Source: an optimization exercise on an open RTL-to-GDS flow (aim: small area). Production flows keep margins and buffers that such runs may drop.
The RTL was checked by simulation tests, not by an equivalence proof against the original design.
Some runs may be left out. An edit can pass the tests and still lose a function that they never use.
In run 11 the design's own scripts or RTL, not TritonCTS, make the clock network.
The clock port is modelled as an ideal driver, which makes a skipped or thinned clock tree look cheaper than it is; a real chip needs a root buffer or a tree.
Power and IR drop assume default switching activity.

## design/flow/config.mk

```make
export PLATFORM = sky130hd
export DESIGN_NAME = user_logic
export DESIGN_NICKNAME = user_logic
export VERILOG_FILES = /design/flow/design.v
export SDC_FILE = /design/flow/constraint.sdc
export NUM_CORES = 4
export LEC_CHECK = 0
export CAP_MARGIN = 20
export CORE_MARGIN = 2
export CORE_UTILIZATION = 40
export SLEW_MARGIN = 20
```

## design/flow/constraint.sdc

```tcl
create_clock -name core_clock -period 10.0 [get_ports {Bus2IP_Clk}]
set_input_delay 2.0000 -clock core_clock [delete_from_list [all_inputs] [get_ports {Bus2IP_Clk}]]
set_output_delay 2.0000 -clock core_clock [all_outputs]
set_load 0.01 [all_outputs]
```

## design/flow/design.v

```verilog
module user_logic
(
  IR_signal,
  Interrupt,
  Bus2IP_Clk,                      
  Bus2IP_Reset,                    
  Bus2IP_Data,                     
  Bus2IP_BE,                       
  Bus2IP_RdCE,                     
  Bus2IP_WrCE,                     
  IP2Bus_Data,                     
  IP2Bus_RdAck,                    
  IP2Bus_WrAck,                    
  IP2Bus_Error                     
);  
  parameter high = 2'b11;
  parameter low  = 2'b00;
  parameter rise = 2'b01;
  parameter fall = 2'b10;
parameter C_SLV_DWIDTH                   = 32;
parameter C_NUM_REG                      = 3;
input					  IR_signal;
output reg				  Interrupt;
input                                     Bus2IP_Clk;
input                                     Bus2IP_Reset;
input      [0 : C_SLV_DWIDTH-1]           Bus2IP_Data;
input      [0 : C_SLV_DWIDTH/8-1]         Bus2IP_BE;
input      [0 : C_NUM_REG-1]              Bus2IP_RdCE;
input      [0 : C_NUM_REG-1]              Bus2IP_WrCE;
output     [0 : C_SLV_DWIDTH-1]           IP2Bus_Data;
output                                    IP2Bus_RdAck;
output                                    IP2Bus_WrAck;
output                                    IP2Bus_Error;
  reg clk_div_16; 	 
  reg [15:0] clk_div_cnt;  
  wire div_tick;           
  reg input_state;	 
  reg current_state;	 
  reg previous_state;	 
  reg [1:0] state;	 
  reg [11:0] data;	 
  reg [3:0] data_bit;	 
  reg rd_flag;		 
  reg send_flag;	 
  reg start_flag;	 
  integer cnt_low;	 
  reg data_write_flag; 	 
  reg        [0 : C_SLV_DWIDTH-1]           slv_reg0;
  reg        [0 : C_SLV_DWIDTH-1]           slv_reg1;
  reg        [0 : C_SLV_DWIDTH-1]           slv_reg2;
  wire       [0 : 2]                        slv_reg_write_sel;
  wire       [0 : 2]                        slv_reg_read_sel;
  reg        [0 : C_SLV_DWIDTH-1]           slv_ip2bus_data;
  wire                                      slv_read_ack;
  wire                                      slv_write_ack;
  integer                                   byte_index, bit_index;
  always @(posedge Bus2IP_Clk)
  begin
	if(Bus2IP_Reset)  
	begin
		clk_div_16 <= 1'b0;
		clk_div_cnt <= 16'b0;
	end
	else if(clk_div_cnt == 16'd1406)  
	begin
		clk_div_16 <= ~clk_div_16;
		clk_div_cnt <= 16'b0;
	end
	else	 
		clk_div_cnt <= clk_div_cnt + 1'b1;
  end
  assign div_tick = (clk_div_cnt == 16'd1406) && ~clk_div_16;
  always @(posedge Bus2IP_Clk)
  begin
	if(Bus2IP_Reset) 
	begin   
		input_state <= 1'b1;
		current_state <= 1'b1;
		previous_state <= 1'b1;
	end
	else
	begin   
		input_state <= IR_signal; 
		current_state <= input_state;
		previous_state <= current_state;
	end
  end
  always @(posedge Bus2IP_Clk)
  begin
	if(Bus2IP_Reset)
	begin
		state <= high;	 
		rd_flag <= 1'b0;
	end
	else if(~previous_state && ~current_state)  
	begin
		state <= low;
		rd_flag <= 1'b1; 
	end
	else if(previous_state && current_state)    
	begin
		state <= high;
		rd_flag <= 1'b0; 
	end
	else if(~previous_state && current_state)  
	begin
		state <= rise;
		rd_flag <= 1'b0; 
	end
	else if(previous_state && ~current_state)  
	begin
		state <= fall;
		rd_flag <= 1'b1; 
	end
	else 
		state <= state;
  end	
  always @(posedge Bus2IP_Clk)
  begin
	if(Bus2IP_Reset)
	begin
		cnt_low <= 0;
		data_write_flag <= 1'b0;
		data_bit <= 4'b0;
		data <= 12'b0;
		start_flag <= 1'b0;
		send_flag <= 1'b0;
		slv_reg0 <= 32'b0;
		slv_reg1 <= 32'b0;
	end
	else if(div_tick)
	begin
	if(rd_flag)
		cnt_low <= cnt_low + 1;	
	else	
		cnt_low <= 0;
	if(state == low)
		data_write_flag <= 1;  	 
	else if(state == high)
	begin
		if((cnt_low > 62) && (cnt_low < 66))  
		begin
			data_bit <= 4'b0;  	 
			data <= 12'b0;		 
			cnt_low <= 0;		 
			start_flag <= 1; 	 
		end
		if((cnt_low > 30) && (cnt_low < 34) && data_write_flag && start_flag)
		begin    
			data <= {1'b1,data[11:1]};   
			data_bit <= data_bit + 1;    
			data_write_flag <= 0;        
			cnt_low <= 0;                
			send_flag <= 0;              
		end
		if((cnt_low > 14) && (cnt_low < 18) && data_write_flag && start_flag)
		begin    
			data <= {1'b0,data[11:1]};   
			data_bit <= data_bit + 1;    
			data_write_flag <= 0;        
			cnt_low <= 0;                
			send_flag <= 0;              
		end
	end
	if(data_bit == 12 && send_flag == 0)
	begin
		slv_reg0   <= data;
		slv_reg1   <= slv_reg1 + 1'b1;
		send_flag  <= 1;  
		start_flag <= 0; 
	end
	end
  end
  reg [0 : C_SLV_DWIDTH-1] slv_reg1_previous, slv_reg1_current;
  reg interrupt_rst_flag;
  always @(posedge Bus2IP_Clk)
  begin
	if(Bus2IP_Reset)
	begin
		slv_reg1_previous <= 0;
		slv_reg1_current <= 0;
		Interrupt <= 1'b0;
		slv_reg2 <= 32'b0;
	end
        else
	begin
		slv_reg1_current  <= slv_reg1;
		slv_reg1_previous <= slv_reg1_current;
  		if(slv_reg1_previous < slv_reg1_current)  
		begin	
			Interrupt  <= 1'b1;
			slv_reg2 <= 32'h00008000;
		end
		if(slv_reg2 == 32'h10008000)  
		begin
			Interrupt <= 1'b0;
			slv_reg2 <= 32'b0;	
		end
		if ( slv_reg_write_sel == 3'b001 )
		begin
            		for (byte_index=0;byte_index<=(C_SLV_DWIDTH/8)-3;byte_index=byte_index+1 ) 
     	      		  if ( Bus2IP_BE[byte_index] == 1 ) 
                	    for ( bit_index = byte_index*8; bit_index <= byte_index*8+7; bit_index = bit_index+1 )
                  		slv_reg2[bit_index] <= Bus2IP_Data[bit_index];
		end
	end
  end	
  assign
    slv_reg_write_sel = Bus2IP_WrCE[0:2],
    slv_reg_read_sel  = Bus2IP_RdCE[0:2],
    slv_write_ack     = Bus2IP_WrCE[0] || Bus2IP_WrCE[1] || Bus2IP_WrCE[2],
    slv_read_ack      = Bus2IP_RdCE[0] || Bus2IP_RdCE[1] || Bus2IP_RdCE[2];
  always @( slv_reg_read_sel or slv_reg0 or slv_reg1 or slv_reg2 )
    begin: SLAVE_REG_READ_PROC
      case ( slv_reg_read_sel )
        3'b100 : slv_ip2bus_data <= slv_reg0;
        3'b010 : slv_ip2bus_data <= slv_reg1;
        3'b001 : slv_ip2bus_data <= slv_reg2;
        default : slv_ip2bus_data <= 0;
      endcase
    end  
  assign IP2Bus_Data    = slv_ip2bus_data;
  assign IP2Bus_WrAck   = slv_write_ack;
  assign IP2Bus_RdAck   = slv_read_ack;
  assign IP2Bus_Error   = 0;
endmodule
```

## design/flow/run.sh

```bash
#!/bin/bash
# synth_recipe.tcl (not shown) runs the flow's synth.tcl, then flattens the netlist and writes it again
# the make line also repeats each setting of config.mk as NAME=value (left out here)
make -C /OpenROAD-flow-scripts/flow DESIGN_CONFIG=/design/flow/config.mk WORK_HOME=/design/flow/orfs CLKGATE_MAP_FILE= SYNTH_SCRIPT=/design/flow/synth_recipe.tcl finish
```

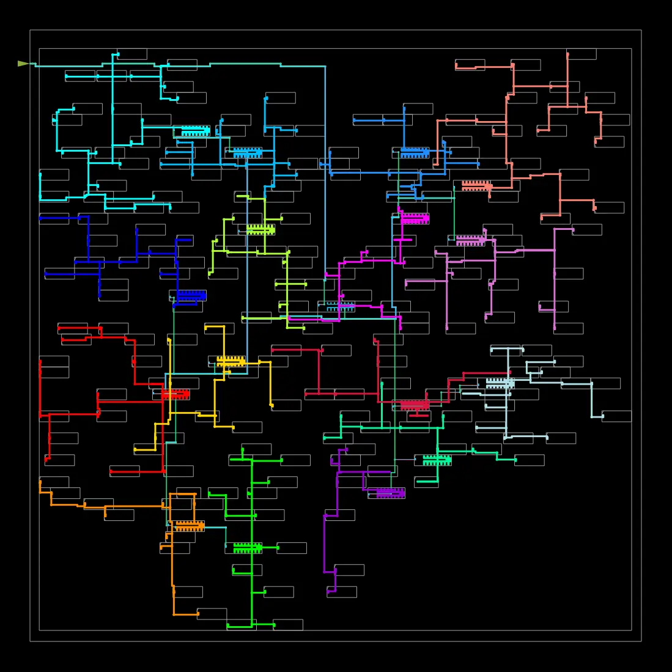
(run_1/clock_tree.png)
Seq cells: 199
TritonCTS Buffers: 17

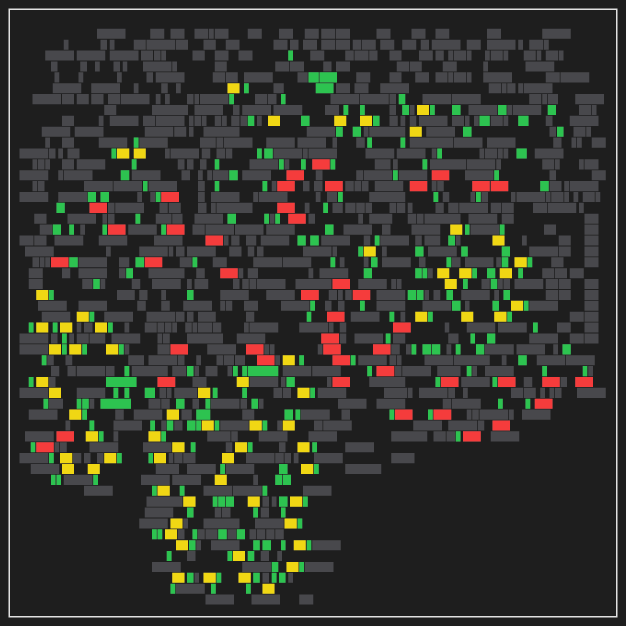
(run_1/logic_types.png)
Drawn at 4 px/um.
| colour | family | cells | most used |
|---|---|---|---|
| green | NOR gates | 223 | nor2_1 |
| red | adder and majority cells | 44 | ha_1 |
| yellow | XOR/XNOR gates | 67 | xnor2_1 |
most common cell after layout, fill and taps aside: dfxtp_1
fin cells: 1322
fraction of area in multi-input gates: 41.89%

==> flow_summary.ini, run 1 <==
[run_status]
outcome = no timing/DRC/antenna violations

[sta]
tightest_slew_ns = 1.051
max_freq_ghz = 0.1540
max-slew-margin-rel_pct = 29.62
hold_ws_ns = 0.4183
finalCriticalPeriod_ns = 6.495
skew_ns = 0.01635
post-route-period-util_pct = 64.95
rsz0062_at_grt = false
timing_hold_violations_final = 0

[clock_tree]
cts.sinks = 199
clk_pin_slew_worst_paths_ns = 0.08
root_buffer = clkbuf_16
htree_levels = 4
clockBufferDepth = 2
clock_latency_ns = 0.44
cts_setup_buffers = 0
hold_buffers = 0

[setup_path]
path_delay_family = buffers and inverters
required_ns = 8.00
cp_num_cells = 5
rrSetupSlack_ns = 6.96
cp-start-kind = input pin
cp.arrival_ns = 4.49
rr_startpoint = clk_div_cnt[1]$_SDFF_PP0_
r2r_end = slv_reg1[5]$_SDFFE_PP0P_
cp-endpoint = IP2Bus_Data[12]
path_buf_inv = 3
cp_slowest_cell = nor3b_2

[min_path]
hp-class = flop to flop
hold_path_end = current_state$_SDFF_PP1_
min_path_cells = 1

[drt]
wl_per_cell_um = 14.23
drc_errors = 0
vias = 6744
wl_um = 18810
dr.first_iter.drc_count = 268

[yosys]
synth_area_sq_mm = 0.008700
ys_async_sr_fraction_pct = 0
post_synth_num_cell_types = 56
syn-instance-count = 995
ys_top_cells_by_area = dfxtp_1 46%, ha_1 6.3%, nor2_1 5.9%, xnor2_1 4.6%, a22o_1 4.1%
synth_edf_count = 0
ys.flop_type = dfxtp_1
synth.most_common_cell = dfxtp_1
yosysTopAreaCellShare_pct = 45.79
yosys-top-cells-count = 199 x dfxtp_1, 136 x nor2_1, 88 x nand2_1
yosysSeqAreaShare_pct = 45.79
ys_warn_count = 1
ys_ff_latch = 199
synth_top_cell_by_area = dfxtp_1

[power_and_ir_drop]
clock_net_power_uw = 744
p_per_area_mw_per_mm2 = 155.9
seq_power_share_pct = 50.4
pwr-share-comb_pct = 2.7
swShare_pct = 25.02
p_int_uw = 1188
max-vdd-ir-drop_mv = 0.1082
clockPowerShare_pct = 46.9
top_power_group = registers
switching_power_uw = 396.6
p_leak_uw = 0.003675

[placement]
gp_congestion = 0.7747
dpl.hpwl_um = 13320
numPortBuffers = 61
placed_cell_area_sq_mm = 0.009510
placed_cells = 1290

[finish]
syn_to_final_growth_pct = 16.87
nets = 1123
diodes = 0

[floorplan]
num_rows = 53
initial_core_util_pct = 41.12
die_h_um = 151.5
core-area_sq_mm = 0.02115

[job]
drv_cap = 0

[global_route]
grt_max_degree = 76
grt_pass1_wl_um = 31080
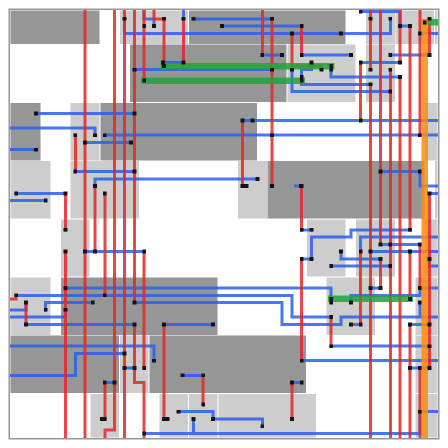
(run_1/detail.png)
Window x 28 to 48, y 104 to 124 um. Cells in grey, sequential cells in the stronger grey; small squares are vias.
| colour | layer |
|---|---|
| red | metal 2 |
| blue | metal 1 |
| green | metal 3 |
| orange | metal 4 |
sequential cells in the window: 8
most frequent: dfxtp_1 (8), nor2_1 (4)
netlist names of flops here include: data (3), slv_reg1 (2), slv_reg1_current (2)
cells with their middle in the window: 30

run 1: state kept, by name, indices dropped and copies added (netlist names):
name / cells
send_flag: 1
rd_flag: 1
previous_state: 1
slv_reg1_current: 32
clk_div_16: 1
slv_reg1: 32
cnt_low: 32
clk_div_cnt: 16
start_flag: 1
current_state: 1
data_bit: 4
state: 2
slv_reg0: 12
data_write_flag: 1
data: 12
slv_reg2: 17
input_state: 1
slv_reg1_previous: 32
run 1: final cells by class:
type / count / area (sq um) / share of cell area, %
multi-input combinational: 676 / 4259 / 41.89
clock buffer: 17 / 425.4 / 4.184
tap: 275 / 344.1 / 3.384
timing repair buffer: 66 / 645.6 / 6.350
inverter: 74 / 277.8 / 2.732
sequential: 199 / 3984 / 39.18
clock inverter: 15 / 231.5 / 2.277
run 1: cells in the final DEF, fill, tap and decap left out, types with 9 or more instances in the layout:
| master | n |
|---|---|
| dfxtp_1 | 199 |
| nor2_1 | 136 |
| nand2_1 | 88 |
| inv_1 | 74 |
| clkdlybuf4s50_1 | 60 |
| xnor2_1 | 46 |
| ha_1 | 44 |
| a22o_1 | 41 |
| nand3_1 | 38 |
| a21oi_1 | 37 |
| nor3_1 | 33 |
| nand4_1 | 25 |
| nor2b_1 | 24 |
| xor2_1 | 21 |
| o21ai_0 | 19 |
| nor4_1 | 19 |
| clkbuf_16 | 17 |
| o41ai_1 | 14 |
| or3_1 | 12 |
| and3_1 | 10 |
| and2_1 | 9 |
run 1: per-stage QoR:
stage	total power (uW)	util, %
2_1_floorplan	839.5	-
3_3_place_gp	859.9	44.93
3_5_place_dp	860.0	44.96
4_1_cts	1608	48.06
5_1_grt	1646	48.06
6_report	1585	48.06
run 1: cell families after synthesis:
logic type / Yosys count / share of synthesized area (%)
buffers and inverters: 120 / 5.422
XOR/XNOR: 67 / 6.745
other: 1 / 0.04311
adder cells (fa/ha/maj): 44 / 6.328
multiplexers: 1 / 0.1151
flip-flops: 199 / 45.79
AO/OA/AOI/OAI: 134 / 10.99
AND/OR/NAND/NOR: 429 / 24.56
run 1: per-layer routing:
metal	up-vias	part of all wire (%)	wire, um	GRT usage, %
met4	0	1.6	296	6.402
met1	3137	49	9298	23.20
met5	-	0	0	0
met2	84	46	8729	27.47
li1	3503	-	-	-
met3	20	2.6	490	2.934
==> run_1/congestion.png <==
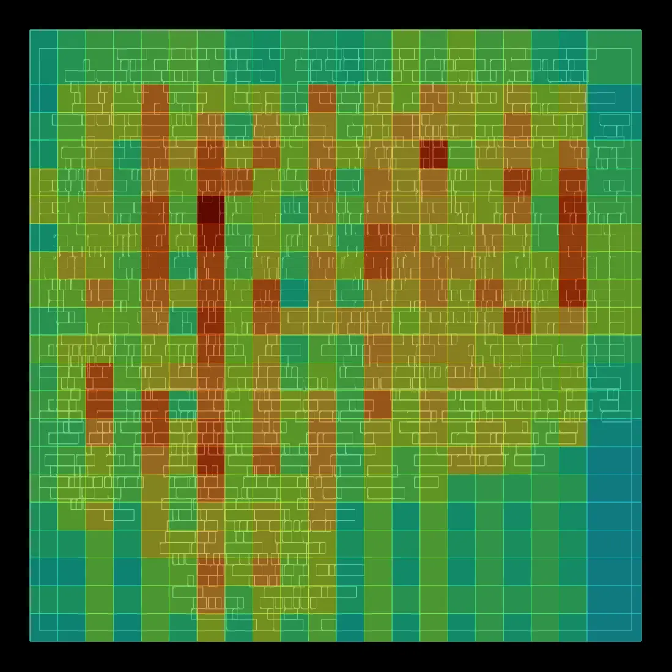

## Run 2: what changed since run 1
==> design/flow/design.v (replaced) <==
module user_logic
(
  IR_signal,
  Interrupt,
  Bus2IP_Clk,
  Bus2IP_Reset,
  Bus2IP_Data,
  Bus2IP_BE,
  Bus2IP_RdCE,
  Bus2IP_WrCE,
  IP2Bus_Data,
  IP2Bus_RdAck,
  IP2Bus_WrAck,
  IP2Bus_Error
);
parameter C_SLV_DWIDTH                   = 32;
parameter C_NUM_REG                      = 3;
input                                     IR_signal;
output                                    Interrupt;
input                                     Bus2IP_Clk;
input                                     Bus2IP_Reset;
input      [0 : C_SLV_DWIDTH-1]           Bus2IP_Data;
input      [0 : C_SLV_DWIDTH/8-1]         Bus2IP_BE;
input      [0 : C_NUM_REG-1]              Bus2IP_RdCE;
input      [0 : C_NUM_REG-1]              Bus2IP_WrCE;
output     [0 : C_SLV_DWIDTH-1]           IP2Bus_Data;
output                                    IP2Bus_RdAck;
output                                    IP2Bus_WrAck;
output                                    IP2Bus_Error;
  localparam [11:0] Y_RST  = 12'b100110100010;
  localparam [11:0] Y_A    = 12'b111011101000;
  localparam [11:0] Y_E    = 12'b000101110111;
  localparam [11:0] M_E    = 12'b111101111011;
  localparam [11:0] Y_T    = 12'b101110111000;
  localparam [11:0] M_T    = 12'b111111011100;
  localparam [11:0] Y_W    = 12'b111011100010;
  localparam [11:0] M_W    = 12'b111101110011;
  reg  [11:0] y;
  wire te = ((y & M_E) == (Y_E & M_E));
  wire tt = ((y & M_T) == (Y_T & M_T));
  wire tw = ((y & M_W) == (Y_W & M_W));
  always @(posedge Bus2IP_Clk)
    if (Bus2IP_Reset)  y <= Y_RST;
    else if (tw)       y <= Y_A;
    else               y <= {y[10:0], y[11] ^ y[10] ^ y[9] ^ y[3]};
  reg ir_d;
  always @(posedge Bus2IP_Clk)
    ir_d <= IR_signal;
  wire lvl_low  = ~ir_d & ~IR_signal;
  wire lvl_high =  ir_d &  IR_signal;
  reg  [6:0]  n1;      
  reg         wflag;   
  reg         sflag;   
  reg  [12:0] sr;      
  reg         pend;    
  wire lo_ok  = ~n1[3] & ~n1[2] & ~(n1[1] & n1[0]);
  wire r_zero = lo_ok & (n1[6:4] == 3'b001);
  wire r_one  = lo_ok & (n1[6:4] == 3'b010);
  wire r_strt = lo_ok & (n1[6:4] == 3'b100);
  wire send   = sflag & sr[0];
  wire dec    = lvl_high & wflag & sflag & (r_zero | r_one);
  wire ld     = lvl_high & r_strt & ~send;
  always @(posedge Bus2IP_Clk)
    if (Bus2IP_Reset) begin
      n1    <= 7'd1;
      wflag <= 1'b0;
      sflag <= 1'b0;
    end else if (te) begin
      if (IR_signal)             n1 <= 7'd1;
      else if (~(n1[6] & n1[5])) n1 <= n1 + 7'd1;
      if (lvl_low)               wflag <= 1'b1;
      else if (dec)              wflag <= 1'b0;
      if (send)                  sflag <= 1'b0;
      else if (ld)               sflag <= 1'b1;
    end
  always @(posedge Bus2IP_Clk)
    if (te & ld)       sr <= 13'h1000;
    else if (te & dec) sr <= {r_one, sr[12:1]};
  reg  [0:11] reg0;
  reg  [31:0] reg1;
  reg  [0:15] reg2_hi;
  reg         irq;
  wire do_send = tt & pend;
  wire set_irq = tw & pend;
  wire clr_irq = irq & (reg2_hi == 16'h1000);
  wire wr2     = (Bus2IP_WrCE == 3'b001);
  always @(posedge Bus2IP_Clk)
    if (Bus2IP_Reset)               pend <= 1'b0;
    else if (te & send)             pend <= 1'b1;
    else if (do_send & (&reg1))     pend <= 1'b0;
    else if (tw)                    pend <= 1'b0;
  always @(posedge Bus2IP_Clk)
    if (Bus2IP_Reset) begin
      reg0 <= 12'b0;
      reg1 <= 32'b0;
    end else if (do_send) begin
      reg0 <= sr[12:1];
      reg1 <= reg1 + 32'd1;
    end
  always @(posedge Bus2IP_Clk)
    if (Bus2IP_Reset) begin
      irq     <= 1'b0;
      reg2_hi <= 16'b0;
    end else begin
      if (clr_irq)      irq <= 1'b0;
      else if (set_irq) irq <= 1'b1;
      if (wr2 & Bus2IP_BE[0])         reg2_hi[0:7]  <= Bus2IP_Data[0:7];
      else if (clr_irq | set_irq)     reg2_hi[0:7]  <= 8'b0;
      if (wr2 & Bus2IP_BE[1])         reg2_hi[8:15] <= Bus2IP_Data[8:15];
      else if (clr_irq | set_irq)     reg2_hi[8:15] <= 8'b0;
    end
  assign Interrupt = irq;
  wire rd0 = (Bus2IP_RdCE == 3'b100);
  wire rd1 = (Bus2IP_RdCE == 3'b010);
  wire rd2 = (Bus2IP_RdCE == 3'b001);
  assign IP2Bus_Data  = ({32{rd0}} & {20'b0, reg0})
                      | ({32{rd1}} & reg1)
                      | ({32{rd2}} & {reg2_hi, irq, 15'b0});
  assign IP2Bus_WrAck = Bus2IP_WrCE[0] | Bus2IP_WrCE[1] | Bus2IP_WrCE[2];
  assign IP2Bus_RdAck = Bus2IP_RdCE[0] | Bus2IP_RdCE[1] | Bus2IP_RdCE[2];
  assign IP2Bus_Error = 1'b0;
endmodule
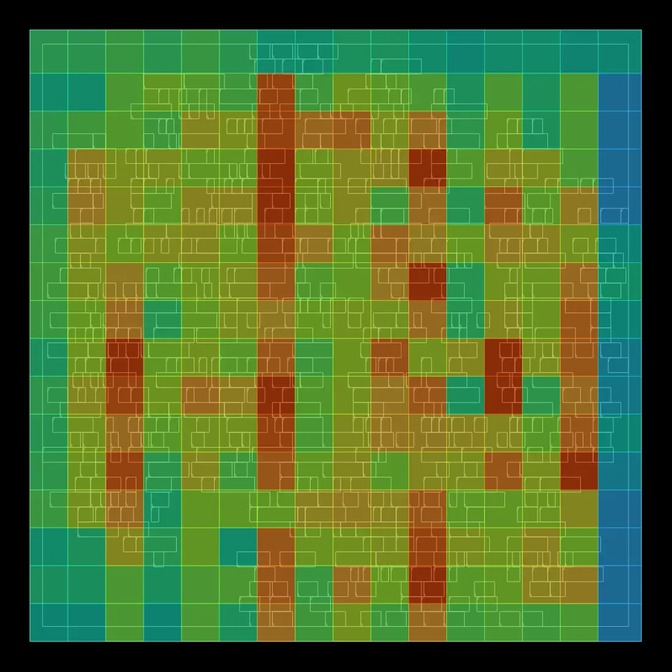
(run_2/congestion.png)
post-layout util: 49.41%
grt met3 use: 3.593%
met1 Use GR: 26.15%
routed wirelength normalized by instance count: 16.48 um
grt met2 use: 33.58%

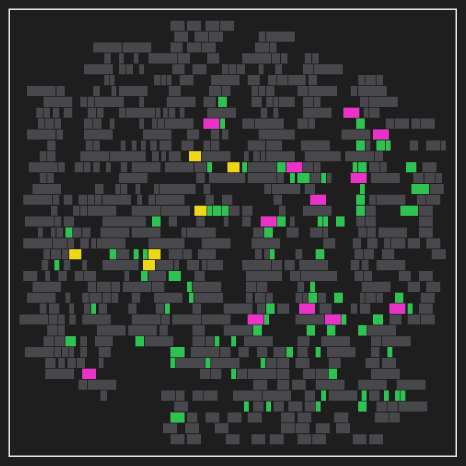
(run_2/logic_types.png)
Drawn at 4 px/um.
| colour | family | cells |
|---|---|---|
| green | NOR gates | 78 |
| magenta | multiplexers | 12 |
| yellow | XOR/XNOR gates | 6 |

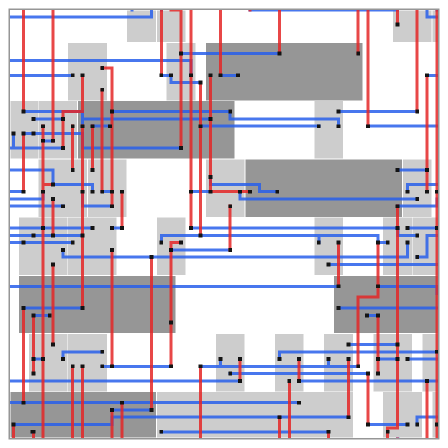
(run_2/detail.png)
Window x 18 to 38, y 74 to 94 um. Cells in grey, sequential cells in the stronger grey; small squares are vias.
| colour | layer |
|---|---|
| blue | metal 1 |
| red | metal 2 |
netlist names of flops here include: reg0 (3), sr (3)
sequential cells in the window: 6
most frequent: nand2_1 (11), a21oi_1 (8), dfxtp_1 (6)
cells with their middle in the window: 32

==> flow_summary.ini, run 2 <==
[yosys]
post_synth_num_cell_types = 52
synth.most_common_cell = dfxtp_1
synth_area_sq_mm = 0.004612
yosysTopAreaCellShare_pct = 42.11
ys_ff_latch = 97
yosysSeqAreaShare_pct = 42.11
syn-instance-count = 544
yosys-top-cells-count = 97 x dfxtp_1, 51 x a21oi_1, 39 x nor2_1
ys_top_cells_by_area = dfxtp_1 42%, a21oi_1 5.5%, a22o_1 5.5%, nand4_1 3.8%, nor2_1 3.2%
synth_edf_count = 0
ys.flop_type = dfxtp_1
ys_async_sr_fraction_pct = 0
synth_top_cell_by_area = dfxtp_1
ys_warn_count = 1

[floorplan]
num_rows = 39
die_h_um = 111.4
initial_core_util_pct = 40.74
core-area_sq_mm = 0.01132
die_w_um = 111.4

[sta]
hold_ws_ns = 0.4440
finalCriticalPeriod_ns = 6.236
timing_hold_violations_final = 0
drv_slew = 0
max-slew-margin-rel_pct = 28.15
rsz0062_at_grt = false
tightest_slew_ns = 1.073
skew_ns = 0.006893
post-route-period-util_pct = 62.36
max_freq_ghz = 0.1604

[run_status]
outcome = no timing/DRC/antenna violations

[clock_tree]
cts.sinks = 97
hold_buffers = 0
htree_levels = 3
cts_setup_buffers = 0
root_buffer = clkbuf_16
clockBufferDepth = 2
clk_pin_slew_worst_paths_ns = 0.06
clock_latency_ns = 0.33
cts_inserted_buffers = 9

[drt]
wl_um = 12010
vias = 4227

[finish]
top_register = reg1
syn_to_final_growth_pct = 21.30
final_cells = 729
final_cell_mix = 97 x dfxtp_1, 60 x clkdlybuf4s50_1, 51 x a21oi_1, 39 x nor2_1, 38 x nand2_1
nets = 629
largest_registers = reg1 (32), reg2_hi (16), sr (13)
diodes = 0
largest_reg_flops = 32
final_common_cell = dfxtp_1

[power_and_ir_drop]
p_per_area_mw_per_mm2 = 140.0
p_leak_uw = 0.001857
finalPower_uw = 783.2

[global_route]
grt_pass1_wl_um = 20260
grt_max_degree = 91

[placement]
numPortBuffers = 61
dpl.hpwl_um = 8306
placed_cells = 713
gp_congestion = 0.8302

[setup_path]
required_ns = 8.00
cp.arrival_ns = 4.24

[min_path]
hp-class = flop to flop

[job]
drv_cap = 0
run 2: changes by cell type after synthesis, moves of 15 or more:
cell	delta
dfxtp_1	-102
nor2_1	-97
inv_1	-61
nand2_1	-50
xnor2_1	-43
ha_1	-41
nor3_1	-28
nand3_1	-21
xor2_1	-18
or4_1	+15
run 2: metal layers:
layer	track usage [%]	share of wire, %	vias up
li1	-	-	2095
met1	26.15	46	2054
met2	33.58	50	73
met3	3.593	3.0	5
met4	3.128	0.39	0
met5	0	0	-
run 2: path summary, 6_finish.rpt:
path	from	to	slack, ns	depth (start not counted)
min reg2reg	y[1]$_SDFF_PP1_	y[2]$_SDFF_PP0_	0.44	1
min	y[1]$_SDFF_PP1_	y[2]$_SDFF_PP0_	0.44	1
max reg2reg	y[9]$_SDFF_PP0_	reg1[15]$_SDFFE_PP0P_	7.34	4
max	Bus2IP_RdCE[2]	IP2Bus_Data[14]	3.76	4
run 2: area by class of cell:
type                            count  area (sq um)
Fill cell                        1130          5727
Clock buffer                        9         225.2
Inverter                           13         48.80
Tap cell                          143         178.9
Timing Repair Buffer               68         658.1
Clock inverter                      7         78.83
Sequential cell                    97          1942
Multi-Input combinational cell    392          2462
run 2: through the flow:
stage / util, % / area, sq um
3_5_place_dp: 46.73 / 5290
6_report: 49.41 / 5594
4_1_cts: 49.41 / 5594
3_3_place_gp: 46.73 / 5290
5_1_grt: 49.41 / 5594
2_1_floorplan: - / 4612
run 2: kinds of logic (layout without fill, tap and decap cells):
kind of cell	Yosys count	in the layout	share of synthesized area [%]
muxes	12	12	2.903
adders and majority gates	3	3	0.8140
and+or+nand+nor	229	229	28.38
other	1	1	0.08131
AOI/OAI and AO/OA	141	141	19.86
xor gates and xnor gates	6	6	1.140
buffers and inverters	55	97	4.721
DFF	97	97	42.11
run 2: critical path: stages:
cell and delay (ns):
clkdlybuf4s50_1 0.52, nor3b_2 0.88, a22o_1 0.28, clkdlybuf4s50_1 0.54
run 2: report_power, final:
| group | internal, uW | switching (uW) | total [uW] |
|---|---|---|---|
| clock | 197 | 152 | 349 |
| sequential | 391 | 4.79 | 396 |
| combinational | 19.1 | 19.3 | 38.4 |
==> run_2/clock_tree.png <==
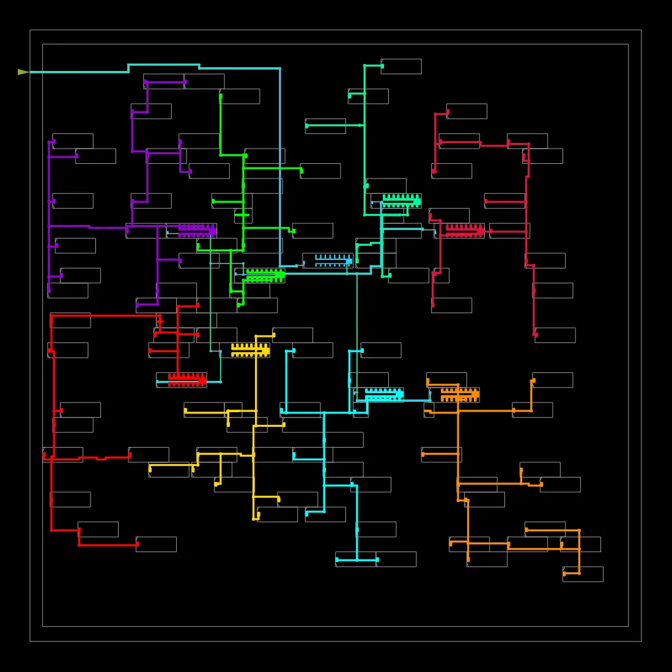

## Run 3: what changed since run 2
--- a/design/flow/config.mk
+++ b/design/flow/config.mk
@@ -5,6 +5,7 @@
 export SDC_FILE = /design/flow/constraint.sdc
 export NUM_CORES = 4
 export LEC_CHECK = 0
+export ABC_AREA = 1
 export CAP_MARGIN = 20
 export CORE_MARGIN = 2
 export CORE_UTILIZATION = 40
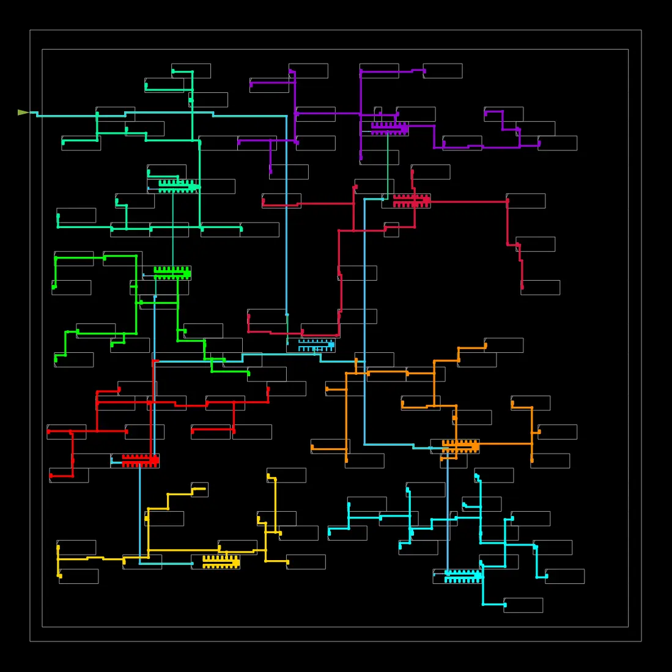
(run_3/clock_tree.png)
Clock Sinks: 97
TritonCTS Buffers: 9
Root Driver: clkbuf_16
Seq cells: 97
# H-tree levels: 3

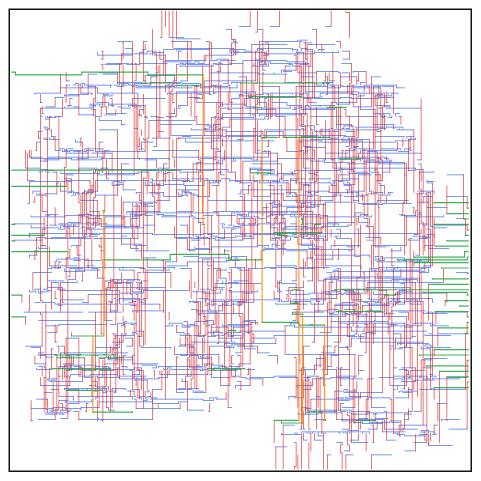
(run_3/wires.png)
Drawn at 4 px/um.
| colour | layer | wire length |
|---|---|---|
| red | metal 2 | 5900 um |
| green | metal 3 | 641 um |
| orange | metal 4 | 252 um |
| blue | metal 1 | 5940 um |
GRT Total Usage: 20.20%
via count: 4886
routed wirelength normalized by instance count: 13.25 um

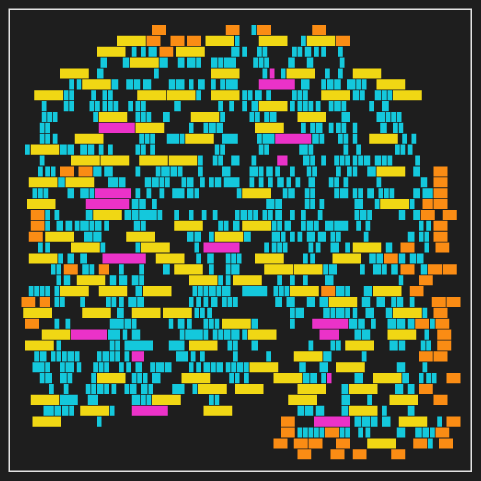
(run_3/placement_by_type.png)
Drawn at 4 px/um.
| colour | class | cells | share of their area |
|---|---|---|---|
| magenta | clock drivers and dummy loads | 16 | 5.6% |
| yellow | flops | 97 | 34% |
| cyan | combinational and other logic | 637 | 50% |
| orange | other buffers and delay cells | 64 | 11% |

==> flow_summary.ini, run 3 <==
[finish]
n_fill_cell = 1219
final_cell_mix = 164 x nand2_1, 127 x nor2_1, 115 x inv_1, 97 x dfxtp_1, 61 x clkdlybuf4s50_1
diodes = 0
top_register = reg1
nets = 857
final_common_cell = nand2_1
largest_registers = reg1 (32), reg2_hi (16), sr (13)
largest_reg_flops = 32
design_area_sq_mm = 0.005968
syn_to_final_growth_pct = 20.76

[setup_path]
cp.arrival_ns = 4.12
required_ns = 8.00
cp-start-kind = input pin

[sta]
drv_slew = 0
finalCriticalPeriod_ns = 6.124
rsz0062_at_grt = false
tightest_slew_ns = 0.7289
post-route-period-util_pct = 61.24
skew_ns = 0.005416
hold_ws_ns = 0.4420
max-slew-margin-rel_pct = 51.26
fin_setup_tns_ns = 0
timing_hold_violations_final = 0
max_freq_ghz = 0.1633

[yosys]
yosysTopAreaCellShare_pct = 39.29
ys_ff_latch = 97
yosys-top-cells-count = 164 x nand2_1, 127 x nor2_1, 115 x inv_1
ys_top_cells_by_area = dfxtp_1 39%, nand2_1 12%, nor2_1 9.6%, inv_1 8.7%, nand3_1 5.2%
yosysSeqAreaShare_pct = 39.29
synthXorXnorAreaFrac_pct = 1.595
ys_warn_count = 1
ys.flop_type = dfxtp_1
synth_top_cell_by_area = dfxtp_1
syn-instance-count = 757
ys_async_sr_fraction_pct = 0
synth.most_common_cell = nand2_1
synth_area_sq_mm = 0.004942
muxShareOfSynthArea_pct = 0
synth_top_family_by_area = simple AND/OR/NAND/NOR gates
synth_edf_count = 0
synth_compound_area_share_pct = 11.04
post_synth_num_cell_types = 30
synthAdderAreaFrac_pct = 0.7595
synthSimpleGateAreaFrac_pct = 36.13

[global_route]
grt_max_degree = 43
met1_usage_pct = 25.34
globalRouteMet3Util_pct = 3.585
grt_pass1_wl_um = 21470
use_met2_pct = 34.08
top_usage_layer = met2

[clock_tree]
clk_pin_slew_worst_paths_ns = 0.06
cts_setup_buffers = 0
cts_tree = yes
clock_latency_ns = 0.35
clockBufferDepth = 2
hold_buffers = 0

[power_and_ir_drop]
p_int_uw = 636.2
p_leak_uw = 0.002350
swShare_pct = 21.94
max-vdd-ir-drop_mv = 0.1089
seq_power_share_pct = 48.6
clockPowerShare_pct = 46.4
switching_power_uw = 178.9
finalPower_uw = 815.1
p_per_area_mw_per_mm2 = 136.6
pwr-share-comb_pct = 5.0

[floorplan]
die_h_um = 115.2
core-area_sq_mm = 0.01201
num_rows = 40
die_w_um = 115.2
initial_core_util_pct = 41.15
dieArea_sq_mm = 0.01326

[placement]
dpl.hpwl_um = 9175
gp_congestion = 0.8858
placed_cell_area_sq_mm = 0.005645
numPortBuffers = 61

[drt]
drt-met1-wl_um = 5935
routed.top_layer = met4
dr.first_iter.drc_count = 280
first_pass_iters = 6
wl_met3_um = 640
drc_errors = 0
met2_length_um = 5903
wl_um = 12730

[min_path]
hp-class = flop to flop

[run_status]
outcome = no timing/DRC/antenna violations

[job]
drv_cap = 0
[run 3: changes by cell type after synthesis, moves of 15 or more]
| cell | change |
|---|---|
| a22oi_1 | -15 |
| inv_1 | +102 |
| a22o_1 | -29 |
| clkbuf_1 | -24 |
| nor2_1 | +88 |
| o22ai_1 | +22 |
| or4_1 | -17 |
| nand3_1 | +33 |
| nand2_1 | +126 |
[run 3: cells by family (layout without fill, tap and decap cells)]
group / after synthesis / count (layout)
buffers and inverters: 139 / 196
other: 1 / 1
XOR/XNOR: 9 / 9
flip-flops: 97 / 97
AND/OR/NAND/NOR: 406 / 406
AO/OA/AOI/OAI: 102 / 102
adder cells (fa/ha/maj): 3 / 3
[run 3: critical path, cell delays in order]
cell and delay [ns]:
clkdlybuf4s50_1 0.45, nor2_1 0.42, nand2_1 0.33, o22ai_1 0.34, clkdlybuf4s50_1 0.59
[run 3: power by group through the flow]
| stage | Sequential, uW | Combinational [uW] | Clock (uW) |
|---|---|---|---|
| 3_5_place_dp | 405 | 40.7 | 0 |
| 5_1_grt | 397 | 46.1 | 401 |
| 4_1_cts | 396 | 41.0 | 387 |
| 3_3_place_gp | 405 | 40.2 | 0 |
| 2_1_floorplan | 404 | 23.3 | 0 |
| 6_report | 396 | 40.8 | 378 |
[run 3: layout make-up]
class                           count  area, sq um  share of cell area, %
Clock buffer                       12        246.5                  4.130
Clock inverter                      4        76.32                  1.279
Inverter                          116        435.4                  7.296
Multi-Input combinational cell    521         2451                  41.07
Sequential cell                    97         1942                  32.54
Tap cell                          147        183.9                  3.082
Timing Repair Buffer               64        633.1                  10.61
[run 3: worst paths after layout]
check,start,end,slack (ns),depth (start not counted)
setup / recovery,Bus2IP_RdCE[1],IP2Bus_Data[16],3.88,5
setup reg to reg,y[9]$_SDFF_PP0_,reg1[27]$_SDFFE_PP0P_,8.09,7
hold reg to reg,y[5]$_SDFF_PP1_,y[6]$_SDFF_PP0_,0.44,2
hold / removal,y[5]$_SDFF_PP1_,y[6]$_SDFF_PP0_,0.44,2
[run 3: through the flow]
stage,std cells,setup WS (ns),util [%]
6_report,961,3.876,49.69
5_1_grt,961,3.751,49.69
4_1_cts,961,3.929,49.69
3_5_place_dp,945,3.939,47.00
3_3_place_gp,945,3.963,47.00
2_1_floorplan,757,5.138,-
==> run_3/logic_types.png <==
Drawn at 4 px/um.
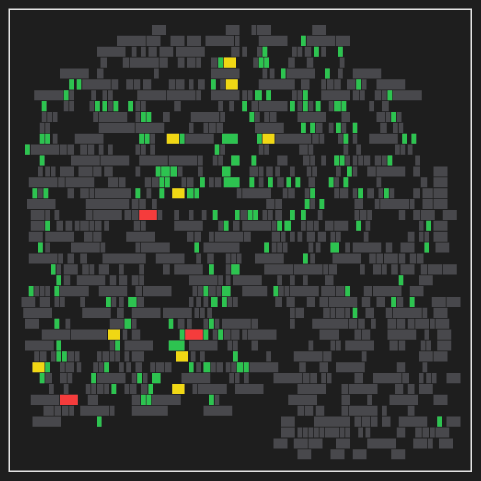

## Run 4: what changed since run 3
==> design/flow/flow/run.sh (new file) <==
#!/bin/bash
set -euo pipefail
cd "$(dirname "$0")/.."
bash standard.sh \
  BUFFER_PORTS_ARGS="-buffer_cell sky130_fd_sc_hd__buf_1" \
  CTS_ARGS="-sink_clustering_enable -repair_clock_nets -dont_use_dummy_load -buf_list sky130_fd_sc_hd__clkbuf_8" \
  finish > flow_make.log 2>&1
==> design/flow/standard.sh (new file) <==
#!/bin/bash
# synth_recipe.tcl (not shown) runs the flow's synth.tcl, then flattens the netlist and writes it again
# the make line also repeats each setting of config.mk as NAME=value (left out here)
make -C /OpenROAD-flow-scripts/flow DESIGN_CONFIG=/design/flow/config.mk WORK_HOME=/design/flow/orfs CLKGATE_MAP_FILE= SYNTH_SCRIPT=/design/flow/synth_recipe.tcl "${@:-finish}"
--- a/design/flow/config.mk
+++ b/design/flow/config.mk
@@ -5,7 +5,6 @@
 export SDC_FILE = /design/flow/constraint.sdc
 export NUM_CORES = 4
 export LEC_CHECK = 0
-export ABC_AREA = 1
 export CAP_MARGIN = 20
 export CORE_MARGIN = 2
 export CORE_UTILIZATION = 40
removed: design/flow/run.sh
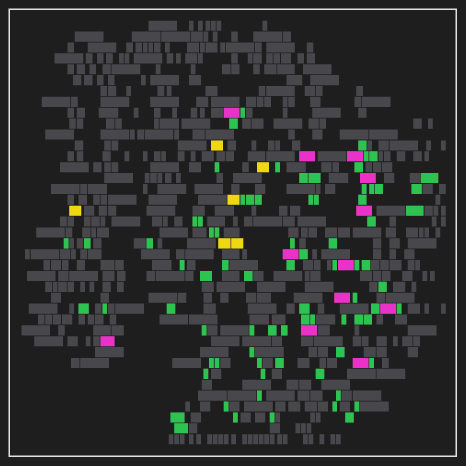
(run_4/logic_types.png)
Drawn at 4 px/um.
| colour | family | cells |
|---|---|---|
| magenta | multiplexers | 12 |
| yellow | XOR/XNOR gates | 6 |
| green | NOR gates | 78 |
fraction of area in multi-input gates: 48.87%
fin cells: 722

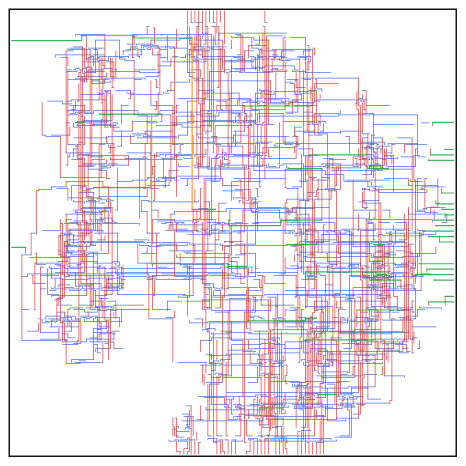
(run_4/wires.png)
Drawn at 4 px/um.
| colour | layer | wire length |
|---|---|---|
| green | metal 3 | 421 um |
| blue | metal 1 | 5510 um |
| red | metal 2 | 5540 um |
| orange | metal 4 | 127 um |
via count: 4180
GRT Total Usage: 18.56%
drt total wl: 11600 um
routed wirelength normalized by instance count: 16.07 um

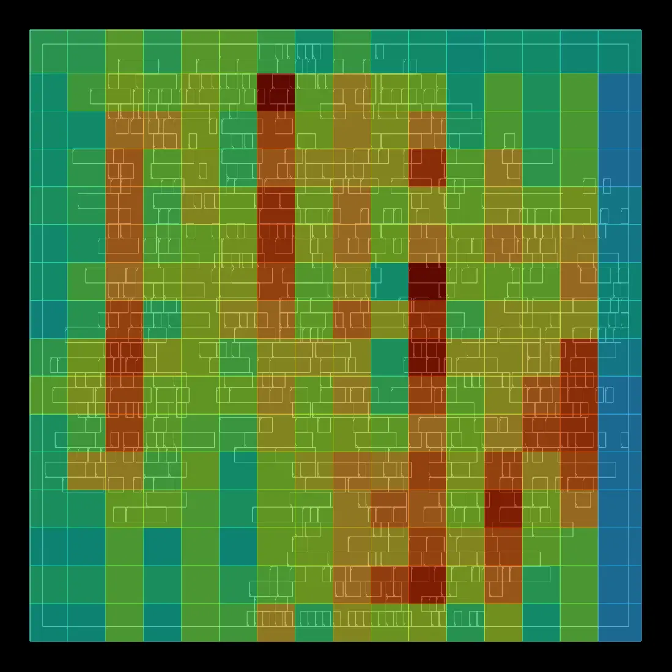
(run_4/congestion.png)
grt met2 use: 31.38%
post-layout util: 44.51%

==> flow_summary.ini, run 4 <==
[clock_tree]
cts_resized = 0
cts.sinks = 97
cts_setup_buffers = 0
htree_levels = 3
clock_latency_ns = 0.37
clk_pin_slew_worst_paths_ns = 0.09
hold_buffers = 0
cts_tree = yes
clockBufferDepth = 2
root_buffer = clkbuf_8
cts_inserted_buffers = 9

[setup_path]
r2r_end = reg1[17]$_SDFFE_PP0P_
ff2ff_path_depth = 4
cp.arrival_ns = 3.51
path_class = input pin to primary output
path_max_fanout = 17
rrSetupSlack_ns = 7.37
cp-endpoint = IP2Bus_Data[15]
cp-end-kind = primary output
required_ns = 8.00
cp-start-kind = input pin
cp-startpoint = Bus2IP_RdCE[2]
rr_startpoint = y[9]$_SDFF_PP0_

[sta]
max_freq_ghz = 0.1815
setup_viol = 0
fin_setup_tns_ns = 0
fin_ws_ns = 4.490
drv_slew = 0
max-slew-margin-rel_pct = 25.78
post-route-period-util_pct = 55.10
rsz0062_at_grt = false
tightest_slew_ns = 1.109
finalCriticalPeriod_ns = 5.510
skew_ns = 0.02329
timing_hold_violations_final = 0

[drt]
routed.top_layer = met4
drt-met1-wl_um = 5514
first_pass_iters = 4
drtAntennaViolNets = 0
dr.first_iter.drc_count = 283
wl_met3_um = 421
drt-vias-per-instance = 5.789
drc_errors = 0
met2_length_um = 5537

[yosys]
synth_area_sq_mm = 0.004612
ys_ff_latch = 97
yosysTopAreaCellShare_pct = 42.11
ys.flop_type = dfxtp_1
ys_warn_count = 1
synth.most_common_cell = dfxtp_1
ys_top_cells_by_area = dfxtp_1 42%, a21oi_1 5.5%, a22o_1 5.5%, nand4_1 3.8%, nor2_1 3.2%
post_synth_num_cell_types = 52
synth_top_cell_by_area = dfxtp_1
synth_edf_count = 0
yosysSeqAreaShare_pct = 42.11
ys_async_sr_fraction_pct = 0
yosys-top-cells-count = 97 x dfxtp_1, 51 x a21oi_1, 39 x nor2_1
syn-instance-count = 544

[floorplan]
core-area_sq_mm = 0.01132
initial_core_util_pct = 40.74
die_h_um = 111.4
num_rows = 39
dieArea_sq_mm = 0.01240
die_w_um = 111.4
ios = 81

[power_and_ir_drop]
p_per_area_mw_per_mm2 = 125.2
seq_power_share_pct = 62.8
pwr-share-comb_pct = 5.0
clockPowerShare_pct = 32.2
swShare_pct = 23.20
seq-power_uw = 396
top_power_group = registers
max-vdd-ir-drop_mv = 0.06749
switching_power_uw = 146.3
p_int_uw = 484.4
clock_net_power_uw = 203
p_comb_uw = 31.6
p_leak_uw = 0.001630

[min_path]
min_path_cells = 2
hp-class = flop to flop

[run_status]
outcome = no timing/DRC/antenna violations

[finish]
syn_to_final_growth_pct = 9.251
top_register = reg1
drive_gt1_share_pct = 6.736
final_common_cell = dfxtp_1
final_cell_mix = 97 x dfxtp_1, 60 x buf_1, 51 x a21oi_1, 39 x nor2_1, 38 x nand2_1
largest_reg_flops = 32
largest_registers = reg1 (32), reg2_hi (16), sr (13)
diodes = 0
nets = 629

[global_route]
grt_max_degree = 91
met1_usage_pct = 24.12
overflow = 0
antenna_found_initial = 0
grt_pass1_vias = 3922
top_usage_layer = met2
globalRouteMet3Util_pct = 3.593
grt_pass1_wl_um = 19190

[placement]
numPortBuffers = 61
gp_congestion = 0.7928
post-place-ws_ns = 4.546
dpl.hpwl_um = 7894

[job]
drv_cap = 0
==> run 4: changes by cell type in the layout (fill, tap and decap cells not counted), sizes merged, moves of 12 or more <==
| cell | change |
|---|---|
| clkdlybuf4s50 | -61 |
| buf | +64 |
| nor2 | -98 |
| inv | -102 |
| nand3 | -36 |
| or4 | +18 |
| o31ai | +12 |
| nand2 | -126 |
| a22o | +29 |
| nor2b | +13 |
| o22ai | -22 |
| a22oi | +15 |
==> run 4: cell type report <==
class / instances / area [sq um]
clock buffers: 9 / 123.9
repair buffers: 68 / 282.8
fillers: 1166 / 6282
multi-input cells: 392 / 2462
flip-flops and latches: 97 / 1942
well taps: 143 / 178.9
inverters: 13 / 48.80
==> run 4: logic make-up after synthesis <==
group,count (synthesis),synth area share [%]
DFF,97,42.11
muxes,12,2.903
adders and majority gates,3,0.8140
buffers and inverters,55,4.721
other,1,0.08131
AOI/OAI and AO/OA,141,19.86
xor gates and xnor gates,6,1.140
and+or+nand+nor,229,28.38
==> run 4: worst min path at each step <==
stage | end | start | slack [ns]
final | reg0[10]$_SDFFE_PP0P_ | sr[2]$_SDFFE_PP0P_ | 0.46
after global routing | reg0[6]$_SDFFE_PP0P_ | sr[6]$_SDFFE_PP0P_ | 0.47
after CTS | reg0[1]$_SDFFE_PP0P_ | reg0[1]$_SDFFE_PP0P_ | 0.46
after detailed placement | y[2]$_SDFF_PP0_ | y[1]$_SDFF_PP1_ | 0.44
after global placement | y[2]$_SDFF_PP0_ | y[1]$_SDFF_PP1_ | 0.44
after floorplan | y[2]$_SDFF_PP0_ | y[1]$_SDFF_PP1_ | 0.42
==> run 4: metrics by stage <==
stage,utilization (%),instances,area (sq um),power [uW],hold WS [ns]
after global routing,44.51,722,5039,654.0,0.4715
after global placement,43.41,713,4915,435.5,0.4425
after detailed placement,43.41,713,4915,436.5,0.4443
after CTS,44.51,722,5039,635.5,0.4595
after floorplan,-,544,4612,424.8,0.4210
final,44.51,722,5039,630.7,0.4555
==> run 4: critical path, stage by stage <==
cell and delay (ns):
buf_1 0.14, nor3b_2 0.91, a22o_1 0.29, buf_1 0.17
## Run 5: what changed since run 4
==> design/flow/flow/run.sh (replaced) <==
#!/bin/bash
set -euo pipefail
cd "$(dirname "$0")/.."
bash standard.sh \
  BUFFER_PORTS_ARGS="-buffer_cell sky130_fd_sc_hd__buf_1" \
  CTS_ARGS="-sink_clustering_enable -repair_clock_nets -dont_use_dummy_load -root_buf sky130_fd_sc_hd__clkbuf_8 -buf_list sky130_fd_sc_hd__clkbuf_4" \
  finish > flow_make.log 2>&1
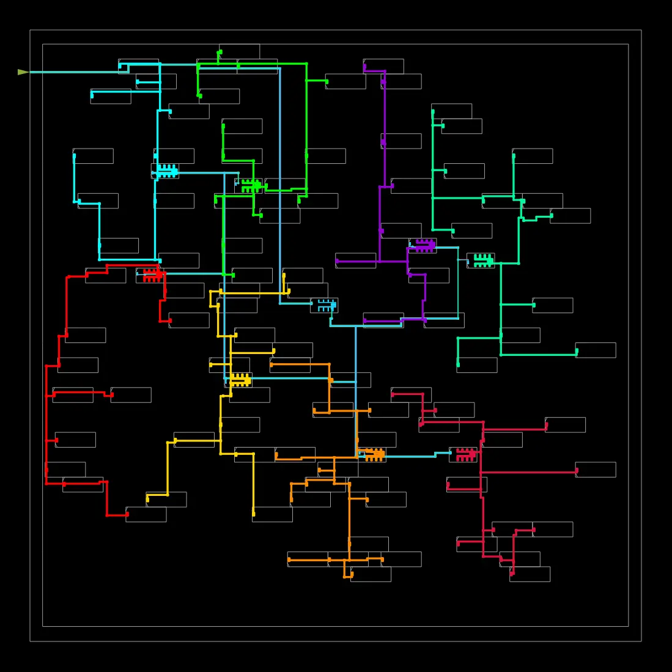
(run_5/clock_tree.png)
Root Driver: clkbuf_8

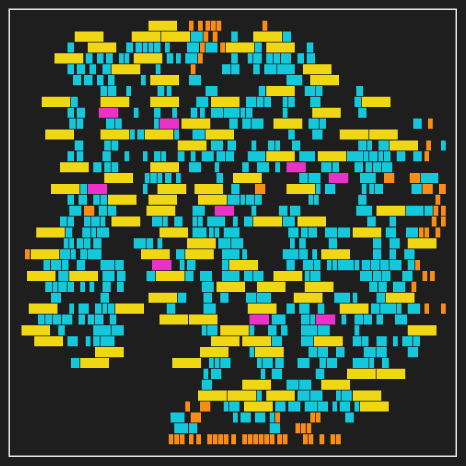
(run_5/placement_by_type.png)
Drawn at 4 px/um.
| colour | class | cells | share of their area |
|---|---|---|---|
| magenta | clock drivers | 9 | 2.5% |
| cyan | combinational and other logic | 405 | 52% |
| orange | other buffers and delay cells | 68 | 5.8% |
| yellow | flops | 97 | 40% |

==> flow_summary.ini, run 5 <==
[run_status]
outcome = no timing/DRC/antenna violations

[floorplan]
core-area_sq_mm = 0.01132
dieArea_sq_mm = 0.01240
die_w_um = 111.4
initial_core_util_pct = 40.74
die_h_um = 111.4
ios = 81
num_rows = 39

[clock_tree]
cts_setup_buffers = 0
clk_pin_slew_worst_paths_ns = 0.09
cts_inserted_buffers = 9
clockBufferDepth = 2
htree_levels = 3
cts_tree = yes
cts.sinks = 97
hold_buffers = 0
clock_latency_ns = 0.37
cts_resized = 0

[global_route]
globalRouteMet3Util_pct = 3.593
grt_usage_pct = 18.56
grt_pass1_vias = 3922
top_usage_layer = met2
antenna_found_initial = 0
overflow = 0
use_met2_pct = 31.38
grt_pass1_wl_um = 19190
met1_usage_pct = 24.12
grt_max_degree = 91

[yosys]
ys.flop_type = dfxtp_1
post_synth_num_cell_types = 52
yosys-top-cells-count = 97 x dfxtp_1, 51 x a21oi_1, 39 x nor2_1
syn-instance-count = 544
synth_top_cell_by_area = dfxtp_1
yosysTopAreaCellShare_pct = 42.11
synth_area_sq_mm = 0.004612
synth_edf_count = 0
yosysSeqAreaShare_pct = 42.11
synth.most_common_cell = dfxtp_1
ys_warn_count = 1
ys_top_cells_by_area = dfxtp_1 42%, a21oi_1 5.5%, a22o_1 5.5%, nand4_1 3.8%, nor2_1 3.2%
synth_area_per_cell_sq_um = 8.478
ys_async_sr_fraction_pct = 0
ys_ff_latch = 97

[sta]
fin_setup_tns_ns = 0
skew_ns = 0.02329
timing_hold_violations_final = 0
drv_slew = 0
finalCriticalPeriod_ns = 5.510
fin_ws_ns = 4.490
setup_viol = 0
max_freq_ghz = 0.1815
post-route-period-util_pct = 55.10
max-slew-margin-rel_pct = 25.78
tightest_slew_ns = 1.109
rsz0062_at_grt = false

[placement]
placed_cells = 713
numPortBuffers = 61
dpl.hpwl_um = 7894
gp_congestion = 0.7928
post-place-ws_ns = 4.546

[power_and_ir_drop]
max-vdd-ir-drop_mv = 0.06749
seq_power_share_pct = 62.8
switching_power_uw = 146.3
clockPowerShare_pct = 32.2
p_leak_uw = 0.001630
p_int_uw = 484.4
p_per_area_mw_per_mm2 = 125.2
swShare_pct = 23.20
pwr-share-comb_pct = 5.0

[setup_path]
path_delay_family = simple AND/OR/NAND/NOR gates
cp-start-kind = input pin
path_class = input pin to primary output
cp.arrival_ns = 3.51
required_ns = 8.00
path_common_cell = buf_1
crit_chain = buf_1 > nor3b_2 > a22o_1 > buf_1
path_buf_inv = 2
slowest_delay_ns = 0.91
cp-end-kind = primary output
cp_slowest_cell = nor3b_2
path_max_fanout = 17

[drt]
drtAntennaViolNets = 0
drc_errors = 0
first_pass_iters = 4
drt-vias-per-instance = 5.789
wl_per_cell_um = 16.07
vias = 4180
wl_um = 11600
dr.first_iter.drc_count = 283

[finish]
drive_gt1_share_pct = 6.736
final_cell_mix = 97 x dfxtp_1, 60 x buf_1, 51 x a21oi_1, 39 x nor2_1, 38 x nand2_1
final_common_cell = dfxtp_1
largest_registers = reg1 (32), reg2_hi (16), sr (13)
utilization_pct = 44.51
n_fill_cell = 1166
syn_to_final_growth_pct = 9.251
largest_reg_flops = 32
nets = 629
diodes = 0
top_register = reg1
final_cells = 722

[job]
drv_cap = 0

[min_path]
hp-class = flop to flop
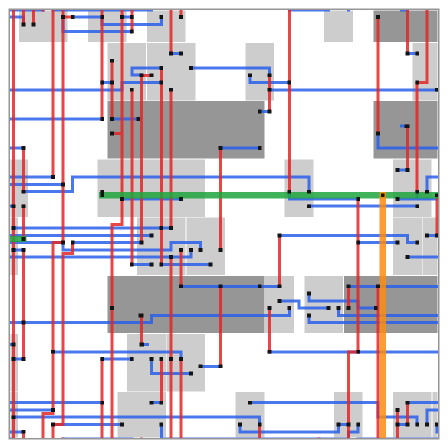
(run_5/detail.png)
Window x 18 to 38, y 74 to 94 um. Cells in grey, sequential cells in the stronger grey; small squares are vias.
| colour | layer |
|---|---|
| blue | metal 1 |
| green | metal 3 |
| red | metal 2 |
| orange | metal 4 |
netlist names of flops here include: sr (2), reg0 (1)
sequential cells in the window: 3
most frequent: nand2_1 (7), a21oi_1 (6)
cells with their middle in the window: 25

[run 5: cell counts in the layout (fill, tap and decap cells not counted)]
Identical to the previous run, type by type.
[run 5: kinds of logic after synthesis]
logic type	Yosys count	share of synthesized area, %
XOR/XNOR	6	1.140
multiplexers	12	2.903
adder cells (fa/ha/maj)	3	0.8140
AND/OR/NAND/NOR	229	28.38
AO/OA/AOI/OAI	141	19.86
other	1	0.08131
flip-flops	97	42.11
buffers and inverters	55	4.721
[run 5: area by class of cell]
class	count	area [sq um]	area share [%]
sequential	97	1942	38.54
tap	143	178.9	3.551
inverter	13	48.80	0.9685
multi-input combinational	392	2462	48.87
timing repair buffer	68	282.8	5.612
clock buffer	9	123.9	2.458
[run 5: stage by stage]
step | total power [uW] | hold slack [ns] | area, sq um
after CTS | 635.5 | 0.4595 | 5039
after floorplan | 424.8 | 0.4210 | 4612
after global routing | 654.0 | 0.4715 | 5039
final | 630.7 | 0.4555 | 5039
after global placement | 435.5 | 0.4425 | 4915
after detailed placement | 436.5 | 0.4443 | 4915
[run 5: per-layer routing]
| layer | routed length [um] | share of wire, % | up-vias |
|---|---|---|---|
| met4 | 127 | 1.1 | 0 |
| met5 | 0 | 0 | - |
| met1 | 5514 | 48 | 2001 |
| met3 | 421 | 3.6 | 10 |
| li1 | - | - | 2096 |
| met2 | 5537 | 48 | 73 |
[run 5: final timing paths]
path / startpoint / end / slack (ns) / cells past startpoint
min reg2reg: sr[2]$_SDFFE_PP0P_ / reg0[10]$_SDFFE_PP0P_ / 0.46 / 2
min: sr[2]$_SDFFE_PP0P_ / reg0[10]$_SDFFE_PP0P_ / 0.46 / 2
max: Bus2IP_RdCE[2] / IP2Bus_Data[15] / 4.49 / 4
max reg2reg: y[9]$_SDFF_PP0_ / reg1[17]$_SDFFE_PP0P_ / 7.37 / 4
[run 5: worst min-delay path: stages (launching register included)]
cell and delay [ns]:
dfxtp_1 0.32, nand2_1 0.06, a21oi_1 0.05
[run 5: power groups by stage]
stage / registers, uW / logic [uW] / clock network (uW)
floorplan: 403 / 21.6 / 0
global placement: 405 / 30.4 / 0
detailed placement: 405 / 31.4 / 0
CTS: 396 / 31.6 / 208
global route: 397 / 34.9 / 222
finish: 396 / 31.6 / 203
## Run 6: what changed since run 5
==> design/flow/flow/run.sh (replaced) <==
#!/bin/bash
set -euo pipefail
cd "$(dirname "$0")/.."
bash standard.sh \
  BUFFER_PORTS_ARGS="-buffer_cell sky130_fd_sc_hd__buf_1" \
  CTS_ARGS="-sink_clustering_enable -repair_clock_nets -dont_use_dummy_load -sink_clustering_size 50 -sink_clustering_max_diameter 300 -buf_list sky130_fd_sc_hd__clkbuf_8" \
  finish > flow_make.log 2>&1
--- a/design/flow/config.mk
+++ b/design/flow/config.mk
@@ -8,4 +8,5 @@
 export CAP_MARGIN = 20
 export CORE_MARGIN = 2
 export CORE_UTILIZATION = 40
+export GPL_TIMING_DRIVEN = 0
 export SLEW_MARGIN = 20
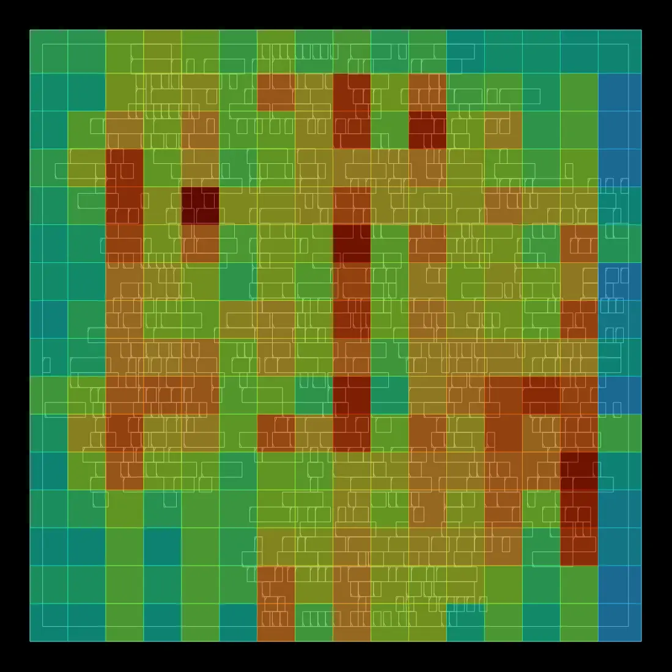
(run_6/congestion.png)
GRT Total Usage: 20.49%
met1 Use GR: 27.29%

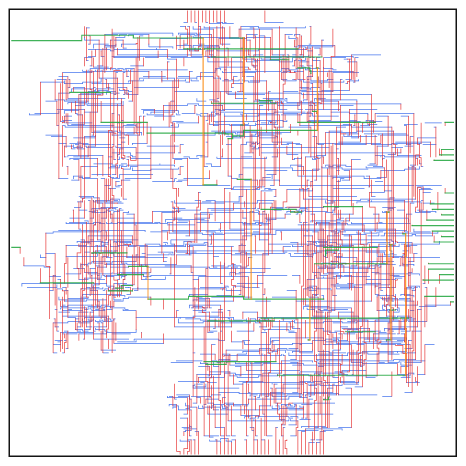
(run_6/wires.png)
Drawn at 4 px/um.
| colour | layer | wire length |
|---|---|---|
| green | metal 3 | 594 um |
| orange | metal 4 | 195 um |
| red | metal 2 | 5900 um |
| blue | metal 1 | 5920 um |

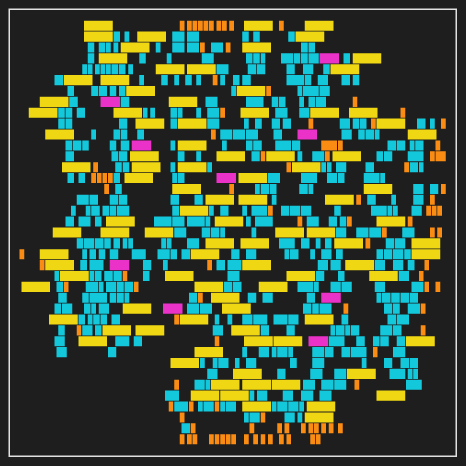
(run_6/placement_by_type.png)
Drawn at 4 px/um.
| colour | class | cells | share of their area |
|---|---|---|---|
| magenta | clock drivers | 9 | 2.5% |
| orange | other buffers and delay cells | 102 | 7.9% |
| yellow | flops | 97 | 39% |
| cyan | combinational and other logic | 405 | 50% |
post-layout util: 45.40%
row cnt: 39

==> flow_summary.ini, run 6 <==
[run_status]
outcome = no timing/DRC/antenna violations

[floorplan]
initial_core_util_pct = 40.74
die_h_um = 111.4
die_w_um = 111.4
dieArea_sq_mm = 0.01240
core-area_sq_mm = 0.01132
ios = 81

[sta]
tightest_slew_ns = 1.091
fin_ws_ns = 4.156
skew_ns = 0.01715
finalCriticalPeriod_ns = 5.844
timing_hold_violations_final = 0
hold_ws_ns = 0.4475
setup_viol = 0
max-slew-margin-rel_pct = 27.08
max_freq_ghz = 0.1711
post-route-period-util_pct = 58.44
rsz0062_at_grt = false
drv_slew = 0
fin_setup_tns_ns = 0

[finish]
final_cell_mix = 97 x dfxtp_1, 63 x buf_1, 51 x a21oi_1, 39 x nor2_1, 38 x nand2_1
syn_to_final_growth_pct = 11.45
largest_reg_flops = 32
nets = 663
multi_input_area_sq_mm = 0.002452
n_fill_cell = 1154
final_common_cell = dfxtp_1
diodes = 0
final-seq-area_sq_mm = 0.001942
drive_gt1_share_pct = 5.057
largest_registers = reg1 (32), reg2_hi (16), sr (13)
top_register = reg1

[drt]
drc_errors = 0
wl_per_cell_um = 16.69
vias = 4414
dr.first_iter.drc_count = 318
drtAntennaViolNets = 0
first_pass_iters = 5
wl_um = 12620
drt-vias-per-instance = 5.839

[clock_tree]
cts_setup_buffers = 0
cts_resized = 0
cts.sinks = 97
root_buffer = clkbuf_8
clockBufferDepth = 2
htree_levels = 3
hold_buffers = 0
cts_tree = yes
clk_pin_slew_worst_paths_ns = 0.09
cts_inserted_buffers = 9
clock_latency_ns = 0.37

[yosys]
synth.most_common_cell = dfxtp_1
synth_top_cell_by_area = dfxtp_1
synth_edf_count = 0
yosysSeqAreaShare_pct = 42.11
ys_warn_count = 1
post_synth_num_cell_types = 52
synth_area_per_cell_sq_um = 8.478
ys.flop_type = dfxtp_1
yosysTopAreaCellShare_pct = 42.11
yosys-top-cells-count = 97 x dfxtp_1, 51 x a21oi_1, 39 x nor2_1
syn-instance-count = 544
ys_ff_latch = 97
ys_async_sr_fraction_pct = 0
ys_top_cells_by_area = dfxtp_1 42%, a21oi_1 5.5%, a22o_1 5.5%, nand4_1 3.8%, nor2_1 3.2%
synth_area_sq_mm = 0.004612

[setup_path]
cp.arrival_ns = 3.84
path_class = input pin to primary output
cp-end-kind = primary output
cp-start-kind = input pin
path_max_fanout = 10
required_ns = 8.00

[placement]
numPortBuffers = 60
post-place-ws_ns = 4.199
dpl.hpwl_um = 9255
gp_congestion = 0.8462

[global_route]
grt_pass1_vias = 4204
antenna_found_initial = 0
grt_max_degree = 15
overflow = 0
grt_pass1_wl_um = 20790

[power_and_ir_drop]
max-vdd-ir-drop_mv = 0.07309
p_leak_uw = 0.001644
p_per_area_mw_per_mm2 = 124.0

[min_path]
hp-class = flop to flop

[job]
drv_cap = 0
[run 6: cell counts after synthesis]
No cell type changed its count.
[run 6: path summary, 6_finish.rpt]
kind	from	end	slack, ns	cells past startpoint
max	Bus2IP_RdCE[2]	IP2Bus_Data[8]	4.16	5
min reg2reg	y[1]$_SDFF_PP1_	y[2]$_SDFF_PP0_	0.45	1
max reg2reg	reg1[1]$_SDFFE_PP0P_	pend$_SDFFE_PP0P_	7.39	7
min	y[1]$_SDFF_PP1_	y[2]$_SDFF_PP0_	0.45	1
[run 6: power breakdown]
group | switching (uW) | total [uW] | leakage (uW) | internal [uW]
clock network | 127 | 208 | 0.0000647 | 81.1
logic | 21.0 | 33.4 | 0.000794 | 12.5
registers | 5.00 | 396 | 0.000785 | 391
total | 153 | 637 | 0.00164 | 485
[run 6: worst max-delay path, cell delays in order]
cell	delay, ns
buf_1	0.13
nor3b_1	0.90
clkbuf_1	0.44
a22o_1	0.22
buf_1	0.16
[run 6: cells by family (layout without fill, tap and decap cells)]
| group | after synthesis | count (layout) | share of synthesized area (%) |
|---|---|---|---|
| and+or+nand+nor | 229 | 229 | 28.38 |
| AOI/OAI and AO/OA | 141 | 141 | 19.86 |
| DFF | 97 | 97 | 42.11 |
| buffers and inverters | 55 | 124 | 4.721 |
| muxes | 12 | 12 | 2.903 |
| xor gates and xnor gates | 6 | 6 | 1.140 |
| adders and majority gates | 3 | 3 | 0.8140 |
| other | 1 | 1 | 0.08131 |
[run 6: final cells by class]
cell class | instances | share of cell area [%]
flip-flops and latches | 97 | 37.78
multi-input cells | 392 | 47.71
clock buffers | 9 | 2.410
inverters | 13 | 0.9494
well taps | 143 | 3.481
repair buffers | 60 | 4.382
plain buffers | 42 | 3.286
[run 6: stage by stage]
stage	power, uW	cell area (sq um)	utilization, %	std cells
floorplan	424.8	4612	-	544
global route	660.2	5140	45.40	756
detailed placement	438.4	5016	44.31	747
CTS	641.1	5140	45.40	756
global placement	437.7	5016	44.31	747
finish	637.4	5140	45.40	756
[run 6: layer usage]
| layer | share of wire, % | track usage, % | vias to the layer above |
|---|---|---|---|
| met4 | 1.5 | 5.926 | 0 |
| met1 | 47 | 27.29 | 2126 |
| met3 | 4.7 | 4.573 | 18 |
| met2 | 47 | 33.62 | 103 |
| li1 | - | - | 2167 |
| met5 | 0 | 0 | - |
## Run 7: what changed since run 6
==> design/flow/flow/run.sh (replaced) <==
#!/bin/bash
set -euo pipefail
cd "$(dirname "$0")/.."
bash standard.sh \
  BUFFER_PORTS_ARGS="-buffer_cell sky130_fd_sc_hd__buf_1" \
  CTS_ARGS="-sink_clustering_enable -repair_clock_nets -dont_use_dummy_load -sink_clustering_size 35 -sink_clustering_max_diameter 150 -buf_list sky130_fd_sc_hd__clkbuf_8" \
  finish > flow_make.log 2>&1
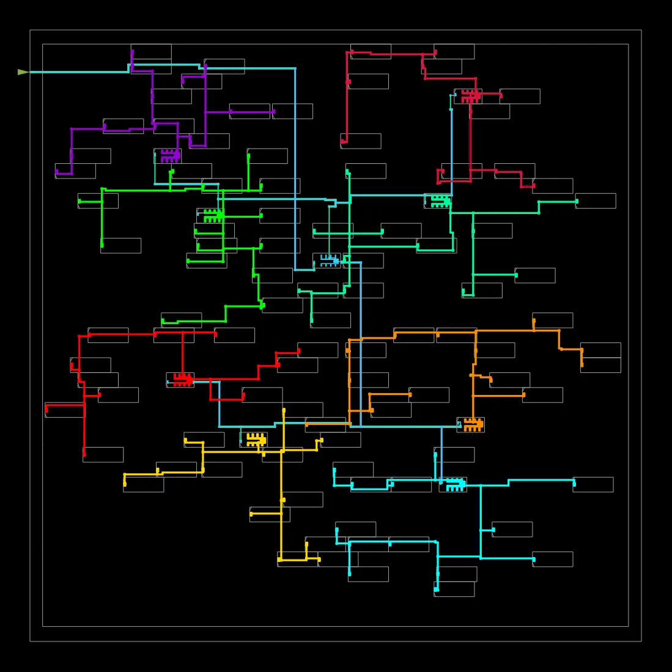
(run_7/clock_tree.png)

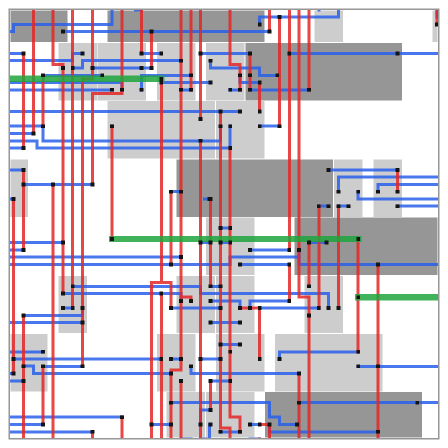
(run_7/detail.png)
Window x 18 to 38, y 74 to 94 um. Cells in grey, sequential cells in the stronger grey; small squares are vias.
| colour | layer |
|---|---|
| green | metal 3 |
| blue | metal 1 |
| red | metal 2 |
netlist names of flops here include: sr (4), reg0 (1)
most frequent: nand4_1 (5), a21oi_1 (5), dfxtp_1 (5)
cells with their middle in the window: 25
sequential cells in the window: 5

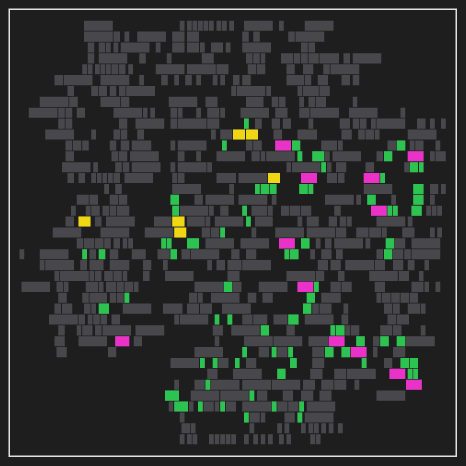
(run_7/logic_types.png)
Drawn at 4 px/um.
| colour | family | cells |
|---|---|---|
| yellow | XOR/XNOR gates | 6 |
| green | NOR gates | 78 |
| magenta | multiplexers | 12 |
fin cells: 756
fraction of area in multi-input gates: 47.71%

==> flow_summary.ini, run 7 <==
[sta]
finalCriticalPeriod_ns = 5.844
drv_slew = 0
tightest_slew_ns = 1.091
setup_viol = 0
max-slew-margin-rel_pct = 27.08

[drt]
dr.first_iter.drc_count = 318
first_pass_iters = 5
drt-vias-per-instance = 5.839
wl_um = 12620

[setup_path]
cp_slowest_cell = nor3b_1

[yosys]
yosys-top-cells-count = 97 x dfxtp_1, 51 x a21oi_1, 39 x nor2_1
ys_async_sr_fraction_pct = 0
ys.flop_type = dfxtp_1
ys_warn_count = 1
synth_edf_count = 0
post_synth_num_cell_types = 52
syn-instance-count = 544
ys_top_cells_by_area = dfxtp_1 42%, a21oi_1 5.5%, a22o_1 5.5%, nand4_1 3.8%, nor2_1 3.2%
ys_ff_latch = 97

[finish]
final_cell_mix = 97 x dfxtp_1, 63 x buf_1, 51 x a21oi_1, 39 x nor2_1, 38 x nand2_1
nets = 663
top_register = reg1
largest_registers = reg1 (32), reg2_hi (16), sr (13)
final_common_cell = dfxtp_1
syn_to_final_growth_pct = 11.45
diodes = 0
multi_input_area_sq_mm = 0.002452
utilization_pct = 45.40

[global_route]
grt_pass1_wl_um = 20790
grt_usage_pct = 20.49
grt_max_degree = 15
grt_pass1_vias = 4204

[floorplan]
die_w_um = 111.4
die_h_um = 111.4
initial_core_util_pct = 40.74

[placement]
numPortBuffers = 60
gp_congestion = 0.8462

[clock_tree]
clockBufferDepth = 2
root_buffer = clkbuf_8
clock_latency_ns = 0.37
htree_levels = 3
clk_pin_slew_worst_paths_ns = 0.09
cts_setup_buffers = 0

[min_path]
hp-class = flop to flop

[run_status]
outcome = no timing/DRC/antenna violations

[power_and_ir_drop]
seq_power_share_pct = 62.2
==> run 7: path summary, 6_finish.rpt <==
kind,startpoint,to,slack [ns],depth (start not counted)
max,Bus2IP_RdCE[2],IP2Bus_Data[8],4.16,5
min,y[1]$_SDFF_PP1_,y[2]$_SDFF_PP0_,0.45,1
max reg2reg,reg1[1]$_SDFFE_PP0P_,pend$_SDFFE_PP0P_,7.39,7
min reg2reg,y[1]$_SDFF_PP1_,y[2]$_SDFF_PP0_,0.45,1
==> run 7: metal layers <==
metal	share of wire (%)	global-route usage (%)	routed length (um)
met1	47	27.29	5923
met2	47	33.62	5904
met3	4.7	4.573	594
met4	1.5	5.926	194
met5	0	0	0
==> run 7: metrics by stage <==
step,setup WS [ns],instances
after CTS,4.191,756
final,4.156,756
after detailed placement,4.199,747
after global routing,4.024,756
after global placement,4.189,747
after floorplan,4.925,544
==> run 7: power groups by stage <==
| stage | clock network (uW) | logic [uW] | registers, uW |
|---|---|---|---|
| final | 208 | 33.4 | 396 |
| after global routing | 226 | 37.3 | 397 |
| after CTS | 211 | 33.6 | 396 |
| after detailed placement | 0 | 33.3 | 405 |
| after global placement | 0 | 32.7 | 405 |
| after floorplan | 0 | 21.6 | 403 |
==> run 7: worst reg2reg max path, cell delays in order, from the launching register on <==
cell,delay (ns)
dfxtp_1,0.47
ha_1,0.34
nand2_1,0.08
or4_4,0.51
buf_6,0.16
clkbuf_1,0.22
nor4_1,0.61
nor3_1,0.08
==> run 7: cell families after synthesis <==
family / count (synthesis) / share of synthesized area (%)
AND/OR/NAND/NOR: 229 / 28.38
buffers and inverters: 55 / 4.721
flip-flops: 97 / 42.11
adder cells (fa/ha/maj): 3 / 0.8140
AO/OA/AOI/OAI: 141 / 19.86
other: 1 / 0.08131
XOR/XNOR: 6 / 1.140
multiplexers: 12 / 2.903
==> run 7: layout make-up <==
class / instances / share of cell area [%]
Multi-Input combinational cell: 392 / 47.71
Sequential cell: 97 / 37.78
Inverter: 13 / 0.9494
Timing Repair Buffer: 60 / 4.382
Tap cell: 143 / 3.481
Buffer: 42 / 3.286
Clock buffer: 9 / 2.410
## Run 8: what changed since run 7
--- a/design/flow/design.v
+++ b/design/flow/design.v
@@ -87,28 +87,37 @@
   always @(posedge Bus2IP_Clk)
     if (Bus2IP_Reset)               pend <= 1'b0;
     else if (te & send)             pend <= 1'b1;
-    else if (do_send & (&reg1))     pend <= 1'b0;
+    else if (r1_c[32])              pend <= 1'b0;
     else if (tw)                    pend <= 1'b0;
+  wire r0_ld   = do_send & ~Bus2IP_Reset;
+  wire r0_hold = ~do_send & ~Bus2IP_Reset;
   always @(posedge Bus2IP_Clk)
-    if (Bus2IP_Reset) begin
-      reg0 <= 12'b0;
-      reg1 <= 32'b0;
-    end else if (do_send) begin
-      reg0 <= sr[12:1];
-      reg1 <= reg1 + 32'd1;
+    reg0 <= ({12{r0_ld}} & sr[12:1]) | ({12{r0_hold}} & reg0);
+  wire [32:0] r1_c;
+  assign r1_c[0] = do_send;
+  genvar gi;
+  generate
+    for (gi = 0; gi < 32; gi = gi + 1) begin : g_r1
+      assign r1_c[gi+1] = r1_c[gi] & reg1[gi];
+      always @(posedge Bus2IP_Clk)
+        reg1[gi] <= ~Bus2IP_Reset & (reg1[gi] ^ r1_c[gi]);
     end
+  endgenerate
   always @(posedge Bus2IP_Clk)
     if (Bus2IP_Reset) begin
       irq     <= 1'b0;
-      reg2_hi <= 16'b0;
     end else begin
       if (clr_irq)      irq <= 1'b0;
       else if (set_irq) irq <= 1'b1;
-      if (wr2 & Bus2IP_BE[0])         reg2_hi[0:7]  <= Bus2IP_Data[0:7];
-      else if (clr_irq | set_irq)     reg2_hi[0:7]  <= 8'b0;
-      if (wr2 & Bus2IP_BE[1])         reg2_hi[8:15] <= Bus2IP_Data[8:15];
-      else if (clr_irq | set_irq)     reg2_hi[8:15] <= 8'b0;
     end
+  wire we_b0   = wr2 & Bus2IP_BE[0] & ~Bus2IP_Reset;
+  wire we_b1   = wr2 & Bus2IP_BE[1] & ~Bus2IP_Reset;
+  wire keep_b0 = ~(wr2 & Bus2IP_BE[0]) & ~(clr_irq | set_irq) & ~Bus2IP_Reset;
+  wire keep_b1 = ~(wr2 & Bus2IP_BE[1]) & ~(clr_irq | set_irq) & ~Bus2IP_Reset;
+  always @(posedge Bus2IP_Clk) begin
+    reg2_hi[0:7]  <= ({8{we_b0}} & Bus2IP_Data[0:7])  | ({8{keep_b0}} & reg2_hi[0:7]);
+    reg2_hi[8:15] <= ({8{we_b1}} & Bus2IP_Data[8:15]) | ({8{keep_b1}} & reg2_hi[8:15]);
+  end
   assign Interrupt = irq;
   wire rd0 = (Bus2IP_RdCE == 3'b100);
   wire rd1 = (Bus2IP_RdCE == 3'b010);
==> design/flow/flow/run.sh (replaced) <==
#!/bin/bash
set -euo pipefail
cd "$(dirname "$0")/.."
bash standard.sh \
  BUFFER_PORTS_ARGS="-buffer_cell sky130_fd_sc_hd__buf_1" \
  CTS_ARGS="-sink_clustering_enable -repair_clock_nets -dont_use_dummy_load -buf_list sky130_fd_sc_hd__clkbuf_8" \
  finish > flow_make.log 2>&1
--- a/design/flow/config.mk
+++ b/design/flow/config.mk
@@ -7,6 +7,5 @@
 export LEC_CHECK = 0
 export CAP_MARGIN = 20
 export CORE_MARGIN = 2
-export CORE_UTILIZATION = 40
-export GPL_TIMING_DRIVEN = 0
+export CORE_UTILIZATION = 65
 export SLEW_MARGIN = 20
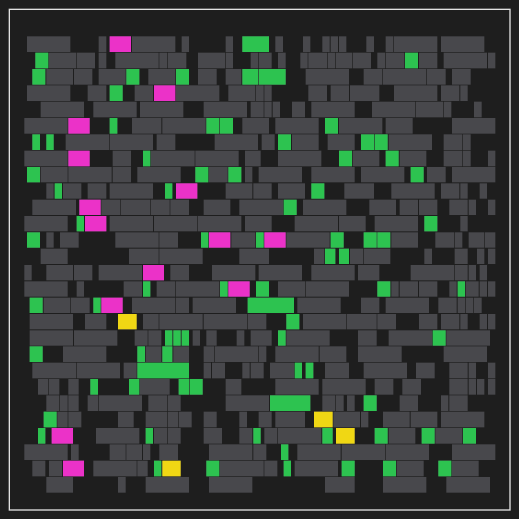
(run_8/logic_types.png)
Drawn at 6 px/um.
| colour | family | cells |
|---|---|---|
| magenta | multiplexers | 14 |
| green | NOR gates | 80 |
| yellow | XOR/XNOR gates | 4 |

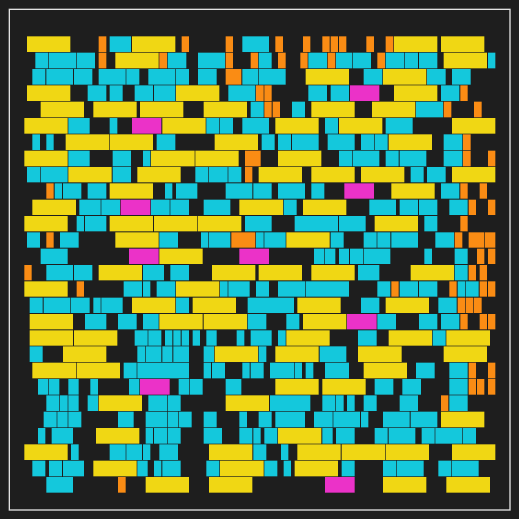
(run_8/placement_by_type.png)
Drawn at 6 px/um.
| colour | class | cells | share of their area |
|---|---|---|---|
| orange | other buffers and delay cells | 65 | 6.0% |
| yellow | flops | 97 | 44% |
| magenta | clock drivers | 9 | 2.8% |
| cyan | combinational and other logic | 264 | 47% |
post-layout util: 75.31%
row cnt: 28

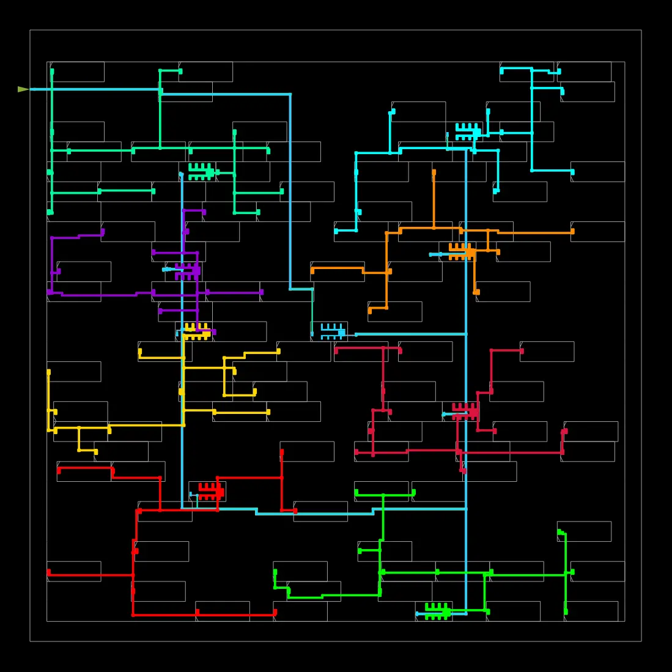
(run_8/clock_tree.png)

==> flow_summary.ini, run 8 <==
[yosys]
synthSimpleGateAreaFrac_pct = 19.51
ys_top_cells_by_area = dfxtp_1 48%, a22o_1 12%, ha_1 10%, nor2b_1 5.7%, mux2i_1 3.4%
yosys-top-cells-count = 97 x dfxtp_1, 56 x a22o_1, 37 x nor2b_1
synth_area_per_cell_sq_um = 10.76
synth_top_cell_by_area = dfxtp_1
synthAdderAreaFrac_pct = 10.43
synth_top_family_by_area = simple AND/OR/NAND/NOR gates
synth_area_sq_mm = 0.004079
yosysSeqAreaShare_pct = 47.61
muxShareOfSynthArea_pct = 3.436
ys_ff_latch = 97
ys.flop_type = dfxtp_1
synth.most_common_cell = dfxtp_1
yosysTopAreaCellShare_pct = 47.61
post_synth_num_cell_types = 47
ys_warn_count = 1
ys_async_sr_fraction_pct = 0

[sta]
drv_slew = 0
post-route-period-util_pct = 71.33
fin_setup_tns_ns = 0
finalCriticalPeriod_ns = 7.133
max-slew-margin-rel_pct = 29.85
max_freq_ghz = 0.1402

[global_route]
grt_max_degree = 67
grt_pass1_vias = 2894
overflow = 0
antenna_found_initial = 0

[clock_tree]
hold_buffers = 0
cts_inserted_buffers = 9
cts.sinks = 97
clock_latency_ns = 0.37

[setup_path]
path_class = flop to flop
path_buf_inv = 0
rr_startpoint = y[10]$_SDFF_PP0_
required_ns = 10.29
path_max_fanout = 7
rrSetupSlack_ns = 2.87
path_common_cell = ha_1
cp.arrival_ns = 7.43
r2r_end = pend$_SDFFE_PP0P_
cp-start-kind = flop
cp_slowest_cell = dfxtp_1
slowest_delay_ns = 0.38

[drt]
wl_um = 7926
drt-vias-per-instance = 5.782
vias = 2949
dr.first_iter.drc_count = 132

[run_status]
outcome = no timing/DRC/antenna violations

[finish]
design_area_sq_mm = 0.004512
diodes = 0
largest_reg_flops = 32
drive_gt1_share_pct = 6.667
final_common_cell = dfxtp_1
nets = 516

[placement]
numPortBuffers = 61
gp_congestion = 0.8113

[floorplan]
initial_core_util_pct = 68.09
ios = 81
core-area_sq_mm = 0.005991
die_w_um = 83.22

[min_path]
hold_path_end = y[8]$_SDFF_PP1_
-- run 8: tightest hold or removal path, stage by stage, from the launching register on --
cell      delay [ns]
dfxtp_1         0.31
inv_1           0.05
o21bai_1        0.06
-- run 8: cell type report --
| class | count | area (sq um) |
|---|---|---|
| clock buffers | 9 | 123.9 |
| fillers | 440 | 1479 |
| inverters | 6 | 22.52 |
| multi-input cells | 258 | 2066 |
| flip-flops and latches | 97 | 1942 |
| well taps | 75 | 93.84 |
| repair buffers | 65 | 264.0 |
-- run 8: through the flow --
stage | total power (uW) | instances | setup slack (ns) | hold slack [ns]
after detailed placement | 433.6 | 500 | 2.792 | 0.4548
after global placement | 433.4 | 500 | 2.920 | 0.4472
final | 620.7 | 510 | 2.867 | 0.4654
after floorplan | 423.1 | 379 | 3.338 | 0.4324
after CTS | 623.1 | 509 | 2.741 | 0.4662
after global routing | 646.0 | 510 | 2.529 | 0.4883
-- run 8: worst max path at each step --
| stage | end | cells after the start | slack (ns) |
|---|---|---|---|
| 2_1_floorplan | pend$_SDFFE_PP0P_ | 37 | 3.34 |
| 3_3_place_gp | pend$_SDFFE_PP0P_ | 36 | 2.92 |
| 3_5_place_dp | pend$_SDFFE_PP0P_ | 36 | 2.79 |
| 4_1_cts | pend$_SDFFE_PP0P_ | 36 | 2.74 |
| 5_1_grt | pend$_SDFFE_PP0P_ | 36 | 2.53 |
| 6_report | pend$_SDFFE_PP0P_ | 36 | 2.87 |
-- run 8: kinds of logic (layout without fill, tap and decap cells) --
kind of cell | count (synthesis) | after routing
and+or+nand+nor | 131 | 131
DFF | 97 | 97
AOI/OAI and AO/OA | 74 | 74
adders and majority gates | 34 | 34
buffers and inverters | 24 | 80
muxes | 14 | 14
xor gates and xnor gates | 4 | 4
other | 1 | 1
-- run 8: report_power, final --
group	total, uW	switching, uW	internal (uW)
sequential	396	4.67	391
clock	195	115	80.7
combinational	29.4	17.9	11.6
total	621	137	484
-- run 8: per-layer routing --
layer | wire [um] | GRT usage, % | vias to the layer above
met3 | 361 | 5.865 | 12
met2 | 3702 | 39.22 | 73
met4 | 135 | 7.750 | 0
li1 | - | - | 1480
met1 | 3727 | 31.96 | 1384
met5 | 0 | 0 | -
==> run_8/detail.png <==
Window x 11 to 31, y 52 to 72 um. Cells in grey, sequential cells in the stronger grey; small squares are vias.
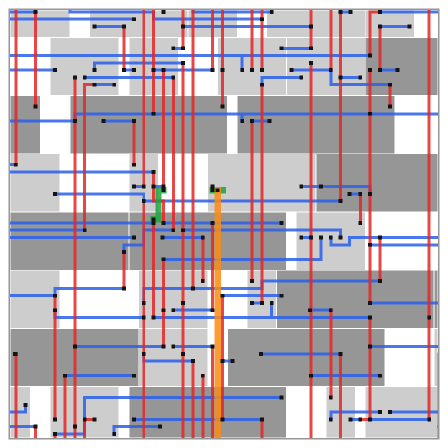

## Run 9: what changed since run 8
==> design/flow/flow/run.sh (replaced) <==
#!/bin/bash
set -euo pipefail
cd "$(dirname "$0")/.."
bash standard.sh \
  BUFFER_PORTS_ARGS="-buffer_cell sky130_fd_sc_hd__buf_1" \
  CTS_ARGS="-sink_clustering_enable -repair_clock_nets -dont_use_dummy_load -buf_list sky130_fd_sc_hd__clkbuf_8" \
  REMOVE_ABC_BUFFERS=1 RECOVER_POWER=100 \
  finish > flow_make.log 2>&1
--- a/design/flow/config.mk
+++ b/design/flow/config.mk
@@ -8,4 +8,5 @@
 export CAP_MARGIN = 20
 export CORE_MARGIN = 2
 export CORE_UTILIZATION = 65
+export GPL_TIMING_DRIVEN = 0
 export SLEW_MARGIN = 20
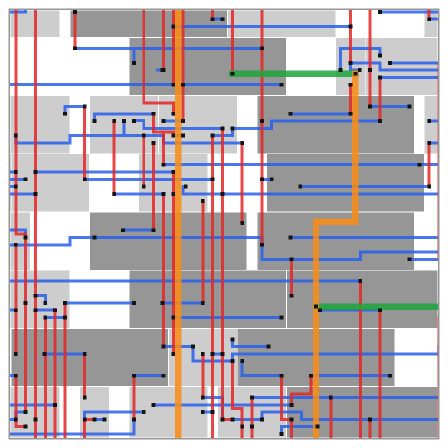
(run_9/detail.png)
Window x 11 to 31, y 52 to 72 um. Cells in grey, sequential cells in the stronger grey; small squares are vias.
| colour | layer |
|---|---|
| green | metal 3 |
| red | metal 2 |
| orange | metal 4 |
| blue | metal 1 |
netlist names of flops here include: sr (7), reg0 (3)
cells with their middle in the window: 24
most frequent: dfxtp_1 (10), a22o_1 (6), mux2i_1 (5)
sequential cells in the window: 10

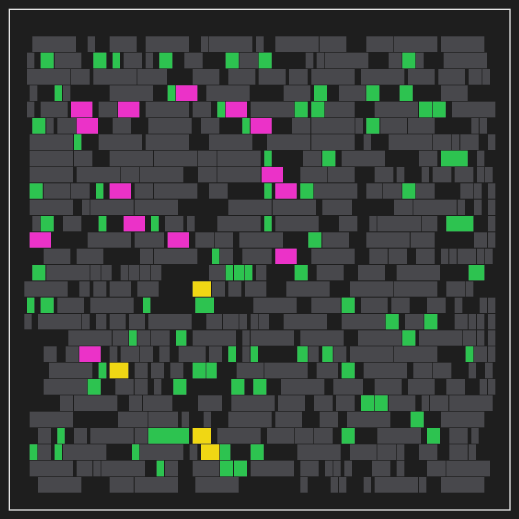
(run_9/logic_types.png)
Drawn at 6 px/um.
| colour | family | cells |
|---|---|---|
| yellow | XOR/XNOR gates | 4 |
| magenta | multiplexers | 14 |
| green | NOR gates | 80 |
fraction of area in multi-input gates: 45.43%
fin cells: 512

==> flow_summary.ini, run 9 <==
[yosys]
yosysTopAreaCellShare_pct = 47.61
yosys-top-cells-count = 97 x dfxtp_1, 56 x a22o_1, 37 x nor2b_1
syn-instance-count = 379
yosysSeqAreaShare_pct = 47.61
ys_warn_count = 1
synth_area_per_cell_sq_um = 10.76
ys_async_sr_fraction_pct = 0
ys.flop_type = dfxtp_1

[setup_path]
required_ns = 10.17
path_class = flop to flop

[sta]
finalCriticalPeriod_ns = 7.555
skew_ns = 0.02336
setup_viol = 0
timing_hold_violations_final = 0
drv_slew = 59
fin_setup_tns_ns = 0

[finish]
largest_reg_flops = 32
final_cell_mix = 97 x dfxtp_1, 59 x buf_1, 56 x a22o_1, 37 x nor2b_1, 34 x ha_1
drive_gt1_share_pct = 5.492
syn_to_final_growth_pct = 9.847
diodes = 0
nets = 518
multi_input_area_sq_mm = 0.002036
utilization_pct = 74.79
final_common_cell = dfxtp_1
design_area_sq_mm = 0.004481

[run_status]
check.faults = max-capacitance violations, max-slew violations
outcome = failed layout checks

[power_and_ir_drop]
max-vdd-ir-drop_mv = 0.1216
p_leak_uw = 0.001866

[clock_tree]
clock_latency_ns = 0.35
cts_resized = 0
htree_levels = 3
cts_setup_buffers = 0
hold_buffers = 0
cts_inserted_buffers = 9
cts.sinks = 97
root_buffer = clkbuf_8

[job]
drv_cap = 3

[placement]
placed_cell_area_sq_mm = 0.004423
gp_congestion = 0.8272
post-place-ws_ns = 2.787
dpl.hpwl_um = 5639

[floorplan]
num_rows = 28
die_w_um = 83.22
core-area_sq_mm = 0.005991
die_h_um = 83.22
ios = 81

[global_route]
grt_usage_pct = 23.50
grt_max_degree = 38
antenna_found_initial = 0
overflow = 0

[min_path]
hp-class = flop to flop

[drt]
wl_per_cell_um = 15.27
wl_um = 7819
drc_errors = 0
dr.first_iter.drc_count = 107
first_pass_iters = 4
drtAntennaViolNets = 0
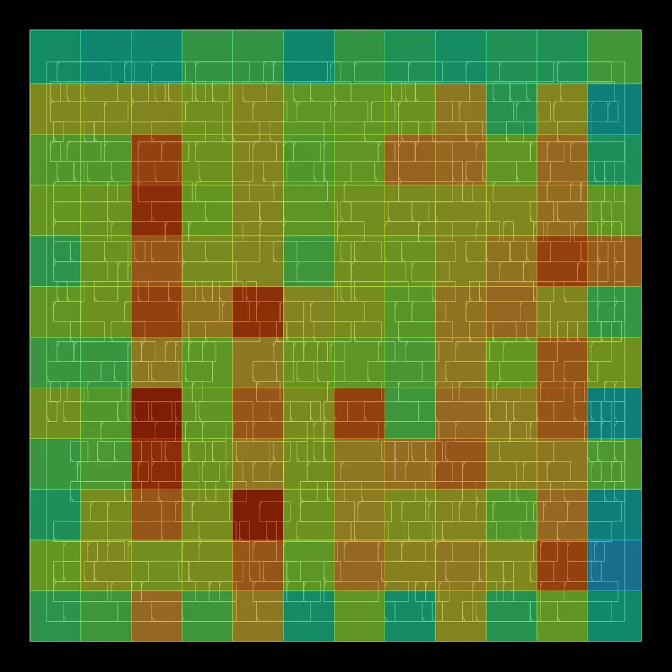
(run_9/congestion.png)
GRT busiest layer: met2
grt met3 use: 5.567%

## run 9: cell counts after synthesis
Identical to the previous run, type by type.
## run 9: worst paths after layout
check                    startpoint                end  cells past startpoint
hold reg to reg     y[7]$_SDFF_PP1_    y[8]$_SDFF_PP1_                      2
setup reg to reg  pend$_SDFFE_PP0P_  pend$_SDFFE_PP0P_                     37
hold / removal      y[7]$_SDFF_PP1_    y[8]$_SDFF_PP1_                      2
setup / recovery  pend$_SDFFE_PP0P_  pend$_SDFFE_PP0P_                     37
## run 9: cell families (layout without fill, tap and decap cells)
logic type	Yosys count	after routing	share of synthesized area (%)
and+or+nand+nor	131	131	19.51
DFF	97	97	47.61
AOI/OAI and AO/OA	74	74	15.64
adders and majority gates	34	34	10.43
buffers and inverters	24	82	2.423
muxes	14	14	3.435
xor gates and xnor gates	4	4	0.8591
other	1	1	0.09194
## run 9: power by group
group / leakage [uW] / internal [uW] / total, uW / switching (uW)
Clock: 0.0000647 / 80.9 / 195 / 114
Combinational: 0.00102 / 11.6 / 29.0 / 17.4
Sequential: 0.000785 / 391 / 396 / 4.99
## run 9: per-stage QoR
stage                     power [uW]  hold slack [ns]  cells
after floorplan                419.0           0.4324    361
after CTS                      627.3           0.4733    512
final                          620.3           0.4740    512
after global placement         432.0           0.4440    497
after global routing           641.7           0.5099    512
after detailed placement       435.8           0.4604    503
## run 9: final cells by class
class,count,share of cell area [%]
Multi-Input combinational cell,258,45.43
Sequential cell,97,43.34
Timing Repair Buffer,67,5.864
Clock buffer,9,2.765
Tap cell,75,2.094
Inverter,6,0.5027
## run 9: critical path: cells and delay by family, from the launching register on
family	cells	cell delay (ns)
buf+inv	1	0.52
flops	1	0.50
fa+ha+maj	32	4.79
compound gates	1	0.16
simple gates	3	1.41
## run 9: per-layer routing
| layer | track usage (%) | part of all wire (%) | up-vias |
|---|---|---|---|
| met5 | 0 | 0 | - |
| met3 | 5.567 | 5.9 | 15 |
| met4 | 8.644 | 1.6 | 0 |
| met2 | 37.46 | 46 | 97 |
| li1 | - | - | 1491 |
| met1 | 31.15 | 47 | 1431 |
==> run_9/wires.png <==
Drawn at 6 px/um.
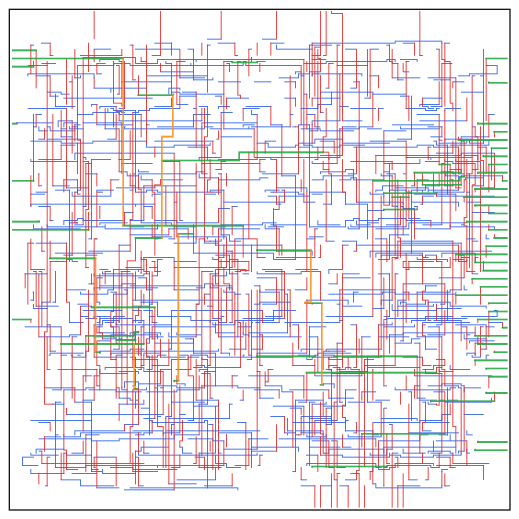

## Run 10: what changed since run 9
==> design/flow/flow/run.sh (replaced) <==
#!/bin/bash
set -euo pipefail
cd "$(dirname "$0")/.."
bash standard.sh \
  BUFFER_PORTS_ARGS="-buffer_cell sky130_fd_sc_hd__buf_1" \
  CTS_ARGS="-sink_clustering_enable -repair_clock_nets -dont_use_dummy_load -buf_list sky130_fd_sc_hd__clkbuf_8" \
  finish > flow_make.log 2>&1
--- a/design/flow/config.mk
+++ b/design/flow/config.mk
@@ -7,6 +7,5 @@
 export LEC_CHECK = 0
 export CAP_MARGIN = 20
 export CORE_MARGIN = 2
-export CORE_UTILIZATION = 65
-export GPL_TIMING_DRIVEN = 0
+export CORE_UTILIZATION = 40
 export SLEW_MARGIN = 20
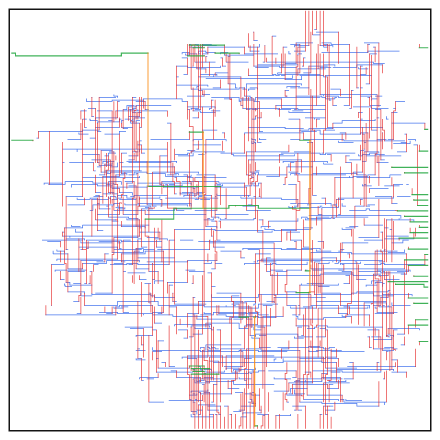
(run_10/wires.png)
Drawn at 4 px/um.
| colour | layer | wire length |
|---|---|---|
| blue | metal 1 | 4030 um |
| red | metal 2 | 3670 um |
| green | metal 3 | 275 um |
| orange | metal 4 | 118 um |
GRT Total Usage: 14.91%
drt total wl: 8096 um

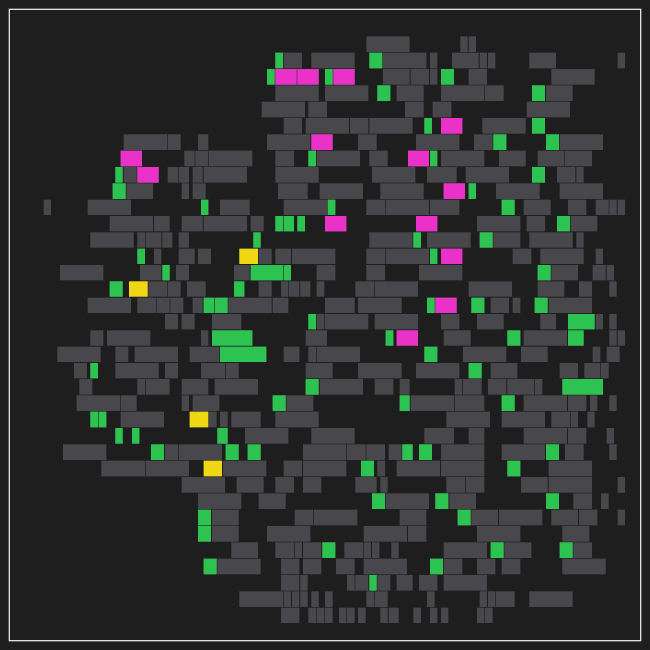
(run_10/logic_types.png)
Drawn at 6 px/um.
| colour | family | cells |
|---|---|---|
| green | NOR gates | 80 |
| yellow | XOR/XNOR gates | 4 |
| magenta | multiplexers | 14 |
fraction of area in multi-input gates: 45.07%
fin cells: 568

==> flow_summary.ini, run 10 <==
[yosys]
post_synth_num_cell_types = 47
ys_warn_count = 1
ys_top_cells_by_area = dfxtp_1 48%, a22o_1 12%, ha_1 10%, nor2b_1 5.7%, mux2i_1 3.4%
ys.flop_type = dfxtp_1
yosys-top-cells-count = 97 x dfxtp_1, 56 x a22o_1, 37 x nor2b_1
ys_async_sr_fraction_pct = 0
synthSimpleGateAreaFrac_pct = 19.51
synthAdderAreaFrac_pct = 10.43
synth_top_cell_by_area = dfxtp_1
synth_area_sq_mm = 0.004079
yosysSeqAreaShare_pct = 47.61
synth_area_per_cell_sq_um = 10.76
synthXorXnorAreaFrac_pct = 0.8589
ys_ff_latch = 97
syn-instance-count = 379
yosysTopAreaCellShare_pct = 47.61
synth.most_common_cell = dfxtp_1
synth_top_family_by_area = simple AND/OR/NAND/NOR gates
synth_compound_area_share_pct = 15.64
synth_edf_count = 0
muxShareOfSynthArea_pct = 3.436

[power_and_ir_drop]
seq_power_share_pct = 63.6
p_per_area_mw_per_mm2 = 136.1
switching_power_uw = 138.8
pwr-share-comb_pct = 4.8
p_int_uw = 484.1
max-vdd-ir-drop_mv = 0.06724
clockPowerShare_pct = 31.6
finalPower_uw = 622.9
swShare_pct = 22.29
p_leak_uw = 0.001890

[finish]
largest_registers = reg1 (32), reg2_hi (16), sr (13)
final_cell_mix = 97 x dfxtp_1, 60 x buf_1, 56 x a22o_1, 37 x nor2b_1, 34 x ha_1
diodes = 0
drive_gt1_share_pct = 6.667
syn_to_final_growth_pct = 12.24
final_common_cell = dfxtp_1
largest_reg_flops = 32
nets = 516
top_register = reg1

[clock_tree]
clockBufferDepth = 2
cts_tree = yes
cts_resized = 0
cts_inserted_buffers = 9
root_buffer = clkbuf_8
cts.sinks = 97
clk_pin_slew_worst_paths_ns = 0.07
htree_levels = 3
hold_buffers = 0
cts_setup_buffers = 0

[setup_path]
cp-end-kind = flop
path_max_fanout = 13
path_class = flop to flop
slowest_delay_ns = 0.41
cp.arrival_ns = 7.51
path_delay_family = adder cells
cp_slowest_cell = dfxtp_1
cp-start-kind = flop
path_common_cell = ha_1
required_ns = 10.28
path_buf_inv = 1

[floorplan]
dieArea_sq_mm = 0.01102
initial_core_util_pct = 41.54
core-area_sq_mm = 0.009819
die_w_um = 105.0
ios = 81
die_h_um = 105.0
num_rows = 36

[sta]
drv_slew = 0
max-slew-margin-rel_pct = 26.09
skew_ns = 0.02629
tightest_slew_ns = 1.106
finalCriticalPeriod_ns = 7.239
fin_setup_tns_ns = 0
max_freq_ghz = 0.1381
post-route-period-util_pct = 72.39
rsz0062_at_grt = false
timing_hold_violations_final = 0
setup_viol = 0

[drt]
wl_per_cell_um = 14.25
vias = 2963
drtAntennaViolNets = 0
drt-vias-per-instance = 5.217
first_pass_iters = 4
drc_errors = 0
dr.first_iter.drc_count = 167

[global_route]
antenna_found_initial = 0
overflow = 0
grt_max_degree = 67
grt_pass1_wl_um = 13460
grt_pass1_vias = 2788

[placement]
numPortBuffers = 61
dpl.hpwl_um = 5686
gp_congestion = 0.7901

[min_path]
hp-class = flop to flop

[run_status]
outcome = no timing/DRC/antenna violations

[job]
drv_cap = 0
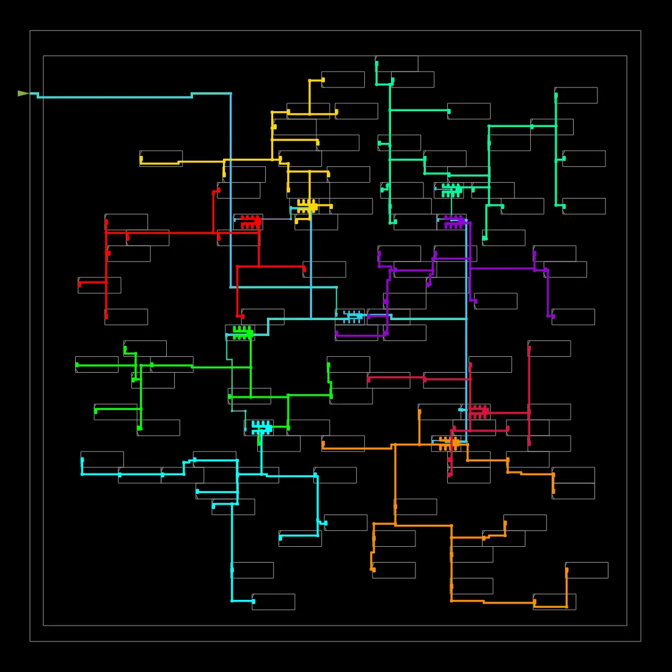
(run_10/clock_tree.png)

-- run 10: layer usage --
metal,global-route usage (%),part of all wire [%]
met2,23.56,45
met3,2.870,3.4
met1,20.19,50
met4,5.524,1.4
met5,0,0
-- run 10: logic make-up after synthesis --
group	count (synthesis)
adder cells (fa/ha/maj)	34
other	1
buffers and inverters	24
flip-flops	97
AND/OR/NAND/NOR	131
XOR/XNOR	4
multiplexers	14
AO/OA/AOI/OAI	74
-- run 10: worst paths after layout --
path	startpoint	to	slack, ns	cells after the start
worst max-delay path	pend$_SDFFE_PP0P_	pend$_SDFFE_PP0P_	2.76	37
worst min-delay path	y[7]$_SDFF_PP1_	y[8]$_SDFF_PP1_	0.46	2
worst max register to register	pend$_SDFFE_PP0P_	pend$_SDFFE_PP0P_	2.76	37
worst min register to register	y[7]$_SDFF_PP1_	y[8]$_SDFF_PP1_	0.46	2
-- run 10: power by group through the flow --
stage | Sequential [uW] | Combinational [uW] | Clock [uW]
3_3_place_gp | 405 | 29.0 | 0
5_1_grt | 397 | 32.9 | 218
6_report | 396 | 29.7 | 197
2_1_floorplan | 403 | 19.8 | 0
4_1_cts | 396 | 29.8 | 204
3_5_place_dp | 405 | 29.6 | 0
-- run 10: layout make-up --
cell class | instances | area [sq um]
Multi-Input combinational cell | 258 | 2063
Timing Repair Buffer | 65 | 260.3
Clock buffer | 9 | 123.9
Sequential cell | 97 | 1942
Inverter | 6 | 22.52
Fill cell | 960 | 5241
Tap cell | 133 | 166.4
-- run 10: tightest hold or removal path: stages, from the launching register on --
cell and delay (ns):
dfxtp_1 0.31, inv_1 0.05, o21bai_1 0.06
-- run 10: through the flow --
| step | cells | util (%) | hold slack, ns | area [sq um] | setup slack (ns) |
|---|---|---|---|---|---|
| finish | 568 | 46.62 | 0.4617 | 4578 | 2.761 |
| global route | 568 | 46.62 | 0.4868 | 4578 | 2.432 |
| CTS | 568 | 46.56 | 0.4654 | 4572 | 2.677 |
| detailed placement | 559 | 45.30 | 0.4534 | 4448 | 2.695 |
| global placement | 559 | 45.30 | 0.4559 | 4448 | 2.772 |
| floorplan | 379 | - | 0.4324 | 4079 | 3.338 |
==> run_10/detail.png <==
Window x 16 to 36, y 69 to 89 um. Cells in grey, sequential cells in the stronger grey; small squares are vias.
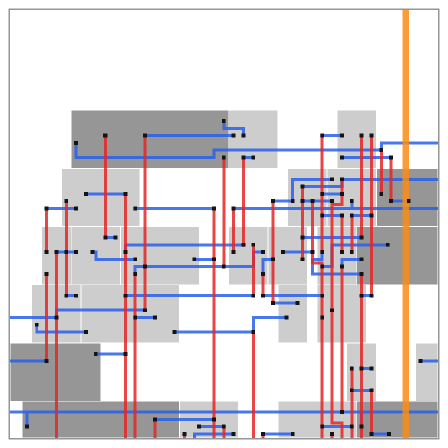

## Run 11: what changed since run 10
==> design/flow/flow/run.sh (replaced) <==
#!/bin/bash
# The standard layout (standard synthesis unchanged) with three changes:
#  * port buffers are buf_1 instead of the default clkdlybuf4s50_1;
#  * the clock tree is rebuilt after CTS by clock_tree.tcl (POST_CTS hook):
#    CLK_NBUF buffers of type CLK_BUF_CELL, each fed from the clock port;
#  * CTS itself inserts no dummy loads.
# The full make output goes to flow_make.log in the work folder; ORFS's own
# per-step logs are under orfs/logs.
set -euo pipefail
cd "$(dirname "$0")/.."
export CLK_NBUF=3
export CLK_BUF_CELL=sky130_fd_sc_hd__clkbuf_16
bash standard.sh \
  BUFFER_PORTS_ARGS="-buffer_cell sky130_fd_sc_hd__buf_1" \
  CTS_ARGS="-sink_clustering_enable -repair_clock_nets -dont_use_dummy_load -buf_list sky130_fd_sc_hd__clkbuf_8" \
  POST_CTS_TCL="$(pwd)/flow/clock_tree.tcl" \
  finish > flow_make.log 2>&1
==> design/flow/flow/clock_tree.tcl (new file) <==
set nbuf [expr {[info exists ::env(CLK_NBUF)] ? $::env(CLK_NBUF) : 4}]
set bcell [expr {[info exists ::env(CLK_BUF_CELL)] ? $::env(CLK_BUF_CELL) : "sky130_fd_sc_hd__clkbuf_8"}]
set block [ord::get_db_block]
set clkport [$block findBTerm Bus2IP_Clk]
set clknet [$clkport getNet]
# walk the tree from the port: collect buffers and sinks
set sinks {}
set bufs {}
set todo [list $clknet]
while {[llength $todo]} {
  set net [lindex $todo 0]; set todo [lrange $todo 1 end]
  foreach it [$net getITerms] {
    set inst [$it getInst]
    if {![$it isInputSignal] && [$it getIoType] ne "INPUT"} { continue }
    set m [[$inst getMaster] getName]
    if {[string match "*clkbuf*" $m] || [string match "*clkinv*" $m]} {
      lappend bufs $inst
      lappend todo [[$inst findITerm X] getNet]
    } else {
      lappend sinks $it
    }
  }
}
foreach b $bufs {
  set on [[$b findITerm X] getNet]
  foreach it [$b getITerms] { if {[$it getNet] ne "NULL"} { $it disconnect } }
  odb::dbInst_destroy $b
  if {$on ne "NULL" && $on ne $clknet && [llength [$on getITerms]] == 0} { odb::dbNet_destroy $on }
}
foreach it $sinks { if {[$it getNet] ne "NULL"} { $it disconnect } }
# k-means on sink locations
set pts {}
foreach it $sinks {
  set bb [[$it getInst] getBBox]
  lappend pts [list [expr {([$bb xMin]+[$bb xMax])/2.0}] [expr {([$bb yMin]+[$bb yMax])/2.0}]]
}
set n [llength $pts]
set cents {}
set sorted [lsort -real -index 0 $pts]
for {set k 0} {$k < $nbuf} {incr k} { lappend cents [lindex $sorted [expr {int(($k+0.5)*$n/$nbuf)}]] }
for {set iter 0} {$iter < 50} {incr iter} {
  # balanced assignment: each buffer takes at most cap sinks; the sinks with
  # the most to lose from a second choice pick first
  set cap [expr {($n + $nbuf - 1) / $nbuf}]
  set order {}
  set i 0
  foreach p $pts {
    set ds {}
    for {set k 0} {$k < $nbuf} {incr k} {
      set c [lindex $cents $k]
      lappend ds [expr {abs([lindex $p 0]-[lindex $c 0]) + abs([lindex $p 1]-[lindex $c 1])}]
    }
    set sd [lsort -real $ds]
    lappend order [list $i [expr {[lindex $sd 1] - [lindex $sd 0]}] $ds]
    incr i
  }
  set asg [lrepeat $n 0]
  set used [lrepeat $nbuf 0]
  foreach o [lsort -real -decreasing -index 1 $order] {
    set ds [lindex $o 2]
    set best -1; set bd 1e30
    for {set k 0} {$k < $nbuf} {incr k} {
      if {[lindex $used $k] < $cap && [lindex $ds $k] < $bd} { set bd [lindex $ds $k]; set best $k }
    }
    lset asg [lindex $o 0] $best
    lset used $best [expr {[lindex $used $best] + 1}]
  }
  set nc {}
  for {set k 0} {$k < $nbuf} {incr k} {
    set sx 0; set sy 0; set cnt 0
    foreach p $pts a $asg { if {$a == $k} { set sx [expr {$sx+[lindex $p 0]}]; set sy [expr {$sy+[lindex $p 1]}]; incr cnt } }
    if {$cnt} { lappend nc [list [expr {$sx/$cnt}] [expr {$sy/$cnt}]] } else { lappend nc [lindex $cents $k] }
  }
  set cents $nc
}
set master [[ord::get_db] findMaster $bcell]
for {set k 0} {$k < $nbuf} {incr k} {
  set b [odb::dbInst_create $block $master "clkbuf_leaf_$k"]
  set c [lindex $cents $k]
  $b setLocation [expr {int([lindex $c 0])}] [expr {int([lindex $c 1])}]
  $b setPlacementStatus PLACED
  set net [odb::dbNet_create $block "clknet_leaf_$k"]
  $net setSigType CLOCK
  [$b findITerm A] connect $clknet
  [$b findITerm X] connect $net
  set cnt 0
  foreach it $sinks a $asg { if {$a == $k} { $it connect $net; incr cnt } }
  puts "clk4: buffer $k ($bcell) drives $cnt sinks"
}
puts "clk4: removed [llength $bufs] CTS buffers, [llength $sinks] sinks"
detailed_placement
check_placement -verbose
--- a/design/flow/config.mk
+++ b/design/flow/config.mk
@@ -7,5 +7,5 @@
 export LEC_CHECK = 0
 export CAP_MARGIN = 20
 export CORE_MARGIN = 2
-export CORE_UTILIZATION = 40
+export CORE_UTILIZATION = 65
 export SLEW_MARGIN = 20
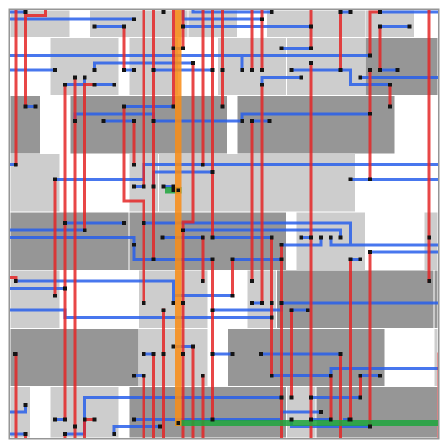
(run_11/detail.png)
Window x 11 to 31, y 52 to 72 um. Cells in grey, sequential cells in the stronger grey; small squares are vias.
| colour | layer |
|---|---|
| red | metal 2 |
| green | metal 3 |
| blue | metal 1 |
| orange | metal 4 |
cells with their middle in the window: 23
most frequent: dfxtp_1 (9), a22o_1 (6)
netlist names of flops here include: sr (5), reg0 (4)
sequential cells in the window: 9

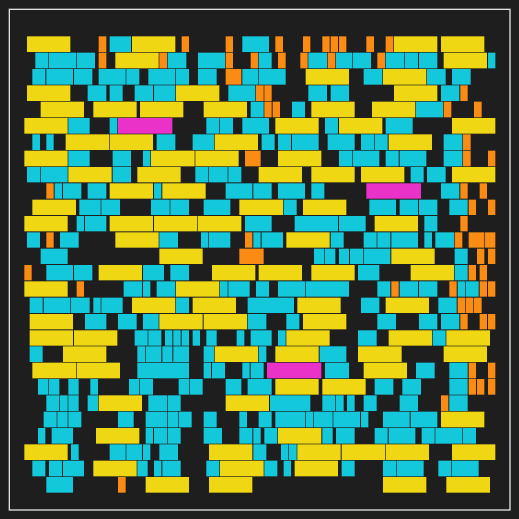
(run_11/placement_by_type.png)
Drawn at 6 px/um.
| colour | class | cells | share of their area |
|---|---|---|---|
| magenta | clock drivers | 3 | 1.7% |
| orange | other buffers and delay cells | 65 | 6.0% |
| yellow | flops | 97 | 44% |
| cyan | combinational and other logic | 264 | 48% |
post-layout util: 74.50%
Seq area share: 43.51%
final instance area: 0.004463 sq mm
CORE AREA: 0.005991 sq mm

==> flow_summary.ini, run 11 <==
[yosys]
ys_top_cells_by_area = dfxtp_1 48%, a22o_1 12%, ha_1 10%, nor2b_1 5.7%, mux2i_1 3.4%
yosys-top-cells-count = 97 x dfxtp_1, 56 x a22o_1, 37 x nor2b_1
ys_warn_count = 1
ys_ff_latch = 97
post_synth_num_cell_types = 47
yosysTopAreaCellShare_pct = 47.61
synth.most_common_cell = dfxtp_1
ys_async_sr_fraction_pct = 0
synth_edf_count = 0
ys.flop_type = dfxtp_1
yosysSeqAreaShare_pct = 47.61
synth_top_cell_by_area = dfxtp_1
synth_area_per_cell_sq_um = 10.76
syn-instance-count = 379
synth_area_sq_mm = 0.004079

[finish]
syn_to_final_growth_pct = 9.417
drive_gt1_share_pct = 5.361
top_register = reg1
final_cell_mix = 97 x dfxtp_1, 60 x buf_1, 56 x a22o_1, 37 x nor2b_1, 34 x ha_1
largest_reg_flops = 32
diodes = 0
final_common_cell = dfxtp_1
nets = 519
largest_registers = reg1 (32), reg2_hi (16), sr (13)

[placement]
dpl.hpwl_um = 5497
gp_congestion = 0.8113
numPortBuffers = 61
placed_cell_area_sq_mm = 0.004368

[global_route]
grt_max_degree = 67
overflow = 0
grt_pass1_vias = 2860
grt_pass1_wl_um = 13450
antenna_found_initial = 0

[sta]
fin_setup_tns_ns = 0
drv_slew = 0
skew_ns = 0.01268
finalCriticalPeriod_ns = 7.187
setup_viol = 0
post-route-period-util_pct = 71.87
timing_hold_violations_final = 0
tightest_slew_ns = 1.084
max_freq_ghz = 0.1391
rsz0062_at_grt = false
max-slew-margin-rel_pct = 27.43

[floorplan]
num_rows = 28
dieArea_sq_mm = 0.006925
die_h_um = 83.22
initial_core_util_pct = 68.09
die_w_um = 83.22
ios = 81

[drt]
first_pass_iters = 4
drtAntennaViolNets = 0
drc_errors = 0
dr.first_iter.drc_count = 149
drt-vias-per-instance = 5.837

[clock_tree]
clock_latency_ns = 0.18
cts.sinks = 97
clk_pin_slew_worst_paths_ns = 0.12

[power_and_ir_drop]
swShare_pct = 20.31
p_leak_uw = 0.001870
p_int_uw = 459.3
switching_power_uw = 117.1
seq_power_share_pct = 68.8
p_per_area_mw_per_mm2 = 129.1
max-vdd-ir-drop_mv = 0.1649
clockPowerShare_pct = 26.1
pwr-share-comb_pct = 5.1

[setup_path]
path_class = flop to flop
cp-start-kind = flop
required_ns = 10.11
cp_slowest_cell = dfxtp_1
rrSetupSlack_ns = 2.81
cp-end-kind = flop
cp.arrival_ns = 7.30
slowest_delay_ns = 0.39
path_common_cell = ha_1
path_max_fanout = 9

[job]
drv_cap = 0

[min_path]
hp-class = flop to flop

[run_status]
outcome = no timing/DRC/antenna violations
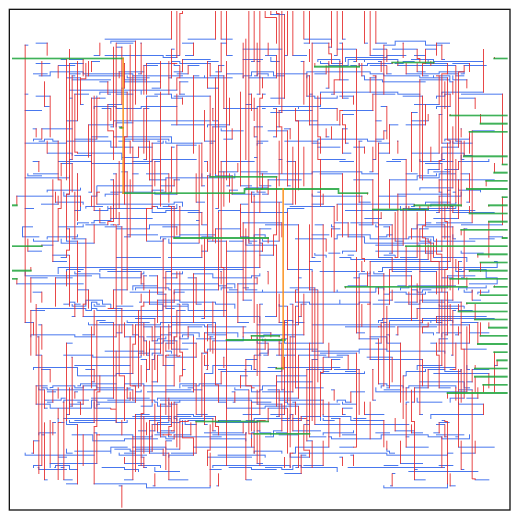
(run_11/wires.png)
Drawn at 6 px/um.
| colour | layer | wire length |
|---|---|---|
| red | metal 2 | 3870 um |
| orange | metal 4 | 52.4 um |
| blue | metal 1 | 3650 um |
| green | metal 3 | 357 um |
drt total wl: 7934 um
via count: 2942
GRT Total Usage: 23.07%
routed wirelength normalized by instance count: 15.74 um

-- run 11: changes by cell type in the layout (fill, tap and decap cells not counted) --
cell	before	now
buf_6	0	1
buf_4	4	3
clkbuf_16	0	3
nor4b_4	0	1
nor3b_4	2	1
clkbuf_8	9	0
nor3b_2	1	2
nor4b_2	1	0
-- run 11: metal layers --
metal	vias to the layer above	part of all wire, %	wire length (um)	global-route usage, %
met5	-	0	0	0
met1	1393	46	3652	31.16
met4	0	0.66	52	3.428
met2	66	49	3872	40.32
li1	1478	-	-	-
met3	5	4.5	356	3.082
-- run 11: stage by stage --
stage          hold WS, ns  setup slack (ns)  power [uW]  std cells
2_1_floorplan       0.4324             3.338       423.1        379
3_3_place_gp        0.4472             2.920       433.4        500
3_5_place_dp        0.4548             2.792       433.6        500
5_1_grt             0.4969             2.490       597.2        504
6_report            0.4703             2.813       576.4        504
-- run 11: worst max-delay path, delay by kind of cell, from the launching register on --
kind	cells	cell delay [ns]
adders and majority gates	32	5.98
and+or+nand+nor	3	0.41
DFF	1	0.39
AOI/OAI and AO/OA	1	0.33
-- run 11: final timing paths --
| kind | start | to | cells after the start |
|---|---|---|---|
| worst min-delay path | y[7]$_SDFF_PP1_ | y[8]$_SDFF_PP1_ | 2 |
| worst max register to register | y[10]$_SDFF_PP0_ | pend$_SDFFE_PP0P_ | 36 |
| worst max-delay path | y[10]$_SDFF_PP0_ | pend$_SDFFE_PP0P_ | 36 |
| worst min register to register | y[7]$_SDFF_PP1_ | y[8]$_SDFF_PP1_ | 2 |
-- run 11: cell families after synthesis --
logic type	synth area share, %
compound gates	15.64
simple gates	19.51
fa+ha+maj	10.43
mux	3.435
buf+inv	2.423
other cells	0.09194
xor+xnor	0.8591
flops	47.61
-- run 11: area by class of cell --
class / count / area, sq um
multi-input cells: 258 / 2066
flip-flops and latches: 97 / 1942
fillers: 442 / 1528
repair buffers: 65 / 264.0
well taps: 75 / 93.84
plain buffers: 3 / 75.07
inverters: 6 / 22.52
-- run 11: power by group through the flow --
stage                     clock network (uW)  registers, uW  logic, uW
after floorplan                            0            403       19.8
after global placement                     0            405       28.5
after detailed placement                   0            405       28.8
after global routing                     167            397       32.8
final                                    151            396       29.5

## Gallery

Signal wires by layer.
image #1
Drawn at 4 px/um.
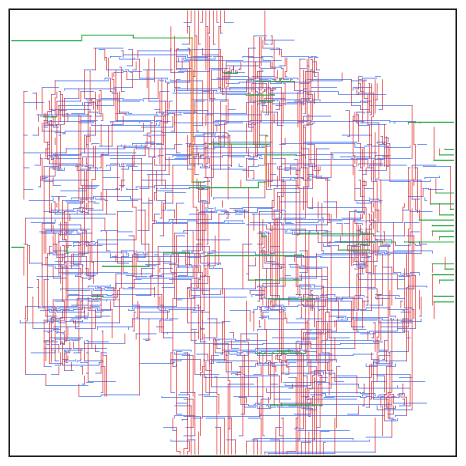
image #2
Drawn at 3 px/um.
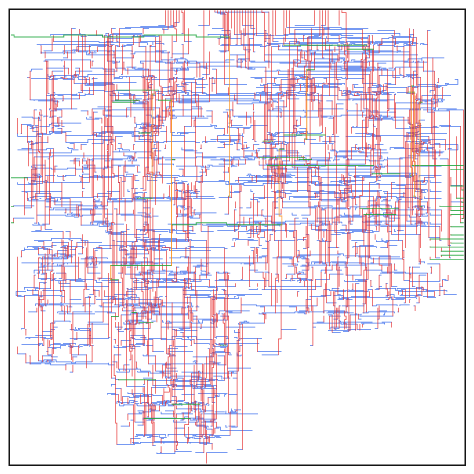
image #3
Drawn at 6 px/um.
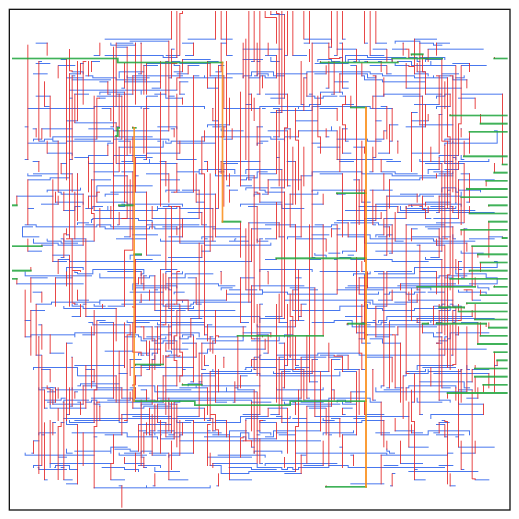
image #1 -> run 2
image #2 -> run 1
image #3 -> run 8
The one with the most wire is image #2.
The one with the largest die is image #2.

Key to image #3:
| colour | layer | wire length |
|---|---|---|
| blue | metal 1 | 3730 um |
| red | metal 2 | 3700 um |
| orange | metal 4 | 135 um |
| green | metal 3 | 362 um |


==> notes/layouts.md <==
Pictures saved along the way, in no particular order.

Routing congestion.
(a)
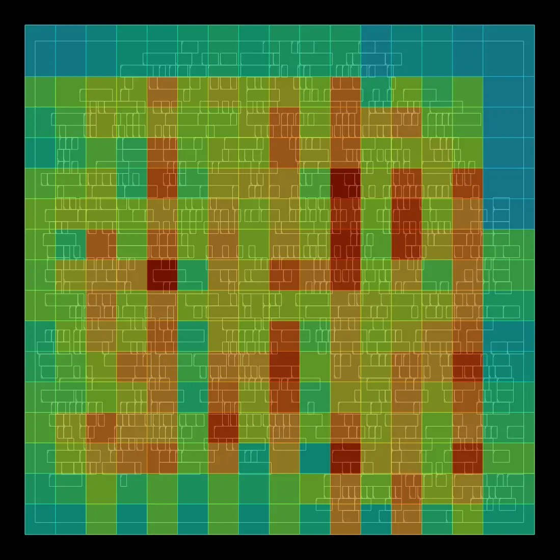
(b)
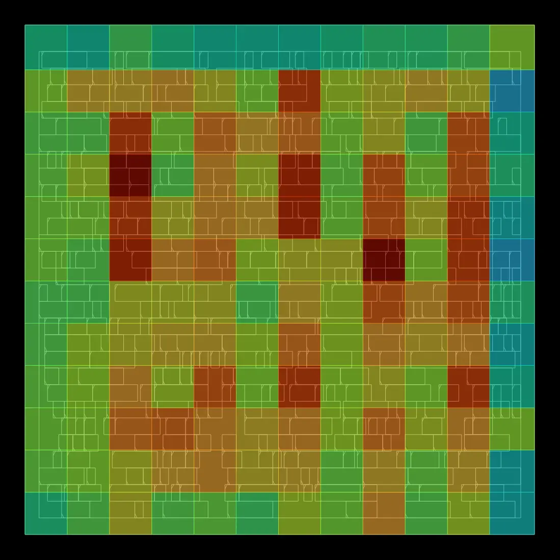
(c)
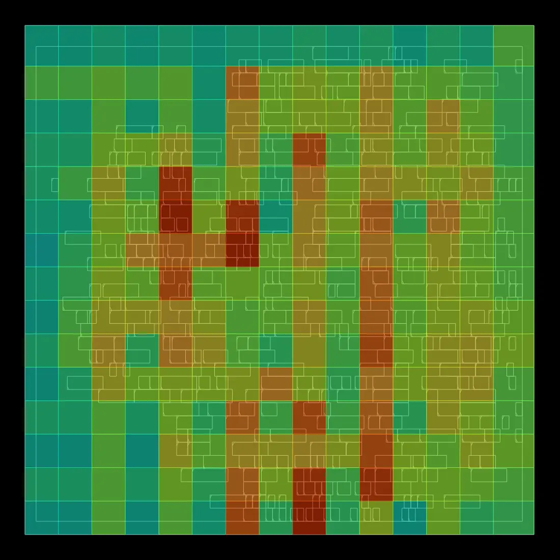
- highest track usage: (b)
- lowest track usage: (c)
(a) comes from run 3.
(b) comes from run 8.
(c) comes from run 10.

[what the ideal ports hide]
The results above use ideal ports. As a check the final layouts listed here were re-extracted and re-timed, cells and wires unchanged. Step 1 sets driving cells, clkbuf_16 on the clock port and buf_2 on the other inputs (assumed; they add their load-dependent delay and slew). Step 2 times the ports against the registers' clock, not the clock port: input delays grow and output delays shrink by t, the midpoint of the rising clock arrivals with the driver on. Three values: ideal ports, drivers, drivers and shift; two values: the first two.
run | t (ns) | setup WS [ns] | worst setup path at the end | clock arrival spread, ns
run 1 | 0.480 | 3.505 / 3.470 / 3.470 | input to output | 0.017 / 0.017
run 2 | 0.366 | 3.764 / 3.733 / 3.733 | input to output | 0.008 / 0.008
run 3 | 0.384 | 3.876 / 3.852 / 3.852 | input to output | 0.006 / 0.006
run 4 | 0.390 | 4.490 / 4.468 / 4.468 | input to output | 0.023 / 0.023
run 5 | 0.390 | 4.490 / 4.468 / 4.468 | input to output | 0.023 / 0.023
run 6 | 0.394 | 4.156 / 4.132 / 4.132 | input to output | 0.017 / 0.018
run 7 | 0.394 | 4.156 / 4.132 / 4.132 | input to output | 0.017 / 0.018
run 8 | 0.384 | 2.867 / 2.867 / 2.867 | register to register | 0.021 / 0.022
run 9 | 0.373 | 2.445 / 2.445 / 2.445 | register to register | 0.024 / 0.024
run 10 | 0.375 | 2.761 / 2.761 / 2.761 | register to register | 0.026 / 0.026
run 11 | 0.231 | 2.813 / 2.813 / 2.813 | register to register | 0.013 / 0.012
For run 1, which loses most, drivers alone change the setup slack by -0.035 ns; drivers and shift together by -0.035 ns.
